From an optimization exercise on the open Yosys and OpenROAD flow, aimed at small area and a short achievable clock period; shortcuts taken in it are not production practice.
RTL that was checked went through simulation tests only; none was proved equivalent to the original.
Not every run is shown, and edits may drop behaviour that the tests do not exercise.
The RTL of runs 1 to 10 was laid out without a check of its function.

run_1/layer_met4.png
Scale bar: 50 um. Supply wires on this layer in gray.
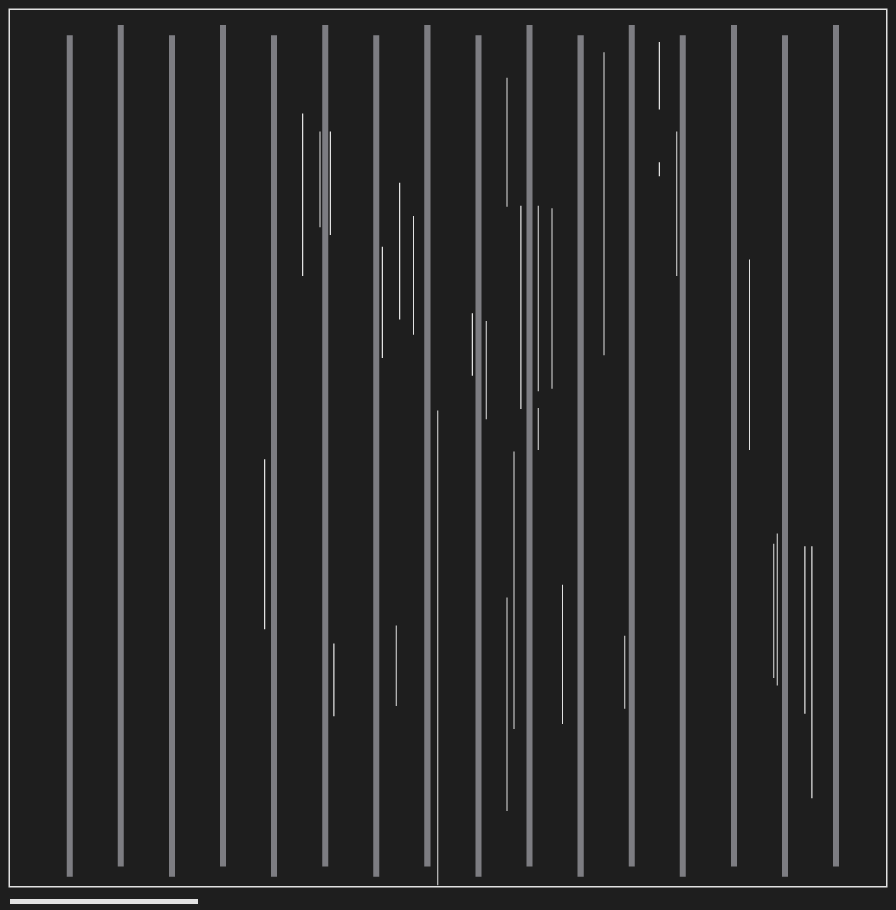
run_1/layer_met2.png
Scale bar: 50 um.
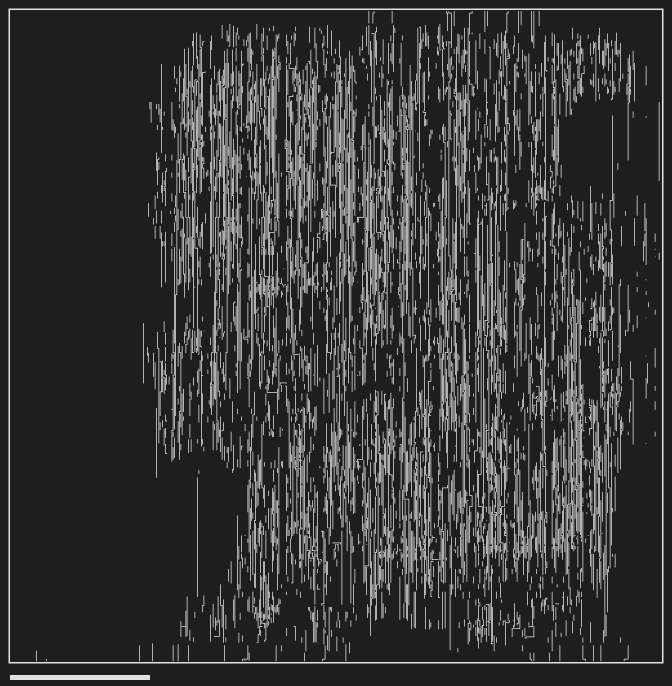
run_1/layer_met1.png
Scale bar: 50 um. Supply wires on this layer in gray.
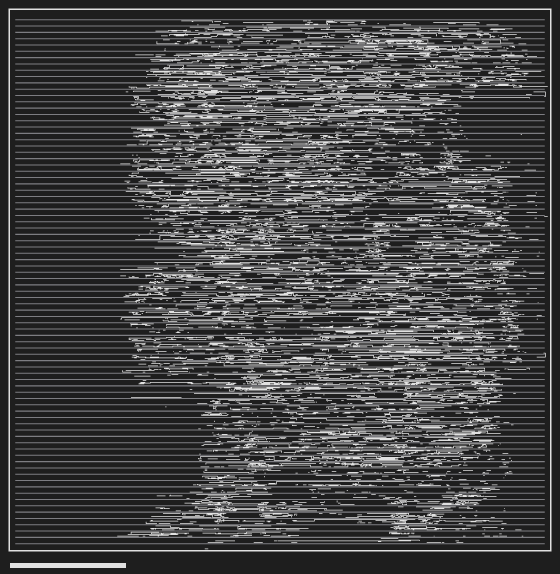
## flow/design.v in outline (module list and top-level ports)
// module goertzel_filter: 2497 lines
// module gz_fa: 4 lines
// module gz_maj: 3 lines
// module gz_ha: 4 lines
module goertzel_filter
  (input  [13:0] input_signal,
   input  clk,
   input  rst,
   output [39:0] magnitude);
  // ...
==> flow/run.sh <==
#!/bin/bash
# synth_recipe.tcl (not shown) runs the flow's synth.tcl, then flattens the netlist and writes it again
# the make line also repeats each setting of config.mk as NAME=value (left out here)
make -C /OpenROAD-flow-scripts/flow DESIGN_CONFIG=/design/flow/config.mk WORK_HOME=/design/flow/orfs CLKGATE_MAP_FILE= SYNTH_SCRIPT=/design/flow/synth_recipe.tcl finish
==> flow/config.mk <==
export PLATFORM = sky130hd
export DESIGN_NAME = goertzel_filter
export DESIGN_NICKNAME = goertzel_filter
export VERILOG_FILES = /design/flow/design.v
export SDC_FILE = /design/flow/constraint.sdc
export NUM_CORES = 4
export LEC_CHECK = 0
export CAP_MARGIN = 20
export CORE_MARGIN = 2
export CORE_UTILIZATION = 40
export SLEW_MARGIN = 20
export SYNTH_HIERARCHICAL = 1
export SYNTH_MINIMUM_KEEP_SIZE = 0
==> flow/constraint.sdc <==
create_clock -name core_clock -period 45.0 [get_ports {clk}]
set_input_delay 9.0000 -clock core_clock [delete_from_list [all_inputs] [get_ports {clk}]]
set_output_delay 9.0000 -clock core_clock [all_outputs]
set_load 0.01 [all_outputs]
==> qor.json, run 1 <==
{
  "status": {
    "run_status": "finished clean"
  },
  "synth": {
    "post_synthesis_compound_gate_area_fraction_pct": 4.74,
    "synth_top_family_by_area": "adder cells",
    "syn-instance-count": 1784,
    "ys_async_sr_fraction_pct": 50.7,
    "synth_largest_area_cell": "fa_1",
    "synth-adder-area-share_pct": 68.5,
    "synth-edff-count": 35
  },
  "cells_and_area": {
    "postLayoutCoreUtil_pct": 44.0,
    "clock_buffer_count": 11,
    "postLayoutCellArea_mm2": 0.0227,
    "multiInputCombCellCount": 1429
  },
  "place": {
    "routabilityCongestion": 0.919
  },
  "die": {
    "initial_utilization_pct": 40.6
  },
  "critical_path": {
    "largest_stage_delay_on_the_critical_path_ps": 730,
    "endpoint_kind": "flop",
    "worst_r2r_path_depth": 57
  },
  "sta": {
    "setup_viol_count_final": 0,
    "period_needed_ps": 19630,
    "rsz0062_at_grt": "false",
    "max_freq_mhz": 50.9
  },
  "clock_tree": {
    "cts_tree": "yes",
    "clock_sinks": 71
  },
  "global_routing": {
    "grt_start_max_net_pins": 72
  }
}
Back to the opening pictures, layer_met4.png:
main direction: vertical
share of all routed wire: 2.3%
wire length on this layer: 1200 um

Back to the opening pictures, layer_met2.png:
wire length on this layer: 26.4 mm
longest straight run: 89.4 um
DR vias: 13.1k
met2 usage: 35.9%

Back to the opening pictures, layer_met1.png:
main direction: horizontal
share of all routed wire: 43%
longest straight run: 57.4 um
nets with wire on the layer: 2431
met1 routing resource usage after global routing: 27.9%
wire length reported by the detailed router: 52600 um

[run 1: layer usage]
metal | vias to the layer above | part of all wire [%] | global-route usage [%] | routed length (um)
met5 | - | 0.015 | 0 | 8
met4 | 2 | 2.3 | 6.17 | 1200
met3 | 62 | 4.0 | 2.94 | 2090
met2 | 299 | 50 | 35.9 | 26400
met1 | 7032 | 43 | 27.9 | 22900
li1 | 5723 | - | - | -
[run 1: placed cells by master, fill, tap and decap left out, types with 3 or more instances in the layout]
cell / count
fa_1: 556
nor2_1: 163
maj3_2: 37
or3_1: 4
nor3_1: 12
nand3_1: 9
nand2_1: 50
a21o_1: 32
conb_1: 6
xor2_1: 27
nand2b_1: 5
clkbuf_16: 11
o21bai_1: 8
o21a_1: 6
clkdlybuf4s50_1: 50
nand4_1: 5
xnor2_1: 44
inv_1: 245
a31oi_1: 3
o31ai_1: 3
a21oi_1: 44
nor2b_1: 7
o21ai_0: 23
buf_4: 30
edfxtp_1: 35
dfrtp_1: 36
and2_1: 121
or2_2: 4
ha_1: 222
==> run 2: too many edits to list; what changed since run 1 <==
flow/design.v: 2508 -> 1888 lines; modules unchanged: 3
  goertzel_filter: edited, 2497 -> 1877 lines
==> flow/flow/run.sh (new file) <==
#!/bin/bash
set -euo pipefail
bash standard.sh SETUP_SLACK_MARGIN=28.5 finish > orfs_make.log 2>&1
==> flow/standard.sh (new file) <==
#!/bin/bash
# synth_recipe.tcl (not shown) runs the flow's synth.tcl, then flattens the netlist and writes it again
# the make line also repeats each setting of config.mk as NAME=value (left out here)
make -C /OpenROAD-flow-scripts/flow DESIGN_CONFIG=/design/flow/config.mk WORK_HOME=/design/flow/orfs CLKGATE_MAP_FILE= SYNTH_SCRIPT=/design/flow/synth_recipe.tcl "${@:-finish}"
--- a/flow/config.mk
+++ b/flow/config.mk
@@ -8,5 +8,5 @@
 export CAP_MARGIN = 20
 export CORE_MARGIN = 2
-export CORE_UTILIZATION = 40
+export CORE_UTILIZATION = 55
 export SLEW_MARGIN = 20
 export SYNTH_HIERARCHICAL = 1
removed: flow/run.sh
run_2/layer_met3.png
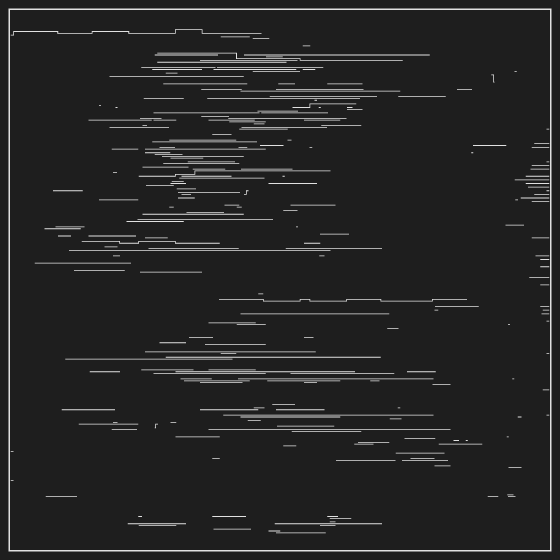
nets with wire on the layer: 162
wire length on this layer: 3950 um
main direction: horizontal
longest straight run: 98.0 um
share of all routed wire: 7.1%
DR vias: 14.6k
met3 usage: 5.91%
wire length reported by the detailed router: 55400 um

run_2/layer_met1.png
Scale bar: 50 um. Supply wires on this layer in gray.
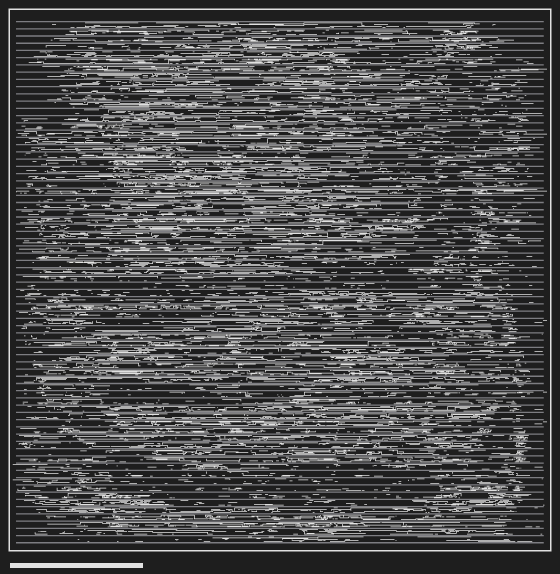
wire length on this layer: 24.7 mm
share of all routed wire: 45%
met1 routing resource usage after global routing: 42.3%

run_2/layer_met4.png
Scale bar: 50 um. Supply wires on this layer in gray.
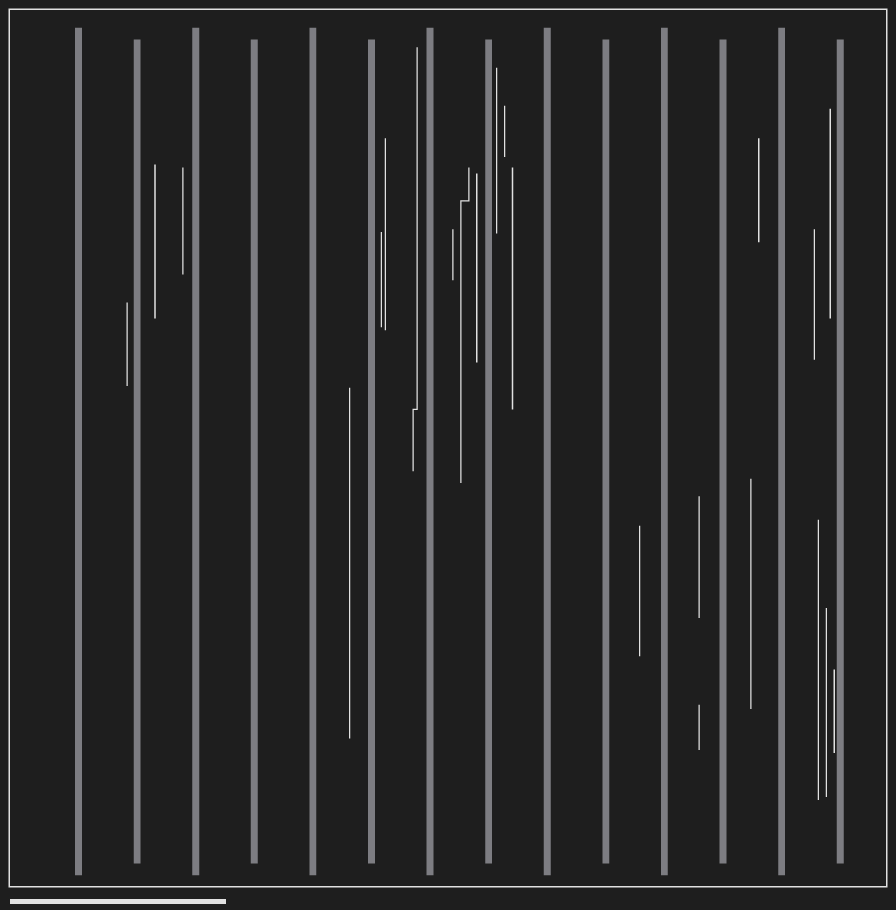
longest straight run: 83.7 um
share of all routed wire: 1.6%
wire length on this layer: 910 um
main direction: vertical
nets with wire on the layer: 19

==> qor.json, run 2 <==
{
  "status": {
    "run_status": "finished clean"
  },
  "clock_tree": {
    "cts_tree": "yes",
    "cts.htree.levels": 3,
    "cts_root_buffer": "clkbuf_16",
    "clock_sinks": 71
  },
  "sta": {
    "setup_viol_count_final": 0,
    "rsz0062_at_grt": "true",
    "period_needed_ps": 16640,
    "layout_worst_path_cycle_share_pct": 37.0,
    "slew_violations": 0,
    "max_freq_mhz": 60.1
  },
  "drt": {
    "detail-route-antenna-nets": 0,
    "drt_pre_antenna_iters": 5,
    "wl_met1_um": 24700,
    "highest_layer": "met4",
    "detailroute.wirelength.met2_um": 25800,
    "initialDrtViolationCount": 897,
    "avgViaCountPerCell": 5.65,
    "route.met3.wl_um": 3950
  },
  "global_routing": {
    "gr-usage-met2_pct": 44.1,
    "grt_busiest_layer": "met2",
    "grt_start_max_net_pins": 72
  },
  "synth": {
    "synth-edff-count": 35,
    "post_synthesis_compound_gate_area_fraction_pct": 5.93,
    "synthSimpleGateAreaFrac_pct": 8.60,
    "synth_largest_area_cell": "fa_1",
    "ys_async_sr_fraction_pct": 50.7,
    "synth-adder-area-share_pct": 67.0,
    "synth_top_family_by_area": "adder cells",
    "mean_post_synth_cell_area_um2": 11.2,
    "syn-instance-count": 1949
  },
  "critical_path": {
    "largest_stage_delay_on_the_critical_path_ps": 570,
    "timing.setup.critical_path_class": "primary input to flop",
    "endpoint_kind": "flop",
    "startpoint_type": "primary input",
    "worst_r2r_path_depth": 58
  },
  "die": {
    "initial_utilization_pct": 56.0
  },
  "cells_and_area": {
    "layout_commonest_cell": "fa_1",
    "largest_register_ff_count": 35,
    "mostFrequentLayoutCells": "539 x fa_1, 284 x nor2_1, 247 x inv_1",
    "postLayoutCellArea_mm2": 0.0245,
    "postLayoutCoreUtil_pct": 63.0
  },
  "place": {
    "routabilityCongestion": 0.919,
    "placement_cell_area_mm2": 0.0232
  }
}
## run 2: cell types whose count changed after synthesis, sizes merged, moves of 10 or more
cell | previous run | this run
nor2 | 163 | 289
inv | 247 | 260
a21oi | 45 | 72
xnor2 | 44 | 67
and2 | 123 | 8
nand2 | 50 | 68
nand3 | 9 | 19
ha | 222 | 255
## run 2: final cells by class
class                      instances  area [um2]  share of cell area (%)
clock inverter                     7         121                   0.496
clock buffer                       9         225                   0.921
timing repair buffer             139        1230                    5.02
multi-input combinational       1580       19300                    78.9
inverter                         260         987                    4.04
sequential                        71        1950                    7.99
tap                              518         648                    2.65
## run 2: worst max-delay path: cells and delay by family
family	cells	cell delay, ps
AO/OA/AOI/OAI	9	2230
AND/OR/NAND/NOR	6	530
buffers and inverters	6	620
adder cells (fa/ha/maj)	10	4080
XOR/XNOR	2	300
## run 2: repair_timing
| action | 4_1_cts | 5_1_grt |
|---|---|---|
| resized for setup | 122 | 57 |
| buffers inserted | 32 | 11 |
| setup endpoints to repair | 21 | 16 |
| pin swaps | 38 | 44 |
==> inputs of run 3 (changes only) <==
--- a/flow/config.mk
+++ b/flow/config.mk
@@ -11,3 +11,4 @@
 export SLEW_MARGIN = 20
 export SYNTH_HIERARCHICAL = 1
 export SYNTH_MINIMUM_KEEP_SIZE = 0
+export TNS_END_PERCENT = 10
run_3/layer_met1.png
Scale bar: 50 um. Supply wires on this layer in gray.
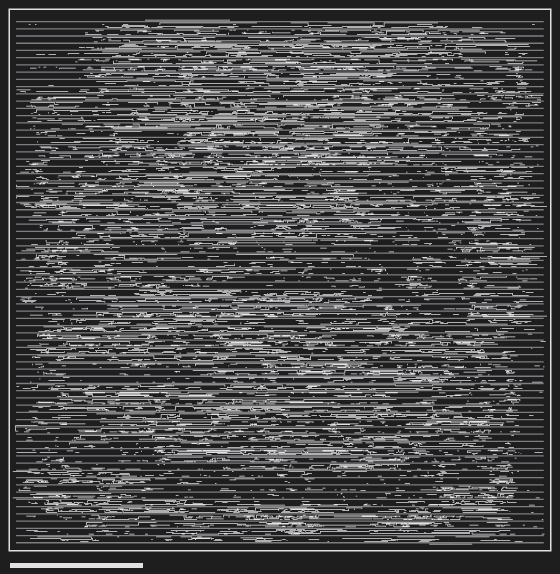
nets with wire on the layer: 2597
wire length on this layer: 24.4 mm
longest straight run: 79.8 um
main direction: horizontal

run_3/layer_met3.png
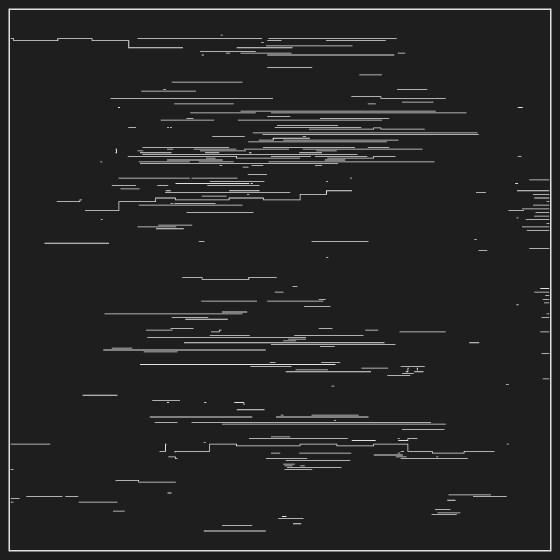
share of all routed wire: 7.4%
nets with wire on the layer: 167
main direction: horizontal
longest straight run: 89.7 um

run_3/layer_met4.png
Scale bar: 50 um. Supply wires on this layer in gray.
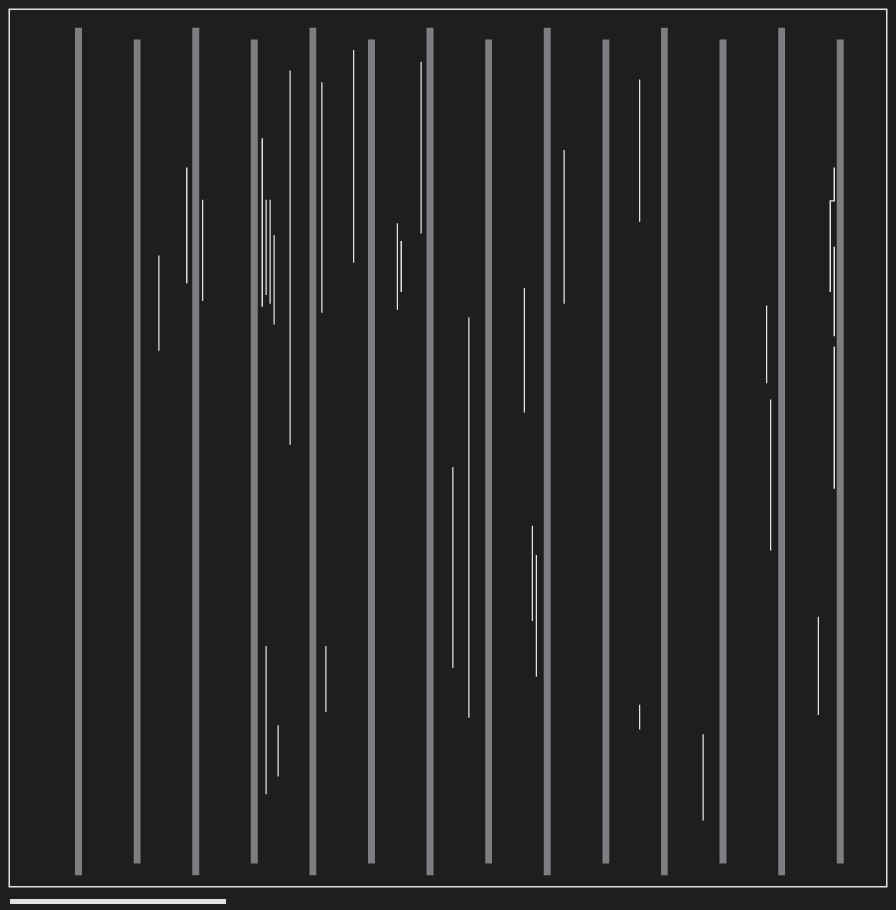
wire length on this layer: 963 um
share of all routed wire: 1.8%
longest straight run: 92.5 um

==> qor.json, run 3 <==
{
  "cells_and_area": {
    "mostFrequentLayoutCells": "541 x fa_1, 283 x nor2_1, 248 x inv_1",
    "final-seq-area_mm2": 0.00195,
    "postLayoutCellArea_mm2": 0.0244,
    "multiInputGateArea_mm2": 0.0193,
    "layout_commonest_cell": "fa_1",
    "postLayoutCoreUtil_pct": 62.9
  },
  "clock_tree": {
    "cts_tree": "yes",
    "cts.htree.levels": 3,
    "post_cts_resize_count": 130,
    "post-cts-setup-buffers": 35,
    "clock_sinks": 71
  },
  "synth": {
    "mean_post_synth_cell_area_um2": 11.2,
    "ys_async_sr_fraction_pct": 50.7,
    "synth_top_family_by_area": "adder cells",
    "synthSimpleGateAreaFrac_pct": 8.60,
    "syn-instance-count": 1949,
    "post_synthesis_compound_gate_area_fraction_pct": 5.93,
    "synth-edff-count": 35,
    "synth_largest_area_cell": "fa_1"
  },
  "critical_path": {
    "critical_path.top_delay_family": "adder cells",
    "logic_depth_of_the_worst_setup_path_including_buffers": 30,
    "largest_stage_delay_on_the_critical_path_ps": 530,
    "worstPathBufferInverterCount": 5
  },
  "sta": {
    "period_needed_ps": 16460,
    "rsz0062_at_grt": "true"
  },
  "place": {
    "placement_cell_area_mm2": 0.0232
  },
  "drt": {
    "avgViaCountPerCell": 5.66,
    "drt_wl_total_um": 54900,
    "detail-route-antenna-nets": 0,
    "drt_pre_antenna_iters": 8,
    "initialDrtViolationCount": 854,
    "vias": 14700
  },
  "global_routing": {
    "groute.layer.met1.usage_pct": 41.7,
    "grt_start_max_net_pins": 72,
    "grt_util_met3_pct": 7.37
  },
  "die": {
    "initial_utilization_pct": 56.0
  },
  "status": {
    "run_status": "finished clean"
  }
}
## run 3: cell count changes in the layout (fill, tap and decap cells not counted), moves of 2 or more
cell and delta:
clkinv_2 +2, fa_2 -2, dlygate4sd2_1 -2, buf_2 -2, nor2_2 +2, clkbuf_2 +2
buf_4 +7, clkinv_4 -2, inv_2 -3, fa_1 +2
## run 3: worst reg2reg max path: cells and delay by family (launching register included)
family	cells	cell delay, ps
buffers and inverters	7	1210
flip-flops	1	770
XOR/XNOR	3	1160
AO/OA/AOI/OAI	12	2620
adder cells (fa/ha/maj)	25	9550
AND/OR/NAND/NOR	6	630
## run 3: metal layers
metal | up-vias | part of all wire [%]
met5 | - | 0
met2 | 441 | 46
met3 | 65 | 7.4
met4 | 0 | 1.8
met1 | 7728 | 44
li1 | 6427 | -
## run 3: layout make-up
class                   count  area share [%]
multi-input cells        1580            78.8
repair buffers            144            5.17
flip-flops and latches     71            7.99
well taps                 518            2.65
inverters                 260            4.07
clock inverters             7           0.358
clock buffers               9           0.922
## run 3: logic make-up (layout without fill, tap and decap cells)
group,count (synthesis),in the layout
other cells,1,6
fa+ha+maj,840,840
xor+xnor,96,96
simple gates,447,447
buf+inv,303,420
flops,71,71
compound gates,191,191
==> inputs of run 4 (changes only) <==
--- a/flow/config.mk
+++ b/flow/config.mk
@@ -8,6 +8,8 @@
 export CAP_MARGIN = 20
 export CORE_MARGIN = 2
 export CORE_UTILIZATION = 55
+export CTS_BUF_LIST = sky130_fd_sc_hd__clkbuf_8
+export CTS_CLUSTER_SIZE = 40
 export SLEW_MARGIN = 20
 export SYNTH_HIERARCHICAL = 1
 export SYNTH_MINIMUM_KEEP_SIZE = 0
run_4/layer_met2.png
Scale bar: 50 um.
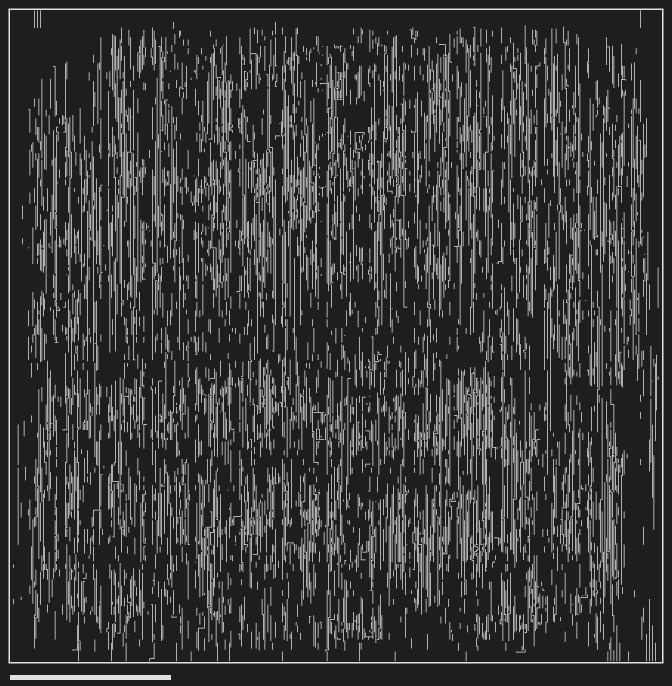
wire length on this layer: 25.5 mm
nets with wire on the layer: 2555
share of all routed wire: 47%
longest straight run: 64.3 um
main direction: vertical
wire length reported by the detailed router: 54700 um
DR vias: 14.6k
met2 usage: 43.5%

run_4/layer_met4.png
Scale bar: 50 um. Supply wires on this layer in gray.
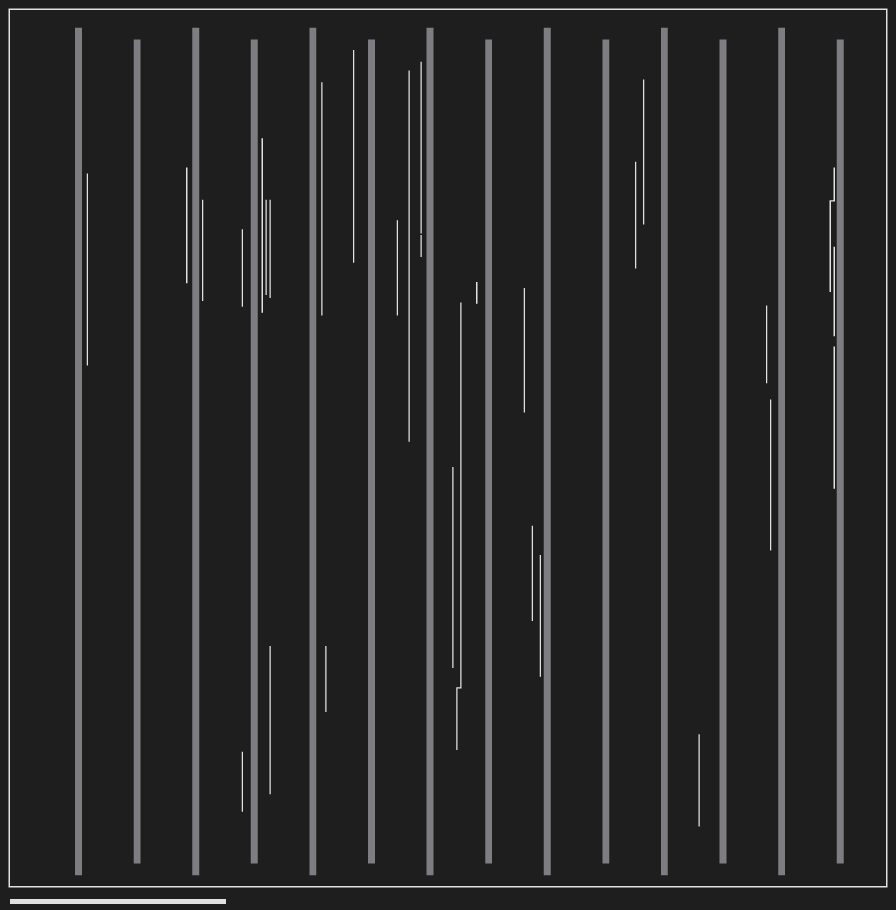
wire length on this layer: 960 um
share of all routed wire: 1.8%
main direction: vertical
nets with wire on the layer: 25

run_4/layer_met1.png
Scale bar: 50 um. Supply wires on this layer in gray.
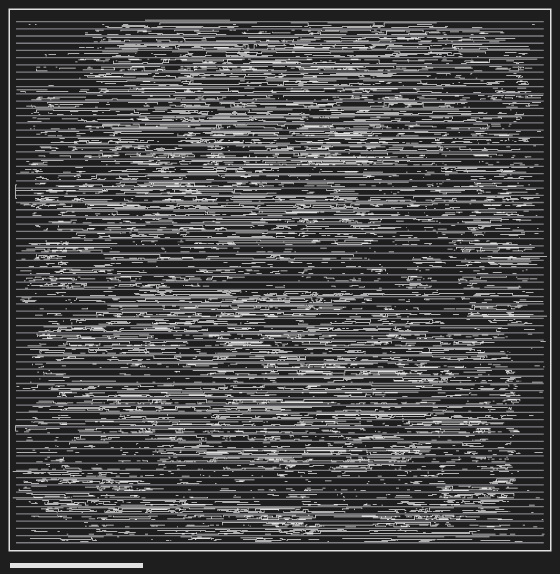
nets with wire on the layer: 2599
longest straight run: 71.3 um
main direction: horizontal
wire length on this layer: 24.2 mm
met1 routing resource usage after global routing: 41.7%

==> qor.json, run 4 <==
{
  "sta": {
    "slew_violations": 0,
    "layout_worst_path_cycle_share_pct": 36.6,
    "rsz0062_at_grt": "true",
    "setup_viol_count_final": 0,
    "max_freq_mhz": 60.8,
    "period_needed_ps": 16450
  },
  "critical_path": {
    "worstPathBufferInverterCount": 8,
    "worst_r2r_path_depth": 61,
    "logic_depth_of_the_worst_setup_path_including_buffers": 31,
    "timing.setup.critical_path_class": "primary input to flop",
    "largest_stage_delay_on_the_critical_path_ps": 560,
    "endpoint_kind": "flop",
    "critical_path.top_delay_family": "adder cells",
    "startpoint_type": "primary input"
  },
  "synth": {
    "ys_async_sr_fraction_pct": 50.7,
    "synth-edff-count": 35,
    "synth_top_family_by_area": "adder cells",
    "post_synthesis_compound_gate_area_fraction_pct": 5.93,
    "synth-adder-area-share_pct": 67.0,
    "mean_post_synth_cell_area_um2": 11.2,
    "synthSimpleGateAreaFrac_pct": 8.60,
    "synth_largest_area_cell": "fa_1"
  },
  "cells_and_area": {
    "largest_register_ff_count": 35,
    "layout_commonest_cell": "fa_1",
    "mostFrequentLayoutCells": "541 x fa_1, 283 x nor2_1, 247 x inv_1"
  },
  "clock_tree": {
    "clock_sinks": 71,
    "cts_tree": "yes",
    "cts.htree.levels": 3
  },
  "place": {
    "routabilityCongestion": 0.890
  },
  "drt": {
    "drt_pre_antenna_iters": 6,
    "detail-route-antenna-nets": 0,
    "avgViaCountPerCell": 5.65,
    "initialDrtViolationCount": 800
  },
  "status": {
    "run_status": "finished clean"
  },
  "die": {
    "die_x_um": 203
  },
  "global_routing": {
    "grt_busiest_layer": "met2"
  }
}
==> run 4: cell type report <==
cell class / instances / area, um2
repair buffers: 146 / 1290
fillers: 3207 / 14400
well taps: 518 / 648
clock inverters: 7 / 87.6
clock buffers: 9 / 124
multi-input cells: 1580 / 19300
flip-flops and latches: 71 / 1950
inverters: 260 / 997
==> run 4: through the flow <==
step / util [%] / instances / setup WS (ps) / instance area [um2]
6_report: 62.8 / 2591 / 28550 / 24400
5_1_grt: 62.8 / 2591 / 28350 / 24400
4_1_cts: 61.8 / 2578 / 28380 / 24000
3_5_place_dp: 59.7 / 2529 / 26490 / 23200
3_3_place_gp: 59.7 / 2529 / 26690 / 23200
2_1_floorplan: - / 1954 / 28410 / 21800
==> run 4: per-layer routing <==
metal / vias up / share of wire, %
met2: 418 / 47
met1: 7720 / 44
met3: 64 / 7.4
met4: 0 / 1.8
li1: 6437 / -
met5: - / 0
==> run 4: repair_timing <==
item	in CTS	in global routing
pin swaps	57	57
buffers inserted	33	13
endpoints found under the hold margin	0	0
gates resized for setup	124	65
endpoints found under the setup margin	20	18
==> inputs of run 5 (changes only) <==
==> flow/flow/run.sh (replaced) <==
#!/bin/bash
set -euo pipefail
bash standard.sh SETUP_SLACK_MARGIN=28 finish > orfs_make.log 2>&1
--- a/flow/config.mk
+++ b/flow/config.mk
@@ -8,9 +8,6 @@
 export CAP_MARGIN = 20
 export CORE_MARGIN = 2
 export CORE_UTILIZATION = 55
-export CTS_BUF_LIST = sky130_fd_sc_hd__clkbuf_8
-export CTS_CLUSTER_SIZE = 40
 export SLEW_MARGIN = 20
 export SYNTH_HIERARCHICAL = 1
 export SYNTH_MINIMUM_KEEP_SIZE = 0
-export TNS_END_PERCENT = 10
run_5/layer_met1.png
Scale bar: 50 um. Supply wires on this layer in gray.
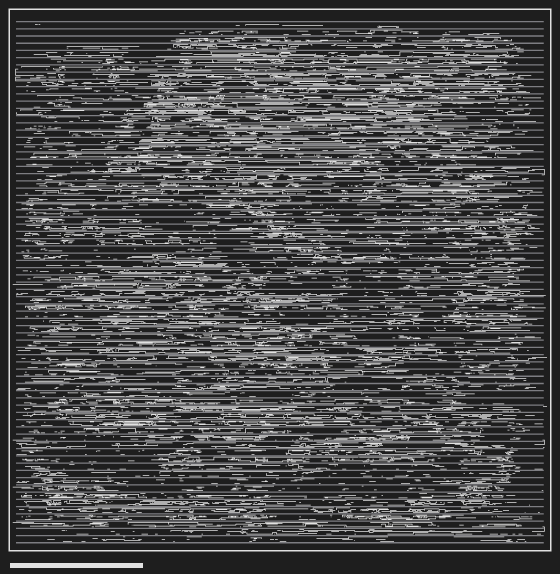
share of all routed wire: 44%
longest straight run: 73.4 um
nets with wire on the layer: 2582
wire length reported by the detailed router: 53700 um
met1 routing resource usage after global routing: 40.2%
DR vias: 14.4k

run_5/layer_met4.png
Scale bar: 50 um. Supply wires on this layer in gray.
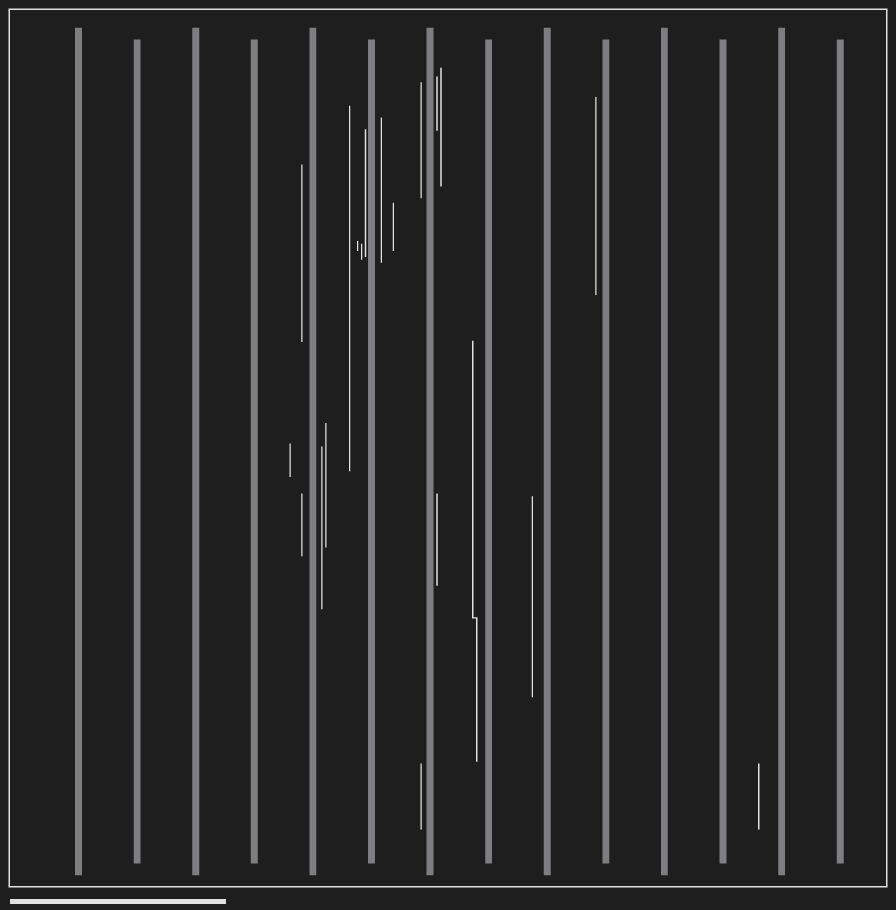
wire length on this layer: 599 um
nets with wire on the layer: 17
share of all routed wire: 1.1%
main direction: vertical

run_5/layer_met2.png
Scale bar: 50 um.
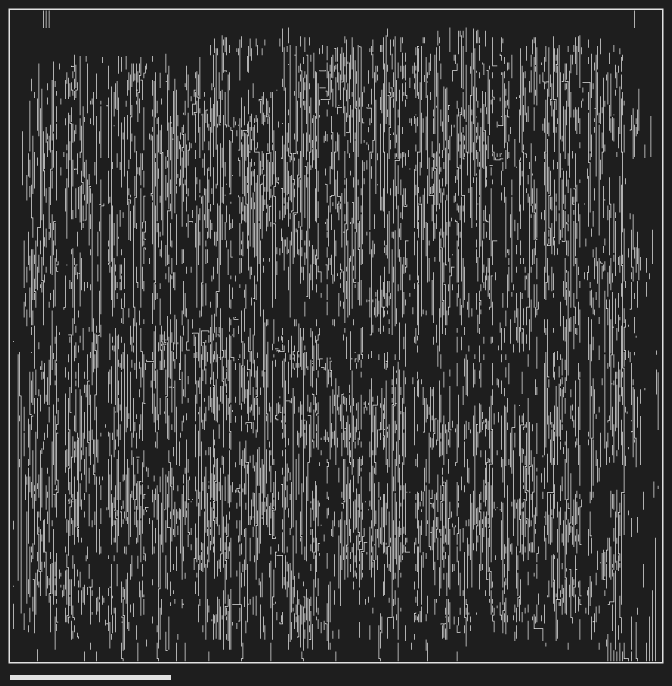
nets with wire on the layer: 2529
share of all routed wire: 48%
met2 usage: 44.4%

==> qor.json, run 5 <==
{
  "drt": {
    "initialDrtViolationCount": 952,
    "detail-route-antenna-nets": 0,
    "drt_pre_antenna_iters": 5,
    "avgViaCountPerCell": 5.58
  },
  "critical_path": {
    "endpoint_kind": "flop",
    "largest_stage_delay_on_the_critical_path_ps": 580,
    "startpoint_type": "primary input",
    "worst_r2r_path_depth": 57,
    "timing.setup.critical_path_class": "primary input to flop"
  },
  "clock_tree": {
    "clockBufferDepth": 2,
    "insertion_delay_ps": 390,
    "cts_root_buffer": "clkbuf_16",
    "post-cts-setup-buffers": 24,
    "clock_sinks": 71,
    "cts_tree": "yes",
    "post_cts_resize_count": 47
  },
  "global_routing": {
    "grt_busiest_layer": "met2",
    "grt_util_met3_pct": 8.17,
    "grt_start_max_net_pins": 54
  },
  "cells_and_area": {
    "mostFrequentLayoutCells": "543 x fa_1, 286 x nor2_1, 251 x inv_1",
    "largest_register_ff_count": 35,
    "postLayoutCoreUtil_pct": 62.2,
    "postLayoutCellArea_mm2": 0.0241,
    "layout_commonest_cell": "fa_1"
  },
  "sta": {
    "period_needed_ps": 16790,
    "setup_ws_ps": 28210,
    "max_freq_mhz": 59.5,
    "slew_violations": 0,
    "layout_worst_path_cycle_share_pct": 37.3,
    "rsz0062_at_grt": "true"
  },
  "synth": {
    "yosysSeqAreaShare_pct": 8.97,
    "synth-edff-count": 35,
    "ys.warnings.count": 7,
    "ys_async_sr_fraction_pct": 50.7,
    "synth_largest_area_cell": "fa_1",
    "syn-instance-count": 1949,
    "mean_post_synth_cell_area_um2": 11.2
  },
  "place": {
    "routabilityCongestion": 0.905,
    "preCtsSetupSlack_ps": 26270,
    "dpl.cell_count": 2535
  },
  "die": {
    "initial_utilization_pct": 56.0,
    "die_x_um": 203
  },
  "status": {
    "run_status": "finished clean"
  }
}
run 5: cell counts after synthesis:
Identical to the previous run, type by type.
run 5: logic make-up after synthesis:
family,share of synthesized area (%)
buffers and inverters,5.44
AOI/OAI and AO/OA,5.93
and+or+nand+nor,8.60
other,0.0172
xor gates and xnor gates,4.04
adders and majority gates,67.0
DFF,8.97
run 5: worst max-delay path: cells and delay by family:
family,cells,cell delay (ps)
AND/OR/NAND/NOR,2,160
AO/OA/AOI/OAI,14,2620
buffers and inverters,5,500
adder cells (fa/ha/maj),10,4200
XOR/XNOR,2,400
run 5: per-layer routing:
layer / wire (um) / part of all wire, % / vias up
met5: 0 / 0 / -
met4: 598 / 1.1 / 0
met3: 4090 / 7.6 / 44
met2: 25500 / 48 / 365
met1: 23500 / 44 / 7584
li1: - / - / 6417
run 5: final cells by class:
cell class | count | area, um2
Clock buffer | 10 | 239
Clock inverter | 6 | 88.8
Fill cell | 3188 | 14700
Inverter | 260 | 985
Multi-Input combinational cell | 1580 | 19100
Sequential cell | 71 | 1950
Tap cell | 518 | 648
Timing Repair Buffer | 139 | 1180
==> inputs of run 6 (changes only) <==
==> flow/flow/run.sh (replaced) <==
#!/bin/bash
set -euo pipefail
bash standard.sh SETUP_SLACK_MARGIN=29 finish > orfs_make.log 2>&1
run_6/layer_met3.png
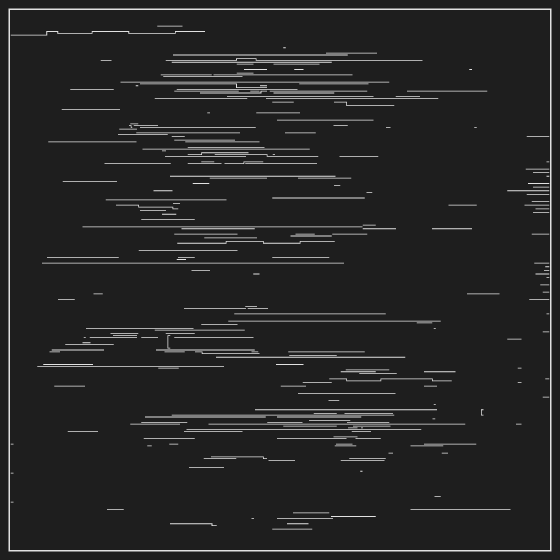
share of all routed wire: 8.0%
main direction: horizontal
longest straight run: 113 um
wire length on this layer: 4400 um
nets with wire on the layer: 164

run_6/layer_met2.png
Scale bar: 50 um.
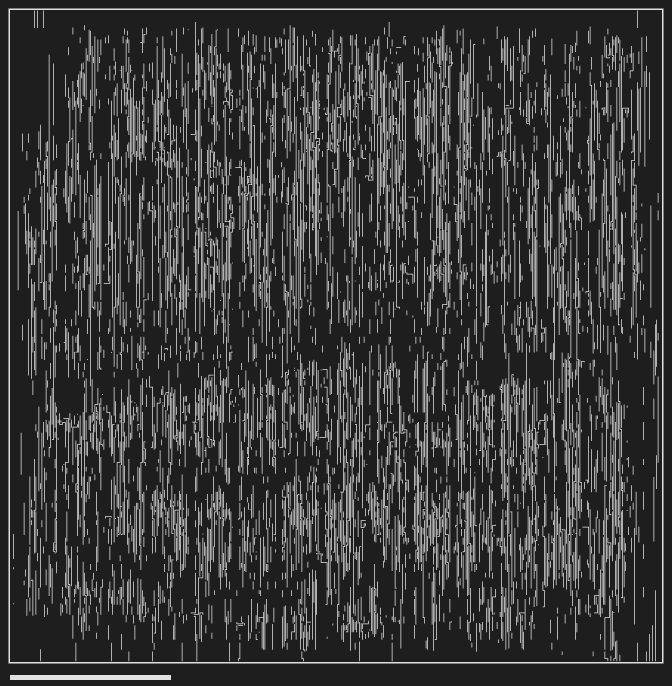
nets with wire on the layer: 2541
main direction: vertical
share of all routed wire: 46%
longest straight run: 58.8 um
met2 usage: 44.3%
wire length reported by the detailed router: 55400 um
DR vias: 14.5k

run_6/layer_met4.png
Scale bar: 50 um. Supply wires on this layer in gray.
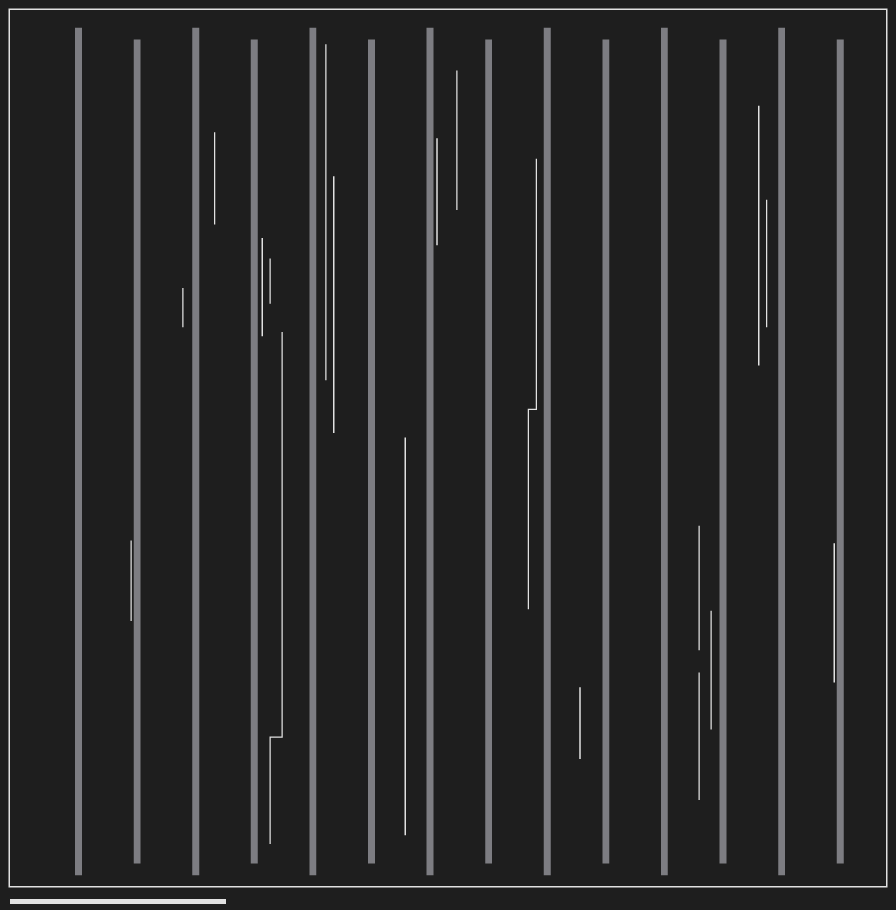
wire length on this layer: 815 um
main direction: vertical
share of all routed wire: 1.5%
longest straight run: 93.7 um

==> qor.json, run 6 <==
{
  "sta": {
    "layout_worst_path_cycle_share_pct": 36.7,
    "setup_viol_count_final": 0,
    "max_freq_mhz": 60.5,
    "rsz0062_at_grt": "true"
  },
  "global_routing": {
    "grt_start_max_net_pins": 72
  },
  "critical_path": {
    "startpoint_type": "primary input",
    "worst_r2r_path_depth": 58,
    "worstPathBufferInverterCount": 2,
    "logic_depth_of_the_worst_setup_path_including_buffers": 30
  },
  "die": {
    "initial_utilization_pct": 56.0,
    "die_x_um": 203
  },
  "drt": {
    "detail-route-antenna-nets": 0,
    "initialDrtViolationCount": 1010,
    "avgViaCountPerCell": 5.62,
    "drt_pre_antenna_iters": 5
  },
  "cells_and_area": {
    "largest_register_ff_count": 35,
    "mostFrequentLayoutCells": "538 x fa_1, 283 x nor2_1, 250 x inv_1",
    "layout_commonest_cell": "fa_1"
  },
  "place": {
    "routabilityCongestion": 0.913
  },
  "synth": {
    "mean_post_synth_cell_area_um2": 11.2,
    "yosysSeqAreaShare_pct": 8.97,
    "synth_largest_area_cell": "fa_1",
    "ys.warnings.count": 7,
    "synth_top_family_by_area": "adder cells",
    "syn-instance-count": 1949
  },
  "clock_tree": {
    "insertion_delay_ps": 390,
    "post_cts_resize_count": 110,
    "cts.htree.levels": 3,
    "clockBufferDepth": 2
  },
  "status": {
    "run_status": "finished clean"
  }
}
run 6: cell types whose count changed in the layout (fill, tap and decap cells not counted), sizes merged:
cell          change
dlygate4sd2       +3
dlymetal6s2s      -4
bufinv            +1
buf               +5
clkbuf            -1
inv               -3
run 6: layer usage:
metal  global-route usage [%]  wire length (um)  up-vias
met4                     6.54               815        2
met3                     6.92              4400       48
met1                     41.7             24400     7633
met2                     44.3             25700      431
li1                         -                 -     6418
met5                        0                13        -
run 6: final cells by class:
type                       count  area (um2)
timing repair buffer         140        1230
clock inverter                 4        93.8
inverter                     260         997
multi-input combinational   1580       19400
fill                        3169       14200
sequential                    71        1950
tap                          518         648
clock buffer                  12         246
run 6: metrics by stage:
step / instances / setup slack, ps / hold slack (ps) / instance area (um2)
global placement: 2529 / 26760 / 600 / 23300
global route: 2585 / 28140 / 623 / 24600
floorplan: 1954 / 28480 / 457 / 22000
finish: 2585 / 28470 / 606 / 24600
CTS: 2570 / 28350 / 615 / 24100
detailed placement: 2529 / 26560 / 606 / 23300
## Run 7: large edit since run 6, in outline
flow/design.v: 1888 -> 1888 lines; modules unchanged: 3
  goertzel_filter: edited, 1877 -> 1877 lines
==> flow/flow/run.sh (replaced) <==
#!/bin/bash
set -euo pipefail
bash standard.sh SETUP_SLACK_MARGIN=28.5 finish > orfs_make.log 2>&1
--- a/flow/config.mk
+++ b/flow/config.mk
@@ -9,5 +9,8 @@
 export CORE_MARGIN = 2
 export CORE_UTILIZATION = 55
+export CTS_BUF_LIST = sky130_fd_sc_hd__clkbuf_8
+export CTS_CLUSTER_SIZE = 40
 export SLEW_MARGIN = 20
 export SYNTH_HIERARCHICAL = 1
 export SYNTH_MINIMUM_KEEP_SIZE = 0
+export TNS_END_PERCENT = 10
run_7/layer_met3.png
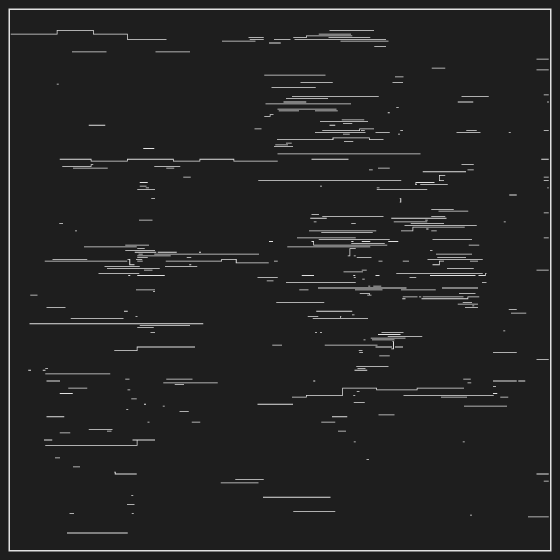
share of all routed wire: 4.4%
longest straight run: 65.8 um

run_7/layer_met4.png
Scale bar: 50 um. Supply wires on this layer in gray.
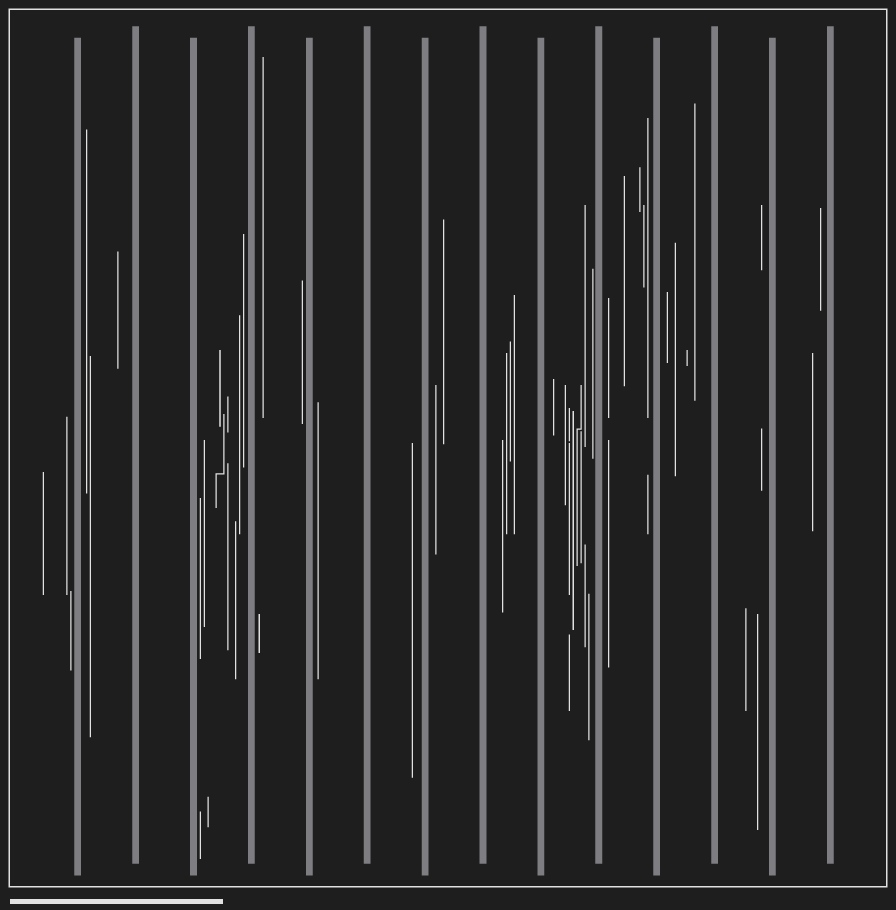
share of all routed wire: 3.3%
nets with wire on the layer: 48

run_7/layer_met2.png
Scale bar: 50 um.
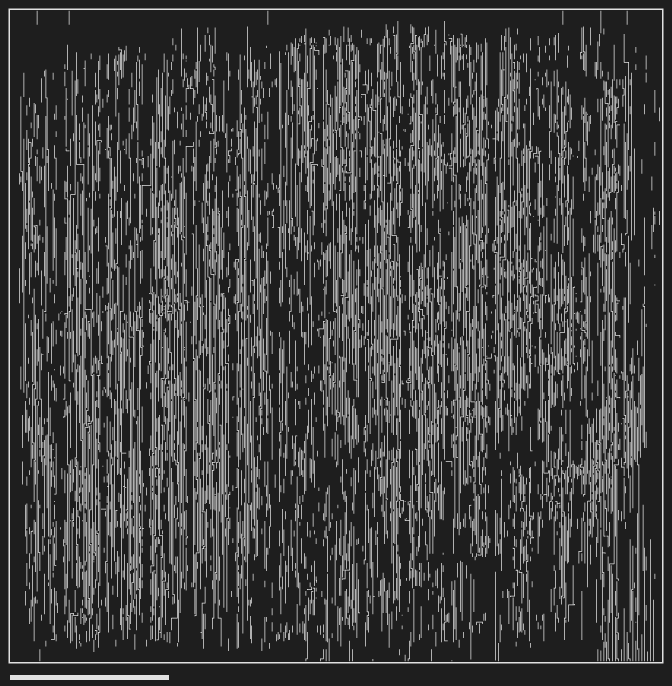
longest straight run: 79.9 um
share of all routed wire: 51%
wire length on this layer: 32.1 mm
nets with wire on the layer: 2601
met2 usage: 54.5%
wire length reported by the detailed router: 62600 um
DR vias: 15.6k

==> qor.json, run 7 <==
{
  "drt": {
    "avgViaCountPerCell": 5.86,
    "wl_met1_um": 25700,
    "initialDrtViolationCount": 1077,
    "detailroute.wirelength.met2_um": 32100,
    "route.met3.wl_um": 2770
  },
  "critical_path": {
    "largest_stage_delay_on_the_critical_path_ps": 550,
    "timing.setup.critical_path_class": "primary input to flop",
    "endpoint_kind": "flop",
    "worst_r2r_path_depth": 55
  },
  "synth": {
    "synthSimpleGateAreaFrac_pct": 9.43,
    "ys.warnings.count": 7,
    "synth-adder-area-share_pct": 65.1,
    "synth_top_family_by_area": "adder cells",
    "synth-xor-area-share_pct": 3.94,
    "post_synthesis_compound_gate_area_fraction_pct": 7.17,
    "syn-instance-count": 2028
  },
  "sta": {
    "layout_worst_path_cycle_share_pct": 36.3,
    "period_needed_ps": 16340,
    "setup_ws_ps": 28660,
    "slew_violations": 0,
    "max_freq_mhz": 61.2
  },
  "clock_tree": {
    "insertion_delay_ps": 470,
    "cts.htree.levels": 3,
    "post_cts_resize_count": 73,
    "post-cts-setup-buffers": 30,
    "cts_tree": "yes",
    "clockBufferDepth": 2
  },
  "die": {
    "initial_utilization_pct": 55.9,
    "die_x_um": 205
  },
  "place": {
    "preCtsSetupSlack_ps": 26960,
    "dpl.cell_count": 2602
  },
  "global_routing": {
    "grt_util_met3_pct": 3.36
  },
  "status": {
    "run_status": "finished clean"
  },
  "cells_and_area": {
    "layout_commonest_cell": "fa_1"
  }
}
run 7: kinds of logic after synthesis:
family          count (synthesis)
buf+inv                       310
simple gates                  476
flops                          71
compound gates                238
xor+xnor                       96
fa+ha+maj                     834
mux                             2
other cells                     1
run 7: worst max-delay path, delay by kind of cell:
family	cells	cell delay (ps)
AND/OR/NAND/NOR	2	410
XOR/XNOR	2	290
buffers and inverters	6	890
AO/OA/AOI/OAI	9	2200
adder cells (fa/ha/maj)	9	3740
run 7: metrics by stage:
step / area, um2 / utilization [%]
2_1_floorplan: 22400 / -
3_3_place_gp: 23600 / 59.2
3_5_place_dp: 23600 / 59.2
4_1_cts: 24300 / 61.0
5_1_grt: 24800 / 62.2
6_report: 24800 / 62.2
run 7: layout make-up:
cell class              instances  area (um2)  area share [%]
multi-input cells            1653       19700            79.2
flip-flops and latches         71        1950            7.87
repair buffers                148        1330            5.37
inverters                     258         970            3.91
well taps                     525         657            2.65
clock buffers                   9         124           0.499
clock inverters                 7         120           0.484
==> run 8: too many edits to list; what changed since run 7 <==
flow/design.v: 1888 -> 1925 lines; modules unchanged: 3
  goertzel_filter: edited, 1877 -> 1914 lines
--- a/flow/config.mk
+++ b/flow/config.mk
@@ -9,8 +9,5 @@
 export CORE_MARGIN = 2
 export CORE_UTILIZATION = 55
-export CTS_BUF_LIST = sky130_fd_sc_hd__clkbuf_8
-export CTS_CLUSTER_SIZE = 40
 export SLEW_MARGIN = 20
 export SYNTH_HIERARCHICAL = 1
 export SYNTH_MINIMUM_KEEP_SIZE = 0
-export TNS_END_PERCENT = 10
run_8/layer_met1.png
Scale bar: 50 um. Supply wires on this layer in gray.
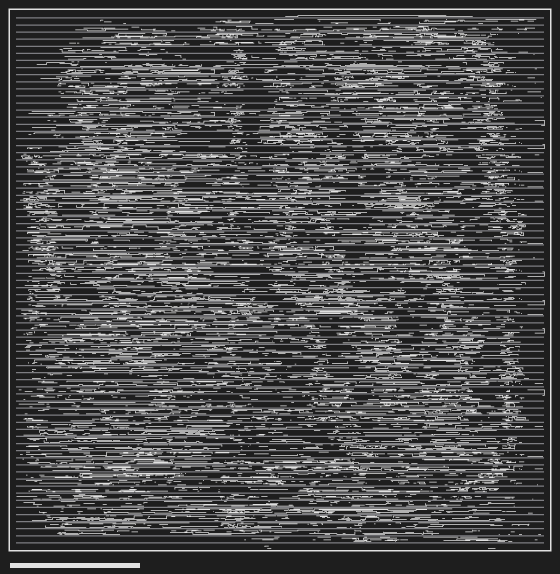
longest straight run: 56.8 um
nets with wire on the layer: 2773
wire length on this layer: 25.1 mm
main direction: horizontal
DR vias: 15.3k
met1 routing resource usage after global routing: 37.4%
wire length reported by the detailed router: 59200 um

run_8/layer_met4.png
Scale bar: 50 um. Supply wires on this layer in gray.
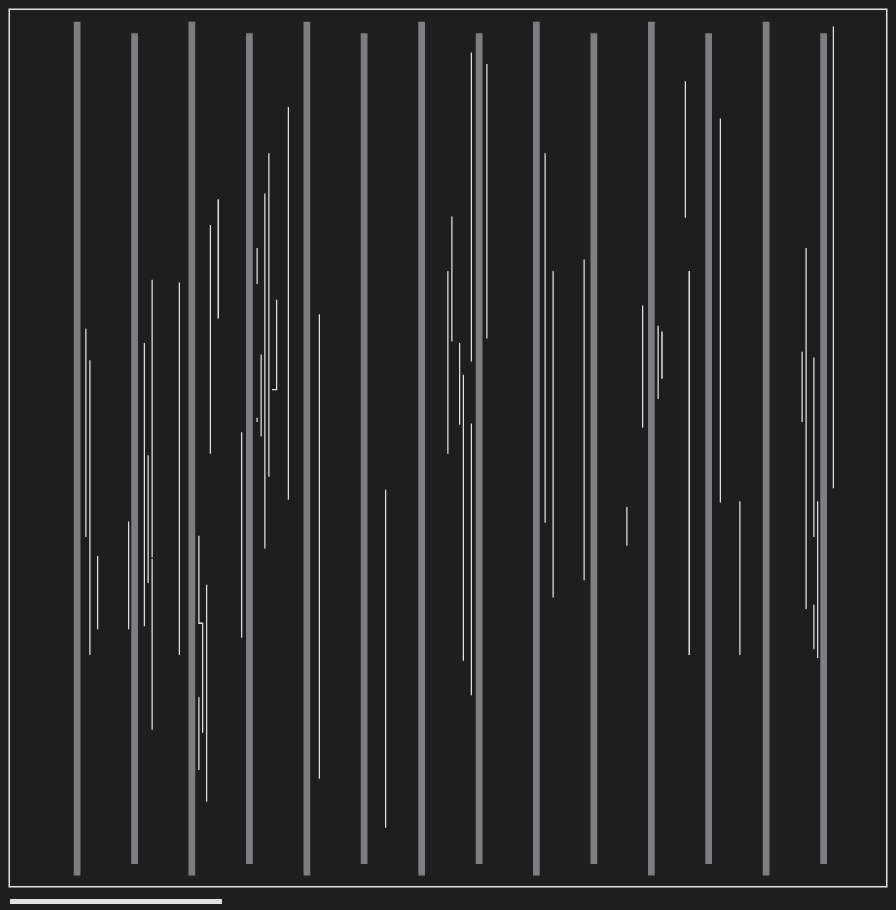
main direction: vertical
nets with wire on the layer: 38
wire length on this layer: 2400 um

run_8/layer_met3.png
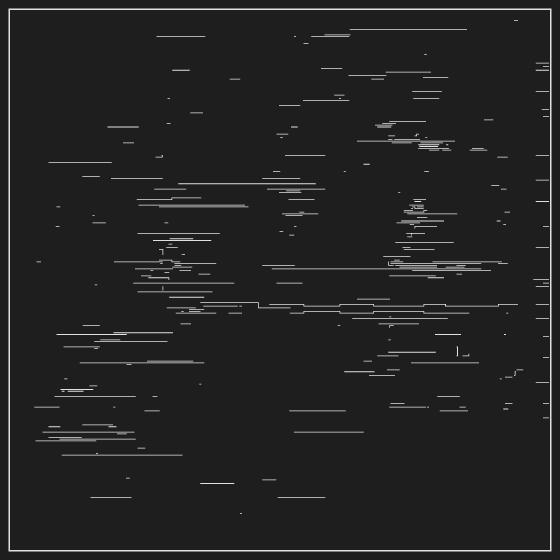
nets with wire on the layer: 180
wire length on this layer: 2450 um
share of all routed wire: 4.2%
longest straight run: 80.0 um

==> qor.json, run 8 <==
{
  "status": {
    "run_status": "finished clean"
  },
  "synth": {
    "synth_mux_area_share_pct": 0.110,
    "synthSimpleGateAreaFrac_pct": 9.17,
    "post_synthesis_compound_gate_area_fraction_pct": 6.81,
    "synth_largest_area_cell": "fa_1",
    "synth-xor-area-share_pct": 3.85,
    "syn-instance-count": 2067
  },
  "cells_and_area": {
    "largest_register_ff_count": 35,
    "fraction_of_standard_cell_area_in_multi_input_logic_pct": 78.8,
    "nonClkBufAreaFrac_pct": 5.27,
    "seq_area_share_pct": 7.74,
    "top_area_cell_class": "multi-input combinational cells",
    "fillCellCount": 3443
  },
  "drt": {
    "avgViaCountPerCell": 5.63,
    "initialDrtViolationCount": 825
  },
  "critical_path": {
    "endpoint_kind": "flop",
    "startpoint_type": "primary input"
  },
  "clock_tree": {
    "clock_sinks": 71,
    "post-cts-setup-buffers": 25,
    "post_cts_resize_count": 99
  },
  "place": {
    "routabilityCongestion": 0.965
  },
  "sta": {
    "rsz0062_at_grt": "true",
    "slew_violations": 0,
    "max_freq_mhz": 60.7,
    "layout_worst_path_cycle_share_pct": 36.6
  }
}
## run 8: changes by cell type in the layout (fill, tap and decap cells not counted), sizes merged, moves of 6 or more
| cell | previous run | this run |
|---|---|---|
| dlygate4sd2 | 8 | 0 |
| nand2b | 12 | 22 |
| a21o | 41 | 33 |
| xnor2 | 66 | 58 |
| nor2 | 270 | 300 |
| nor3 | 49 | 13 |
| xor2 | 30 | 36 |
| ha | 249 | 264 |
| buf | 99 | 111 |
| nand2 | 73 | 79 |
| fa | 548 | 560 |
| inv | 258 | 276 |
| nand3 | 18 | 24 |
## run 8: metal layers
layer	part of all wire (%)	up-vias	track usage [%]
li1	-	6845	-
met1	42	7966	37.4
met2	49	418	49.6
met3	4.1	104	3.55
met4	4.0	0	11.7
met5	0	-	0
## run 8: stage by stage
stage | setup WS [ps] | std cells | hold slack, ps
after floorplan | 28500 | 2072 | 457
after global placement | 26910 | 2666 | 578
after detailed placement | 26770 | 2666 | 572
after CTS | 28510 | 2707 | 586
after global routing | 28310 | 2724 | 599
final | 28540 | 2724 | 578
--- run 9: outline of the changes from run 8 ---
flow/design.v: 1925 -> 1927 lines; modules unchanged: 3
  goertzel_filter: edited, 1914 -> 1916 lines
run_9/layer_met2.png
Scale bar: 50 um.
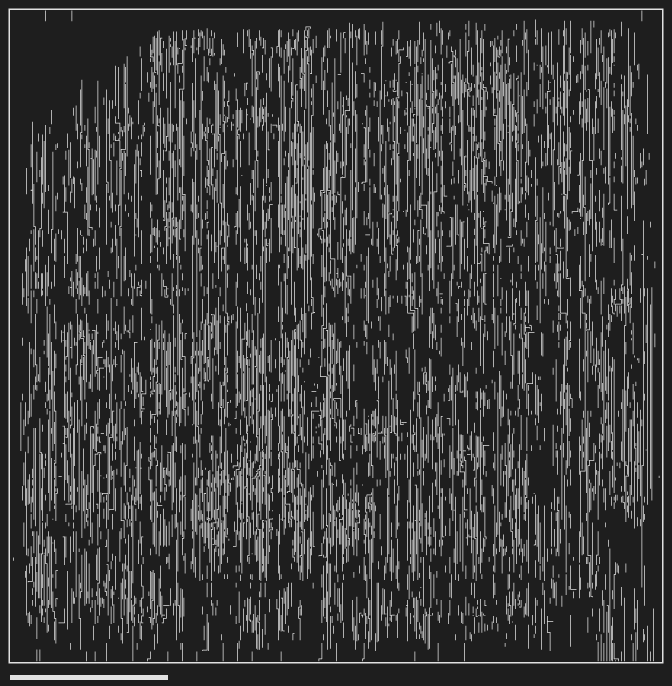
nets with wire on the layer: 2640
wire length on this layer: 26.8 mm
longest straight run: 77.5 um
main direction: vertical

run_9/layer_met1.png
Scale bar: 50 um. Supply wires on this layer in gray.
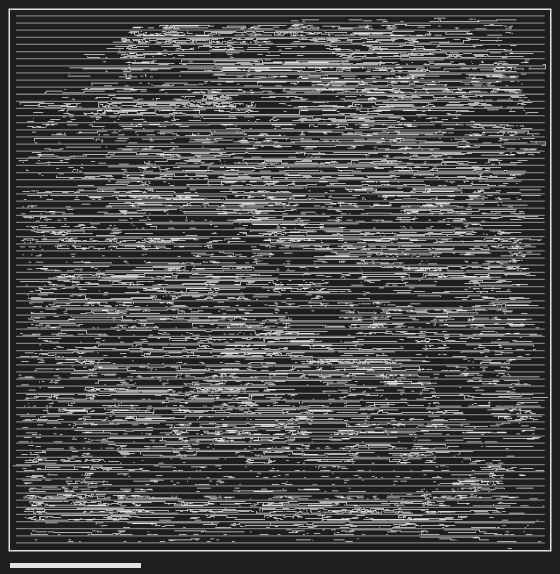
nets with wire on the layer: 2708
main direction: horizontal
longest straight run: 60.3 um
share of all routed wire: 43%
wire length on this layer: 24.6 mm
DR vias: 15.3k
wire length reported by the detailed router: 56600 um
met1 routing resource usage after global routing: 41.0%

run_9/layer_met4.png
Scale bar: 50 um. Supply wires on this layer in gray.
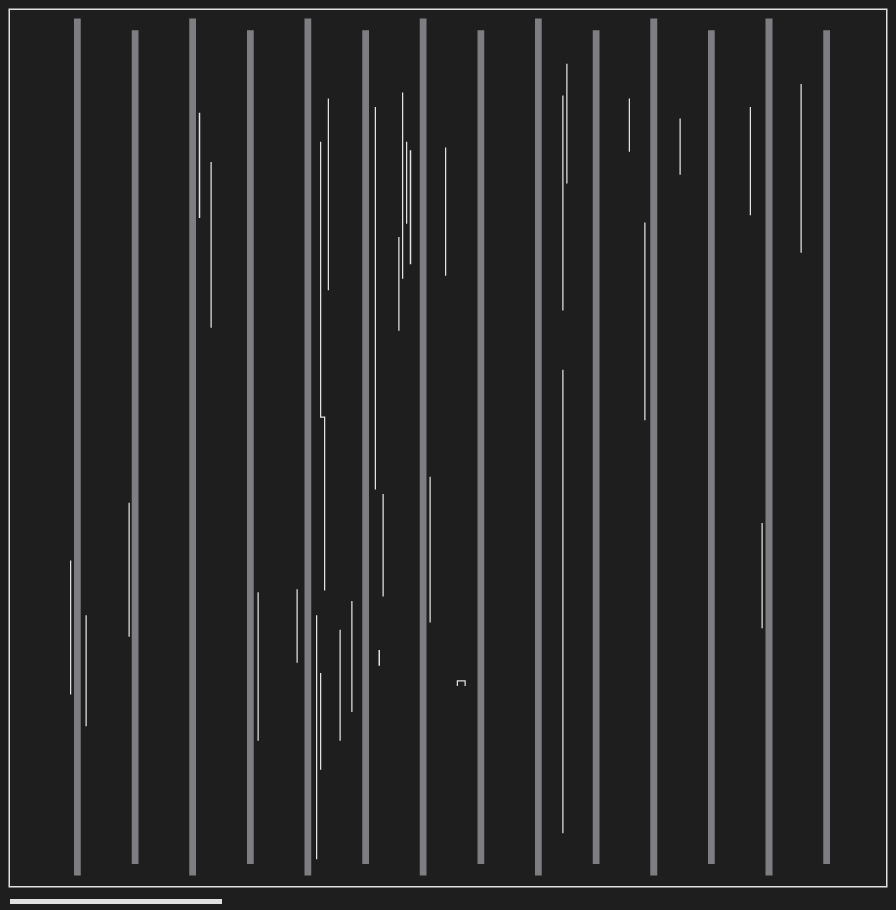
longest straight run: 109 um
nets with wire on the layer: 30
wire length on this layer: 1130 um
main direction: vertical

==> qor.json, run 9 <==
{
  "status": {
    "run_status": "finished clean"
  },
  "clock_tree": {
    "post_cts_resize_count": 65,
    "insertion_delay_ps": 390,
    "clockBufferDepth": 2,
    "cts_root_buffer": "clkbuf_16",
    "cts_tree": "yes"
  },
  "place": {
    "placement_cell_area_mm2": 0.0239,
    "preCtsSetupSlack_ps": 26590
  },
  "synth": {
    "mean_post_synth_cell_area_um2": 11.0,
    "ys.warnings.count": 7,
    "synth-edff-count": 35,
    "ys_async_sr_fraction_pct": 50.7
  },
  "critical_path": {
    "startpoint_type": "primary input",
    "endpoint_kind": "flop"
  },
  "cells_and_area": {
    "postLayoutCoreUtil_pct": 61.5,
    "layout.cells.non_filler": 2686,
    "mostFrequentLayoutCells": "553 x fa_1, 288 x nor2_1, 258 x inv_1"
  },
  "sta": {
    "setup_ws_ps": 28530,
    "period_needed_ps": 16470,
    "rsz0062_at_grt": "true",
    "max_freq_mhz": 60.7,
    "slew_violations": 0,
    "setup_viol_count_final": 0,
    "hold_ws_ps": 568
  },
  "drt": {
    "detailroute.wirelength.met2_um": 26800,
    "highest_layer": "met4",
    "route.met3.wl_um": 4110
  },
  "die": {
    "die_x_um": 206,
    "initial_utilization_pct": 55.4
  },
  "global_routing": {
    "grt_start_max_net_pins": 45,
    "gr-usage-met2_pct": 44.2
  }
}
run 9: cell types whose count changed in the layout (fill, tap and decap cells not counted), moves of 6 or more:
cell / change
fa_1: +7
nor3_1: +6
fa_2: -6
nand2_1: -9
inv_1: -6
nand2b_1: -6
nor2b_1: +6
run 9: worst max-delay path, delay by kind of cell:
family,cells,cell delay (ps)
and+or+nand+nor,5,750
adders and majority gates,10,4230
AOI/OAI and AO/OA,9,1670
buffers and inverters,5,590
xor gates and xnor gates,2,350
run 9: layout make-up:
| type | instances | area (um2) |
|---|---|---|
| Sequential cell | 71 | 1950 |
| Clock buffer | 11 | 253 |
| Inverter | 269 | 1030 |
| Fill cell | 3440 | 15600 |
| Tap cell | 532 | 666 |
| Clock inverter | 5 | 37.5 |
| Timing Repair Buffer | 147 | 1270 |
| Multi-Input combinational cell | 1651 | 19800 |
run 9: logic make-up (layout without fill, tap and decap cells):
logic type      Yosys count  in the layout  share of synthesized area [%]
flops                    71             71                           8.67
buf+inv                 320            432                           5.52
compound gates          219            219                           6.51
xor+xnor                 93             93                           3.82
fa+ha+maj               862            862                           66.4
other cells               1              6                         0.0167
simple gates            470            470                           8.94
mux                       1              1                         0.0667
--- run 10: outline of the changes from run 9 ---
flow/design.v: 1927 -> 1886 lines; modules unchanged: 3
  goertzel_filter: edited, 1916 -> 1875 lines
==> flow/run.sh (new file) <==
#!/bin/bash
# synth_recipe.tcl (not shown) runs the flow's synth.tcl, then flattens the netlist and writes it again
# the make line also repeats each setting of config.mk as NAME=value (left out here)
make -C /OpenROAD-flow-scripts/flow DESIGN_CONFIG=/design/flow/config.mk WORK_HOME=/design/flow/orfs CLKGATE_MAP_FILE= SYNTH_SCRIPT=/design/flow/synth_recipe.tcl finish
--- a/flow/config.mk
+++ b/flow/config.mk
@@ -8,5 +8,5 @@
 export CAP_MARGIN = 20
 export CORE_MARGIN = 2
-export CORE_UTILIZATION = 55
+export CORE_UTILIZATION = 40
 export SLEW_MARGIN = 20
 export SYNTH_HIERARCHICAL = 1
removed: flow/flow/run.sh
removed: flow/standard.sh
run_10/layer_met1.png
Scale bar: 50 um. Supply wires on this layer in gray.
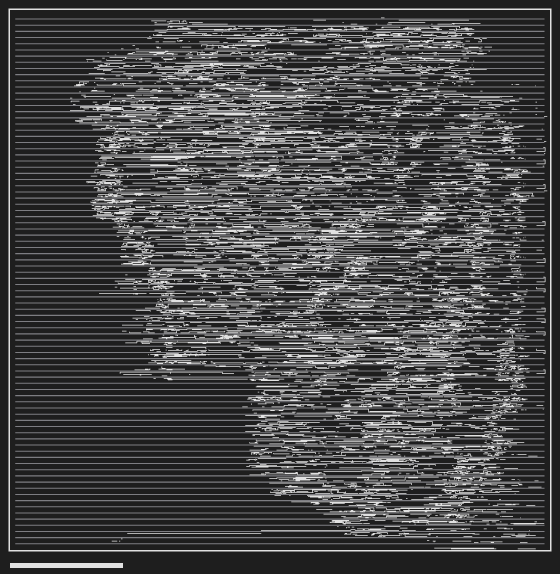
share of all routed wire: 44%
nets with wire on the layer: 2565
wire length on this layer: 24.8 mm
main direction: horizontal

run_10/layer_met4.png
Scale bar: 50 um. Supply wires on this layer in gray.
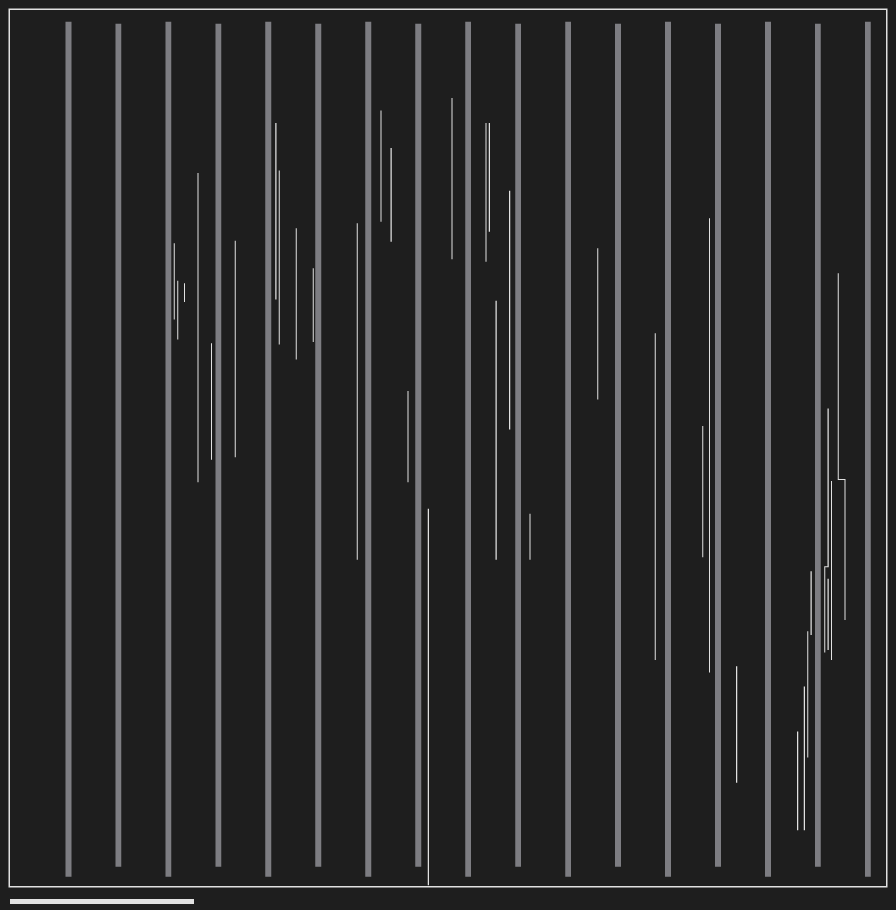
wire length on this layer: 1560 um
longest straight run: 123 um
wire length reported by the detailed router: 56400 um
DR vias: 14.4k

run_10/layer_met3.png
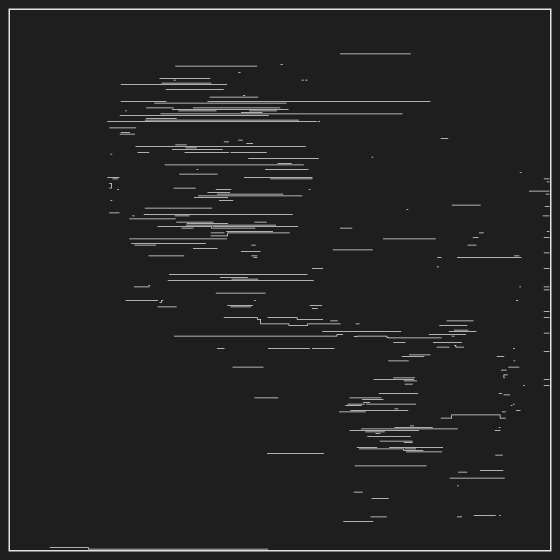
nets with wire on the layer: 153
main direction: horizontal
share of all routed wire: 5.8%
longest straight run: 106 um
met3 usage: 3.98%

==> qor.json, run 10 <==
{
  "status": {
    "run_status": "finished clean"
  },
  "place": {
    "routabilityCongestion": 0.910,
    "placement_cell_area_mm2": 0.0233,
    "preCtsSetupSlack_ps": 25470,
    "dpl.cell_count": 2682
  },
  "global_routing": {
    "grt_start_max_net_pins": 72,
    "gr-usage-met2_pct": 34.5
  },
  "synth": {
    "syn-instance-count": 1948,
    "ys_async_sr_fraction_pct": 50.7,
    "synth-edff-count": 35
  },
  "drt": {
    "wl_met1_um": 24800,
    "route.met3.wl_um": 3270,
    "detailroute.wirelength.met2_um": 26700,
    "initialDrtViolationCount": 841,
    "highest_layer": "met4",
    "avgViaCountPerCell": 5.32
  },
  "clock_tree": {
    "clockBufferDepth": 2,
    "cts_root_buffer": "clkbuf_16",
    "post_cts_resize_count": 0,
    "insertion_delay_ps": 380,
    "clock_sinks": 71
  },
  "sta": {
    "max_freq_mhz": 51.0,
    "slew_violations": 0,
    "period_needed_ps": 19610,
    "hold_ws_ps": 604,
    "setup_viol_count_final": 0,
    "rsz0062_at_grt": "false"
  },
  "cells_and_area": {
    "layout.cells.non_filler": 2699,
    "fillCellCount": 5006,
    "postLayoutCellArea_mm2": 0.0236,
    "layout_commonest_cell": "fa_1",
    "postLayoutCoreUtil_pct": 43.8,
    "largest_register_ff_count": 35
  },
  "critical_path": {
    "startpoint_type": "flop",
    "worst_r2r_path_depth": 55,
    "timing.setup.critical_path_class": "flop to flop"
  },
  "die": {
    "initial_utilization_pct": 40.6
  }
}
run 10: changes by cell type in the layout (fill, tap and decap cells not counted), moves of 12 or more:
cell	delta
clkdlybuf4s50_1	+14
inv_1	-24
a21oi_1	+17
a21oi_2	-12
buf_4	-49
nor2_1	-111
and2_1	+116
run 10: cells by family after synthesis:
kind of cell	share of synthesized area [%]
adders and majority gates	66.0
and+or+nand+nor	9.88
buffers and inverters	5.15
AOI/OAI and AO/OA	6.60
xor gates and xnor gates	3.28
DFF	8.92
muxes	0.137
other	0.0171
run 10: area by class of cell:
| type | count | area (um2) | area share (%) |
|---|---|---|---|
| clock inverters | 3 | 43.8 | 0.185 |
| inverters | 236 | 887 | 3.75 |
| well taps | 696 | 871 | 3.69 |
| flip-flops and latches | 71 | 1950 | 8.26 |
| clock buffers | 13 | 250 | 1.06 |
| multi-input cells | 1591 | 18800 | 79.7 |
| repair buffers | 88 | 790 | 3.34 |
| diodes | 1 | 2.50 | 0.0106 |
==> run 11: too many edits to list; what changed since run 10 <==
flow/design.v: 1886 -> 1857 lines; modules unchanged: 3
  goertzel_filter: edited, 1875 -> 1846 lines
run_11/layer_met4.png
Scale bar: 50 um. Supply wires on this layer in gray.
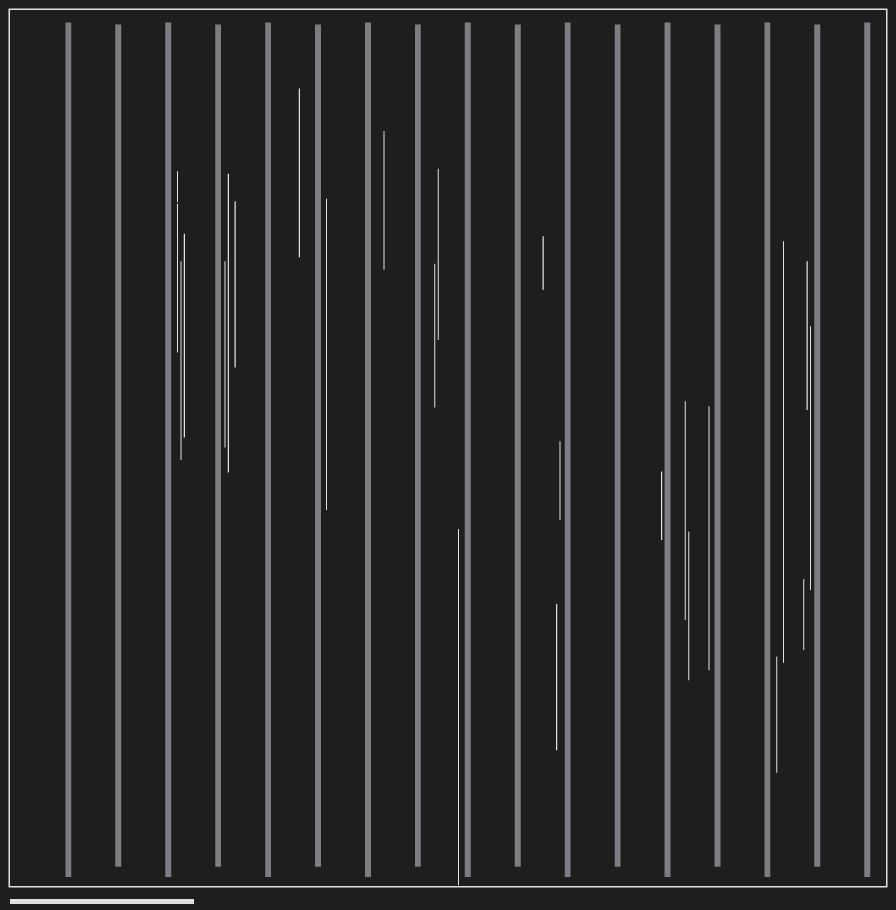
share of all routed wire: 2.1%
nets with wire on the layer: 23
main direction: vertical
longest straight run: 114 um
wire length on this layer: 1220 um
DR vias: 14.6k
wire length reported by the detailed router: 57000 um

run_11/layer_met2.png
Scale bar: 50 um.
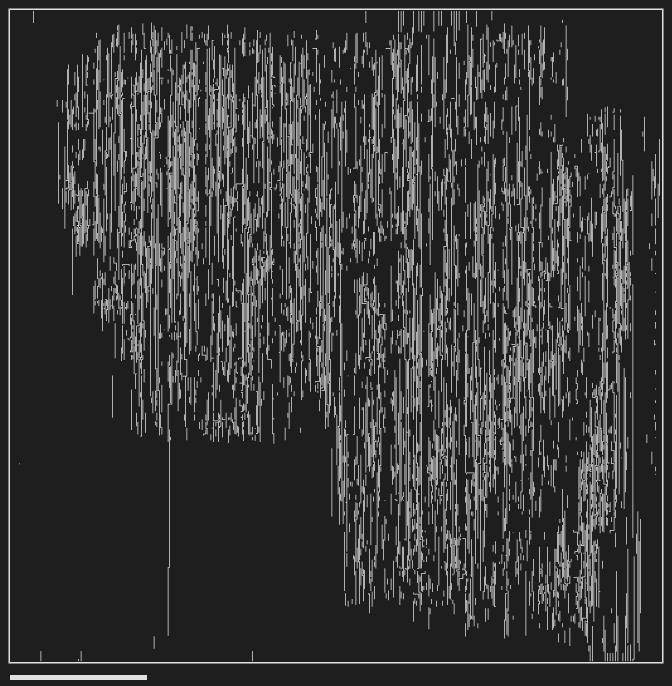
share of all routed wire: 48%
main direction: vertical
nets with wire on the layer: 2431
met2 usage: 35.1%

run_11/layer_met1.png
Scale bar: 50 um. Supply wires on this layer in gray.
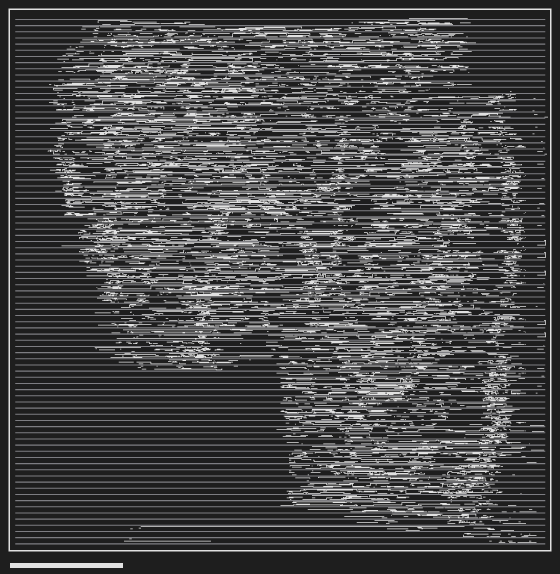
wire length on this layer: 25.8 mm
nets with wire on the layer: 2598
longest straight run: 143 um

==> qor.json, run 11 <==
{
  "status": {
    "run_status": "finished clean"
  },
  "clock_tree": {
    "clockBufferDepth": 2,
    "insertion_delay_ps": 400,
    "cts_tree": "yes",
    "post_cts_resize_count": 0,
    "cts_root_buffer": "clkbuf_16",
    "post-cts-setup-buffers": 0,
    "cts.htree.levels": 3
  },
  "synth": {
    "syn-instance-count": 1964,
    "synthSimpleGateAreaFrac_pct": 11.1,
    "synth_largest_area_cell": "fa_1",
    "ys.warnings.count": 7,
    "synth_mux_area_share_pct": 0.245,
    "synth-edff-count": 35,
    "ys_async_sr_fraction_pct": 50.7,
    "yosysSeqAreaShare_pct": 8.90,
    "synth-xor-area-share_pct": 2.96,
    "synth-adder-area-share_pct": 65.1
  },
  "place": {
    "placement_cell_area_mm2": 0.0234,
    "dpl.cell_count": 2701,
    "routabilityCongestion": 0.931,
    "preCtsSetupSlack_ps": 25800
  },
  "sta": {
    "layout_worst_path_cycle_share_pct": 42.0,
    "setup_viol_count_final": 0,
    "hold_ws_ps": 632,
    "setup_ws_ps": 26090
  },
  "cells_and_area": {
    "insertedDiodeCount": 0,
    "final-seq-area_mm2": 0.00195,
    "layout_commonest_cell": "fa_1",
    "postLayoutCoreUtil_pct": 43.8,
    "layout.cells.non_filler": 2716,
    "postLayoutCellArea_mm2": 0.0237,
    "multiInputGateArea_mm2": 0.0189,
    "fillCellCount": 5002
  },
  "drt": {
    "initialDrtViolationCount": 793,
    "detail-route-antenna-nets": 0
  },
  "global_routing": {
    "grt_start_max_net_pins": 72
  }
}
## run 11: cell count changes in the layout (fill, tap and decap cells not counted), moves of 7 or more
cell / delta
a21oi_1: -14
a31oi_1: +7
ha_1: -16
nand2_1: -8
nand2_2: +9
nand3_1: +8
nand4_1: -10
nor2_1: +7
nor3_1: +9
o21ai_0: +8
xnor2_1: -8
## run 11: cells by family after synthesis
logic type | count (synthesis)
AO/OA/AOI/OAI | 221
XOR/XNOR | 74
adder cells (fa/ha/maj) | 813
buffers and inverters | 287
flip-flops | 71
multiplexers | 5
other | 1
AND/OR/NAND/NOR | 492
## run 11: final cells by class
cell class                 instances  area share (%)
clock buffer                       9           0.951
clock inverter                     6           0.365
inverter                         237            3.76
multi-input combinational       1611            79.7
sequential                        71            8.25
tap                              696            3.68
timing repair buffer              86            3.27
## run 11: layer usage
layer	GRT usage, %	vias to the layer above	part of all wire, %
met4	5.51	0	2.1
met5	0	-	0
li1	-	6431	-
met1	29.3	7678	45
met3	3.09	57	4.8
met2	35.1	411	48
## Run 12: large edit since run 11, in outline
flow/design.v: 1857 -> 1852 lines; modules unchanged: 3
  goertzel_filter: edited, 1846 -> 1841 lines
run_12/layer_met2.png
Scale bar: 50 um.
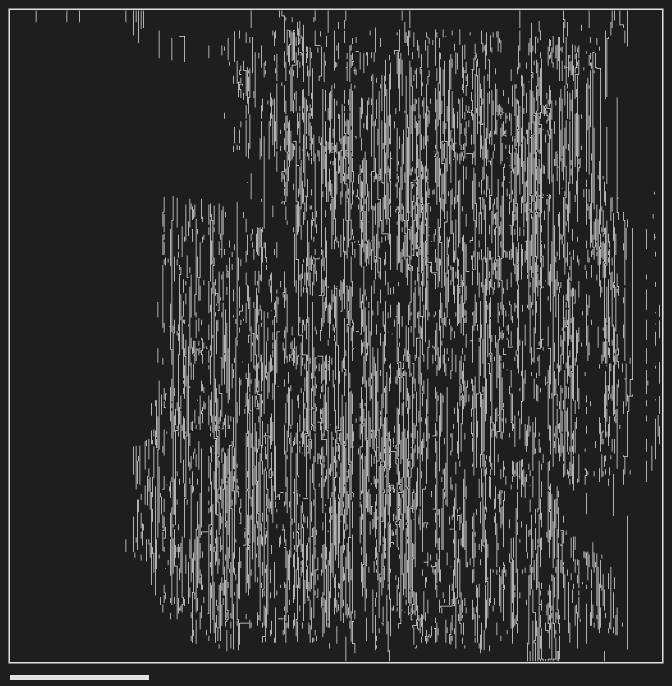
longest straight run: 65.4 um
main direction: vertical

run_12/layer_met3.png
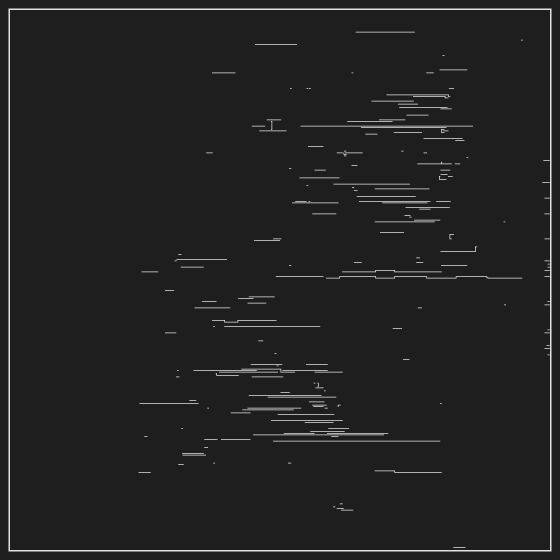
nets with wire on the layer: 125
main direction: horizontal
wire length on this layer: 1810 um
share of all routed wire: 3.4%
longest straight run: 74.5 um

run_12/layer_met1.png
Scale bar: 50 um. Supply wires on this layer in gray.
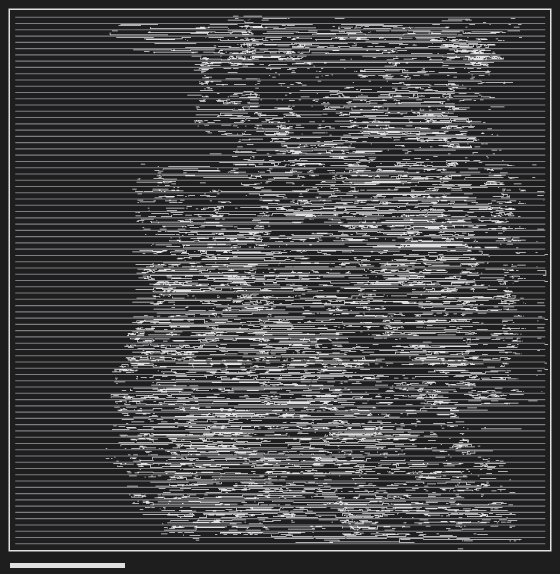
wire length on this layer: 23.3 mm
nets with wire on the layer: 2438
longest straight run: 48.1 um

==> qor.json, run 12 <==
{
  "status": {
    "run_status": "finished clean"
  },
  "clock_tree": {
    "post-cts-setup-buffers": 0,
    "insertion_delay_ps": 390,
    "cts_root_buffer": "clkbuf_16"
  },
  "drt": {
    "wl_met1_um": 23300,
    "detailroute.wirelength.met2_um": 26700,
    "initialDrtViolationCount": 702,
    "route.met3.wl_um": 1810,
    "avgViaCountPerCell": 5.26,
    "drt_pre_antenna_iters": 5,
    "drt_wl_total_um": 53100,
    "vias": 13500
  },
  "global_routing": {
    "grt_busiest_layer": "met2",
    "grt_start_max_net_pins": 72,
    "groute.layer.met1.usage_pct": 27.9
  },
  "cells_and_area": {
    "postLayoutCoreUtil_pct": 43.7,
    "layout.cells.non_filler": 2572,
    "largest_register_ff_count": 35,
    "insertedDiodeCount": 0,
    "layout_commonest_cell": "fa_1"
  },
  "synth": {
    "syn-instance-count": 1827,
    "mean_post_synth_cell_area_um2": 11.6,
    "synth-edff-count": 35,
    "ys.warnings.count": 7,
    "yosysSeqAreaShare_pct": 9.20
  },
  "die": {
    "die_x_um": 234
  },
  "critical_path": {
    "worst_r2r_path_depth": 56,
    "endpoint_kind": "flop",
    "timing.setup.critical_path_class": "primary input to flop"
  },
  "sta": {
    "hold_ws_ps": 640,
    "slew_violations": 0,
    "setup_ws_ps": 25760,
    "rsz0062_at_grt": "false",
    "max_freq_mhz": 52.0
  },
  "place": {
    "placement_cell_area_mm2": 0.0226,
    "preCtsSetupSlack_ps": 25450
  }
}
## run 12: logic make-up (layout without fill, tap and decap cells)
kind of cell,count (synthesis),count (layout),share of synthesized area [%]
fa+ha+maj,808,808,66.8
simple gates,403,403,9.25
buf+inv,272,324,5.03
compound gates,192,192,6.29
xor+xnor,79,79,3.37
flops,71,71,9.20
other cells,1,6,0.0177
mux,1,1,0.0530
## run 12: critical path, delay by kind of cell
family | cells | cell delay (ps)
buf+inv | 1 | 750
fa+ha+maj | 12 | 5440
compound gates | 9 | 2830
simple gates | 7 | 1320
## run 12: area by class of cell
class,count,share of cell area [%]
Multi-Input combinational cell,1489,79.4
Sequential cell,71,8.50
Tap cell,688,3.75
Inverter,228,3.73
Timing Repair Buffer,80,3.18
Clock buffer,14,1.29
Clock inverter,2,0.153
==> inputs of run 13 (changes only) <==
==> flow/flow/run.sh (new file) <==
#!/bin/bash
set -euo pipefail
bash standard.sh SETUP_SLACK_MARGIN=26 finish > orfs_make.log 2>&1
==> flow/standard.sh (new file) <==
#!/bin/bash
# synth_recipe.tcl (not shown) runs the flow's synth.tcl, then flattens the netlist and writes it again
# the make line also repeats each setting of config.mk as NAME=value (left out here)
make -C /OpenROAD-flow-scripts/flow DESIGN_CONFIG=/design/flow/config.mk WORK_HOME=/design/flow/orfs CLKGATE_MAP_FILE= SYNTH_SCRIPT=/design/flow/synth_recipe.tcl "${@:-finish}"
removed: flow/run.sh
run_13/layer_met1.png
Scale bar: 50 um. Supply wires on this layer in gray.
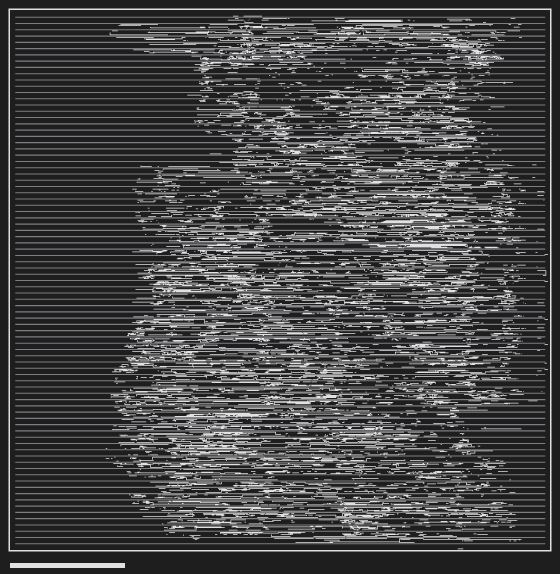
longest straight run: 56.6 um
main direction: horizontal
DR vias: 13.6k
wire length reported by the detailed router: 53300 um
met1 routing resource usage after global routing: 27.9%

run_13/layer_met3.png
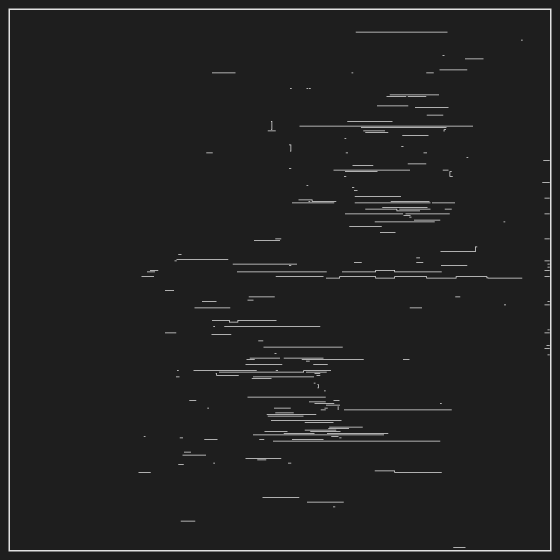
nets with wire on the layer: 124
longest straight run: 75.0 um
met3 usage: 2.38%

run_13/layer_met2.png
Scale bar: 50 um.
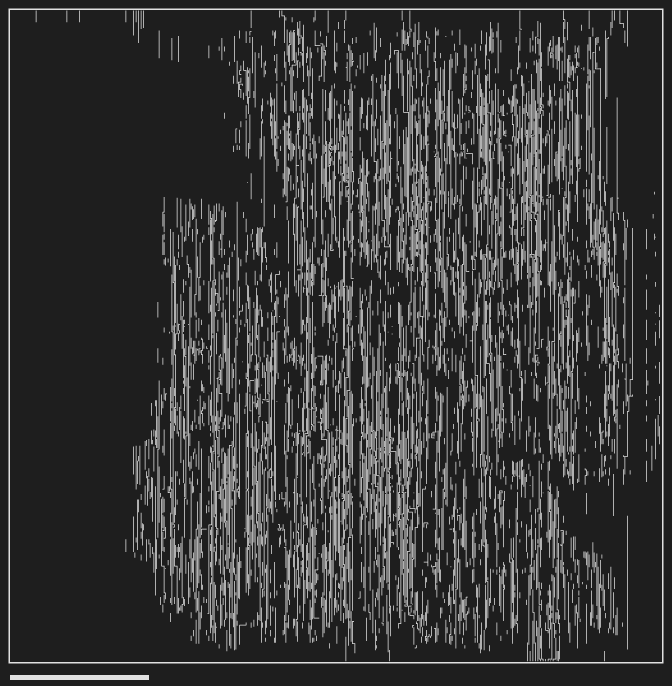
wire length on this layer: 26.9 mm
longest straight run: 69.4 um
main direction: vertical
nets with wire on the layer: 2339
met2 usage: 36.5%

==> qor.json, run 13 <==
{
  "cells_and_area": {
    "layout_commonest_cell": "fa_1",
    "multiInputGateArea_mm2": 0.0183,
    "fraction_of_standard_cell_area_in_multi_input_logic_pct": 79.2,
    "postLayoutCellArea_mm2": 0.0230,
    "fillCellCount": 4927,
    "multiInputCombCellCount": 1489,
    "numSequentialCells": 71,
    "final-seq-area_mm2": 0.00195,
    "mostFrequentLayoutCells": "545 x fa_1, 226 x inv_1, 223 x ha_1",
    "layout.cells.non_filler": 2579,
    "postLayoutCoreUtil_pct": 43.8,
    "nonClkBufAreaFrac_pct": 3.39
  },
  "clock_tree": {
    "post_cts_resize_count": 3,
    "cts_tree": "yes",
    "post-cts-setup-buffers": 0,
    "clock_sinks": 71,
    "insertion_delay_ps": 390,
    "cts.htree.levels": 3
  },
  "synth": {
    "synth_largest_area_cell": "fa_1",
    "ys.warnings.count": 7,
    "ys_async_sr_fraction_pct": 50.7,
    "syn-instance-count": 1827
  },
  "sta": {
    "rsz0062_at_grt": "true",
    "period_needed_ps": 18630,
    "hold_ws_ps": 621,
    "setup_viol_count_final": 0,
    "max_freq_mhz": 53.7
  },
  "status": {
    "run_status": "finished clean"
  },
  "die": {
    "nWellTaps": 688
  },
  "critical_path": {
    "worst_r2r_path_depth": 57,
    "largest_stage_delay_on_the_critical_path_ps": 750
  },
  "drt": {
    "wl_met1_um": 23100,
    "initialDrtViolationCount": 728,
    "highest_layer": "met4",
    "detailroute.wirelength.met2_um": 26900
  },
  "global_routing": {
    "grt_busiest_layer": "met2",
    "grt_start_max_net_pins": 72
  },
  "place": {
    "dpl.cell_count": 2556,
    "routabilityCongestion": 0.906
  }
}
[run 13: cell counts after synthesis]
Identical to the previous run, type by type.
[run 13: cells by family (layout without fill, tap and decap cells)]
| group | after synthesis | in the layout | share of synthesized area, % |
|---|---|---|---|
| compound gates | 192 | 192 | 6.29 |
| xor+xnor | 79 | 79 | 3.37 |
| fa+ha+maj | 808 | 808 | 66.8 |
| buf+inv | 272 | 331 | 5.03 |
| flops | 71 | 71 | 9.20 |
| mux | 1 | 1 | 0.0530 |
| other cells | 1 | 6 | 0.0177 |
| simple gates | 403 | 403 | 9.25 |
[run 13: worst max-delay path, delay by kind of cell]
| kind | cells | cell delay (ps) |
|---|---|---|
| adder cells (fa/ha/maj) | 12 | 5440 |
| AND/OR/NAND/NOR | 7 | 1300 |
| buffers and inverters | 1 | 750 |
| AO/OA/AOI/OAI | 9 | 2260 |
==> inputs of run 14 (changes only) <==
==> flow/flow/run.sh (replaced) <==
#!/bin/bash
set -euo pipefail
bash standard.sh SETUP_SLACK_MARGIN=29 finish > orfs_make.log 2>&1
run_14/layer_met2.png
Scale bar: 50 um.
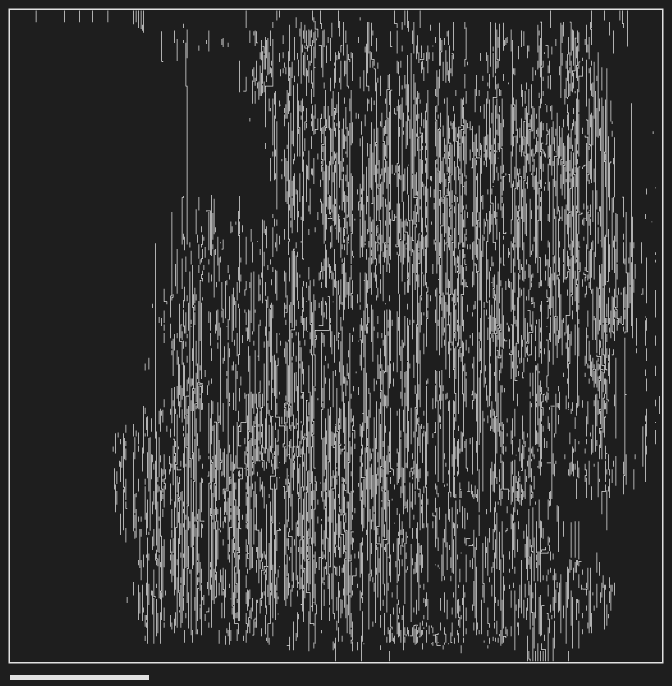
longest straight run: 71.6 um
main direction: vertical
share of all routed wire: 50%
wire length on this layer: 28.0 mm

run_14/layer_met1.png
Scale bar: 50 um. Supply wires on this layer in gray.
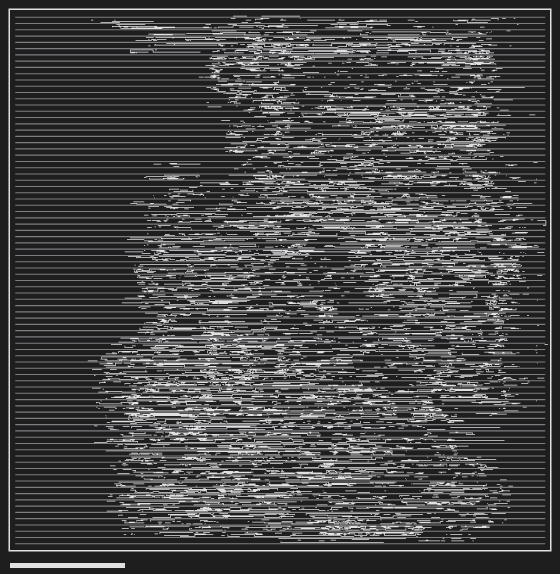
longest straight run: 55.2 um
nets with wire on the layer: 2542
share of all routed wire: 42%
wire length reported by the detailed router: 56100 um
met1 routing resource usage after global routing: 28.2%
DR vias: 14.1k

run_14/layer_met3.png
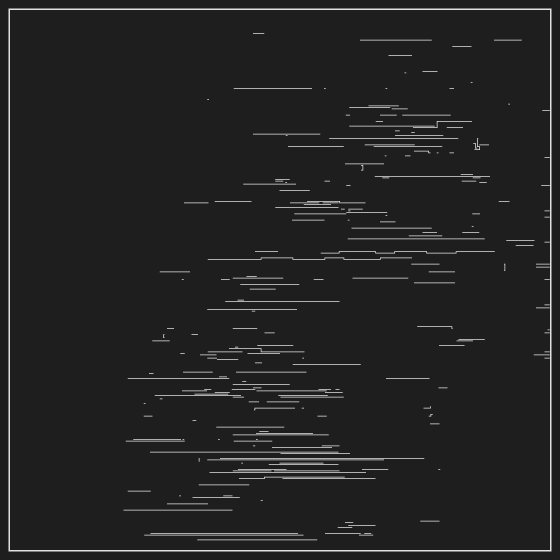
wire length on this layer: 3080 um
nets with wire on the layer: 147
share of all routed wire: 5.5%
longest straight run: 88.3 um

==> qor.json, run 14 <==
{
  "cells_and_area": {
    "postLayoutCoreUtil_pct": 47.2,
    "nNonClkInverters": 228,
    "mostFrequentLayoutCells": "503 x fa_1, 221 x inv_1, 201 x ha_1",
    "final-seq-area_mm2": 0.00196,
    "area_share_clock_buf_inv_pct": 1.22,
    "multiInputGateArea_mm2": 0.0191,
    "largest_register_ff_count": 35,
    "insertedDiodeCount": 0,
    "fillCellCount": 4783,
    "numSequentialCells": 71,
    "clock_buffer_count": 13,
    "top_area_cell_class": "multi-input combinational cells",
    "nonClkBufAreaFrac_pct": 6.73,
    "multiInputCombCellCount": 1489
  },
  "global_routing": {
    "grt_util_met3_pct": 3.66,
    "grt_busiest_layer": "met2",
    "gr-usage-met2_pct": 37.4
  },
  "drt": {
    "drt_pre_antenna_iters": 5,
    "initialDrtViolationCount": 744,
    "detail-route-antenna-nets": 0,
    "avgViaCountPerCell": 5.28
  },
  "critical_path": {
    "largest_stage_delay_on_the_critical_path_ps": 560,
    "worst_r2r_path_depth": 55,
    "timing.setup.critical_path_class": "primary input to flop",
    "critical_path.top_delay_family": "adder cells",
    "worstPathBufferInverterCount": 2,
    "logic_depth_of_the_worst_setup_path_including_buffers": 30,
    "endpoint_kind": "flop"
  },
  "status": {
    "run_status": "finished clean"
  },
  "synth": {
    "mean_post_synth_cell_area_um2": 11.6,
    "ys.warnings.count": 7,
    "synthSimpleGateAreaFrac_pct": 9.25,
    "synth_mux_area_share_pct": 0.0531,
    "synth-xor-area-share_pct": 3.37,
    "synth-edff-count": 35,
    "yosysSeqAreaShare_pct": 9.20,
    "syn-instance-count": 1827,
    "synth_top_family_by_area": "adder cells"
  },
  "sta": {
    "period_needed_ps": 17310,
    "setup_viol_count_final": 0,
    "layout_worst_path_cycle_share_pct": 38.5,
    "setup_ws_ps": 27690,
    "rsz0062_at_grt": "true",
    "slew_violations": 0
  },
  "clock_tree": {
    "cts_root_buffer": "clkbuf_16",
    "cts_tree": "yes",
    "clock_sinks": 71,
    "insertion_delay_ps": 400,
    "cts.htree.levels": 3,
    "clockBufferDepth": 2
  },
  "place": {
    "preCtsSetupSlack_ps": 26010
  },
  "die": {
    "initial_utilization_pct": 40.4,
    "die_x_um": 234
  }
}
-- run 14: cell types whose count changed in the layout (fill, tap and decap cells not counted), sizes merged --
| cell | delta |
|---|---|
| inv | +2 |
| bufinv | -1 |
| clkbuf | -1 |
| buf | +101 |
| clkdlybuf4s50 | -12 |
| dlygate4sd2 | +3 |
| bufbuf | +1 |
-- run 14: timing repair --
| item | 4_1_cts | 5_1_grt |
|---|---|---|
| buffers inserted | 59 | 35 |
| hold buffers | 0 | 0 |
| cloned | 1 | 0 |
| setup endpoints to repair | 22 | 22 |
| pin swaps | 72 | 51 |
| gates resized for setup | 167 | 71 |
| endpoints found under the hold margin | 0 | 0 |
-- run 14: routing by layer --
layer  routed length, um  vias to the layer above
met5                   0                        -
met4                1750                        0
met3                3080                       96
met2               28000                      366
met1               23300                     7503
li1                    -                     6151
-- run 14: stage by stage --
step	instances	hold WS (ps)
detailed placement	2561	614
floorplan	1832	457
global route	2672	605
finish	2672	600
CTS	2637	599
global placement	2561	621
==> inputs of run 15 (changes only) <==
==> flow/flow/run.sh (replaced) <==
#!/bin/bash
set -euo pipefail
bash standard.sh SETUP_SLACK_MARGIN=27.5 finish > orfs_make.log 2>&1
run_15/layer_met3.png
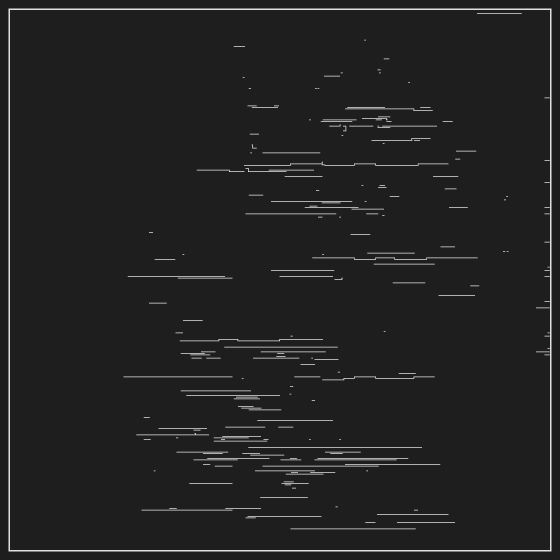
longest straight run: 75.2 um
share of all routed wire: 4.2%
main direction: horizontal

run_15/layer_met4.png
Scale bar: 50 um. Supply wires on this layer in gray.
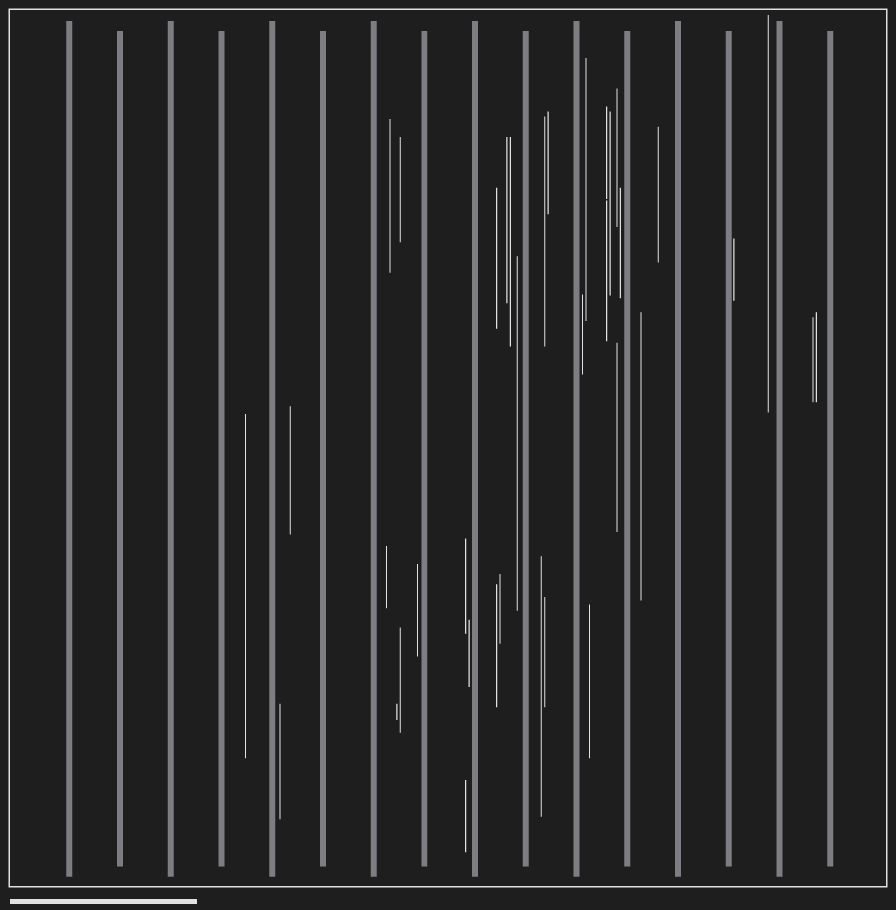
share of all routed wire: 2.7%
wire length on this layer: 1470 um
nets with wire on the layer: 32
DR vias: 13.8k
wire length reported by the detailed router: 54600 um

run_15/layer_met1.png
Scale bar: 50 um. Supply wires on this layer in gray.
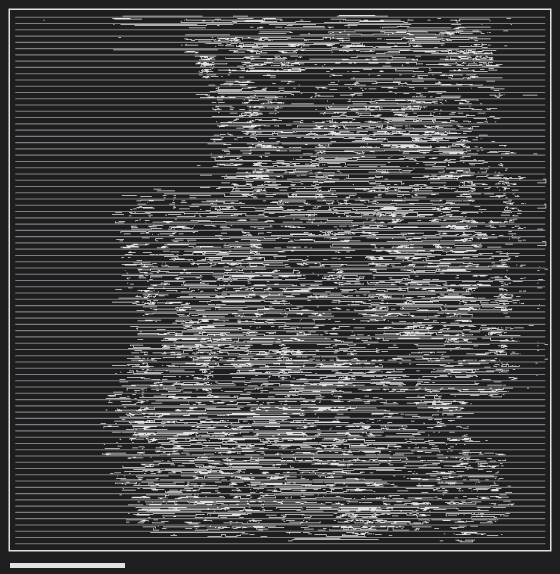
wire length on this layer: 23.7 mm
main direction: horizontal
share of all routed wire: 43%

==> qor.json, run 15 <==
{
  "sta": {
    "setup_viol_count_final": 0,
    "max_freq_mhz": 57.3,
    "rsz0062_at_grt": "true",
    "setup_ws_ps": 27550,
    "period_needed_ps": 17450
  },
  "cells_and_area": {
    "layout_commonest_cell": "fa_1",
    "final-seq-area_mm2": 0.00196,
    "fillCellCount": 4851,
    "postLayoutCoreUtil_pct": 45.4,
    "layout.cells.non_filler": 2628
  },
  "critical_path": {
    "startpoint_type": "primary input",
    "worstPathBufferInverterCount": 2,
    "logic_depth_of_the_worst_setup_path_including_buffers": 30
  },
  "drt": {
    "detail-route-antenna-nets": 0,
    "avgViaCountPerCell": 5.26
  },
  "status": {
    "run_status": "finished clean"
  },
  "clock_tree": {
    "clock_sinks": 71,
    "clockBufferDepth": 2
  },
  "synth": {
    "ys_async_sr_fraction_pct": 50.7,
    "ys.warnings.count": 7
  },
  "place": {
    "placement_cell_area_mm2": 0.0227,
    "preCtsSetupSlack_ps": 25590
  }
}
==> run 15: cell type report <==
| cell class | count | share of cell area [%] |
|---|---|---|
| Clock buffer | 14 | 1.11 |
| Clock inverter | 1 | 0.0210 |
| Inverter | 228 | 3.61 |
| Multi-Input combinational cell | 1489 | 78.5 |
| Sequential cell | 71 | 8.20 |
| Tap cell | 688 | 3.61 |
| Timing Repair Buffer | 137 | 5.00 |
==> run 15: kinds of logic (layout without fill, tap and decap cells) <==
family / after synthesis / after routing / share of synthesized area (%)
flops: 71 / 71 / 9.20
fa+ha+maj: 808 / 808 / 66.8
buf+inv: 272 / 380 / 5.03
mux: 1 / 1 / 0.0530
other cells: 1 / 6 / 0.0177
compound gates: 192 / 192 / 6.29
xor+xnor: 79 / 79 / 3.37
simple gates: 403 / 403 / 9.25
==> run 15: per-layer routing <==
metal | track usage (%) | vias up | share of wire [%]
met3 | 2.71 | 77 | 4.2
met4 | 6.66 | 0 | 2.7
met5 | 0 | - | 0
met1 | 28.3 | 7353 | 43
met2 | 37.0 | 329 | 50
li1 | - | 6052 | -
==> run 15: timing repair <==
item	in CTS	in global routing
gates resized for setup	90	65
setup buffers	33	22
setup endpoints to repair	20	13
pin swaps	22	42

separate check: timing with driven ports:
In the flow no input, the clock included, has a driving cell. The finished layouts below were timed again as built, in two steps.
Step 1, drivers: a clkbuf_16 drives clk and a buf_2 each remaining input, both assumed.
Step 2, shift: input delay + t, output delay - t, t = (earliest + latest rising clock arrival at the registers) / 2. This alone moves slack from input paths to output paths.
Three values: no drivers, after step 1, after step 2; two values: the first two.
run | t, ns | setup WS [ns] | latest minus earliest clock arrival (ns)
run 1 | 0.448 | 25.368 / 25.403 / 24.955 | 0.018 / 0.018
run 2 | 0.439 | 28.363 / 28.375 / 27.936 | 0.014 / 0.014
run 3 | 0.434 | 28.540 / 28.546 / 28.112 | 0.010 / 0.010
run 4 | 0.484 | 28.545 / 28.548 / 28.063 | 0.019 / 0.019
run 5 | 0.434 | 28.207 / 28.206 / 27.771 | 0.017 / 0.017
run 6 | 0.440 | 28.471 / 28.476 / 28.037 | 0.016 / 0.017
run 7 | 0.497 | 28.661 / 28.692 / 28.195 | 0.042 / 0.042
run 8 | 0.453 | 28.539 / 28.553 / 28.100 | 0.019 / 0.018
run 9 | 0.443 | 28.528 / 28.545 / 28.102 | 0.016 / 0.015
run 10 | 0.428 | 25.393 / 25.393 / 25.393 | 0.017 / 0.017
run 11 | 0.439 | 26.091 / 26.091 / 25.799 | 0.015 / 0.014
run 12 | 0.442 | 25.763 / 25.788 / 25.346 | 0.014 / 0.014
run 13 | 0.441 | 26.371 / 26.395 / 25.955 | 0.015 / 0.015
run 14 | 0.448 | 27.687 / 27.708 / 27.261 | 0.021 / 0.021
run 15 | 0.440 | 27.548 / 27.552 / 27.112 | 0.009 / 0.010
After both steps every run listed still meets setup and hold. For run 4, which loses most, drivers alone change the setup slack by +0.003 ns; drivers and shift together by -0.482 ns.
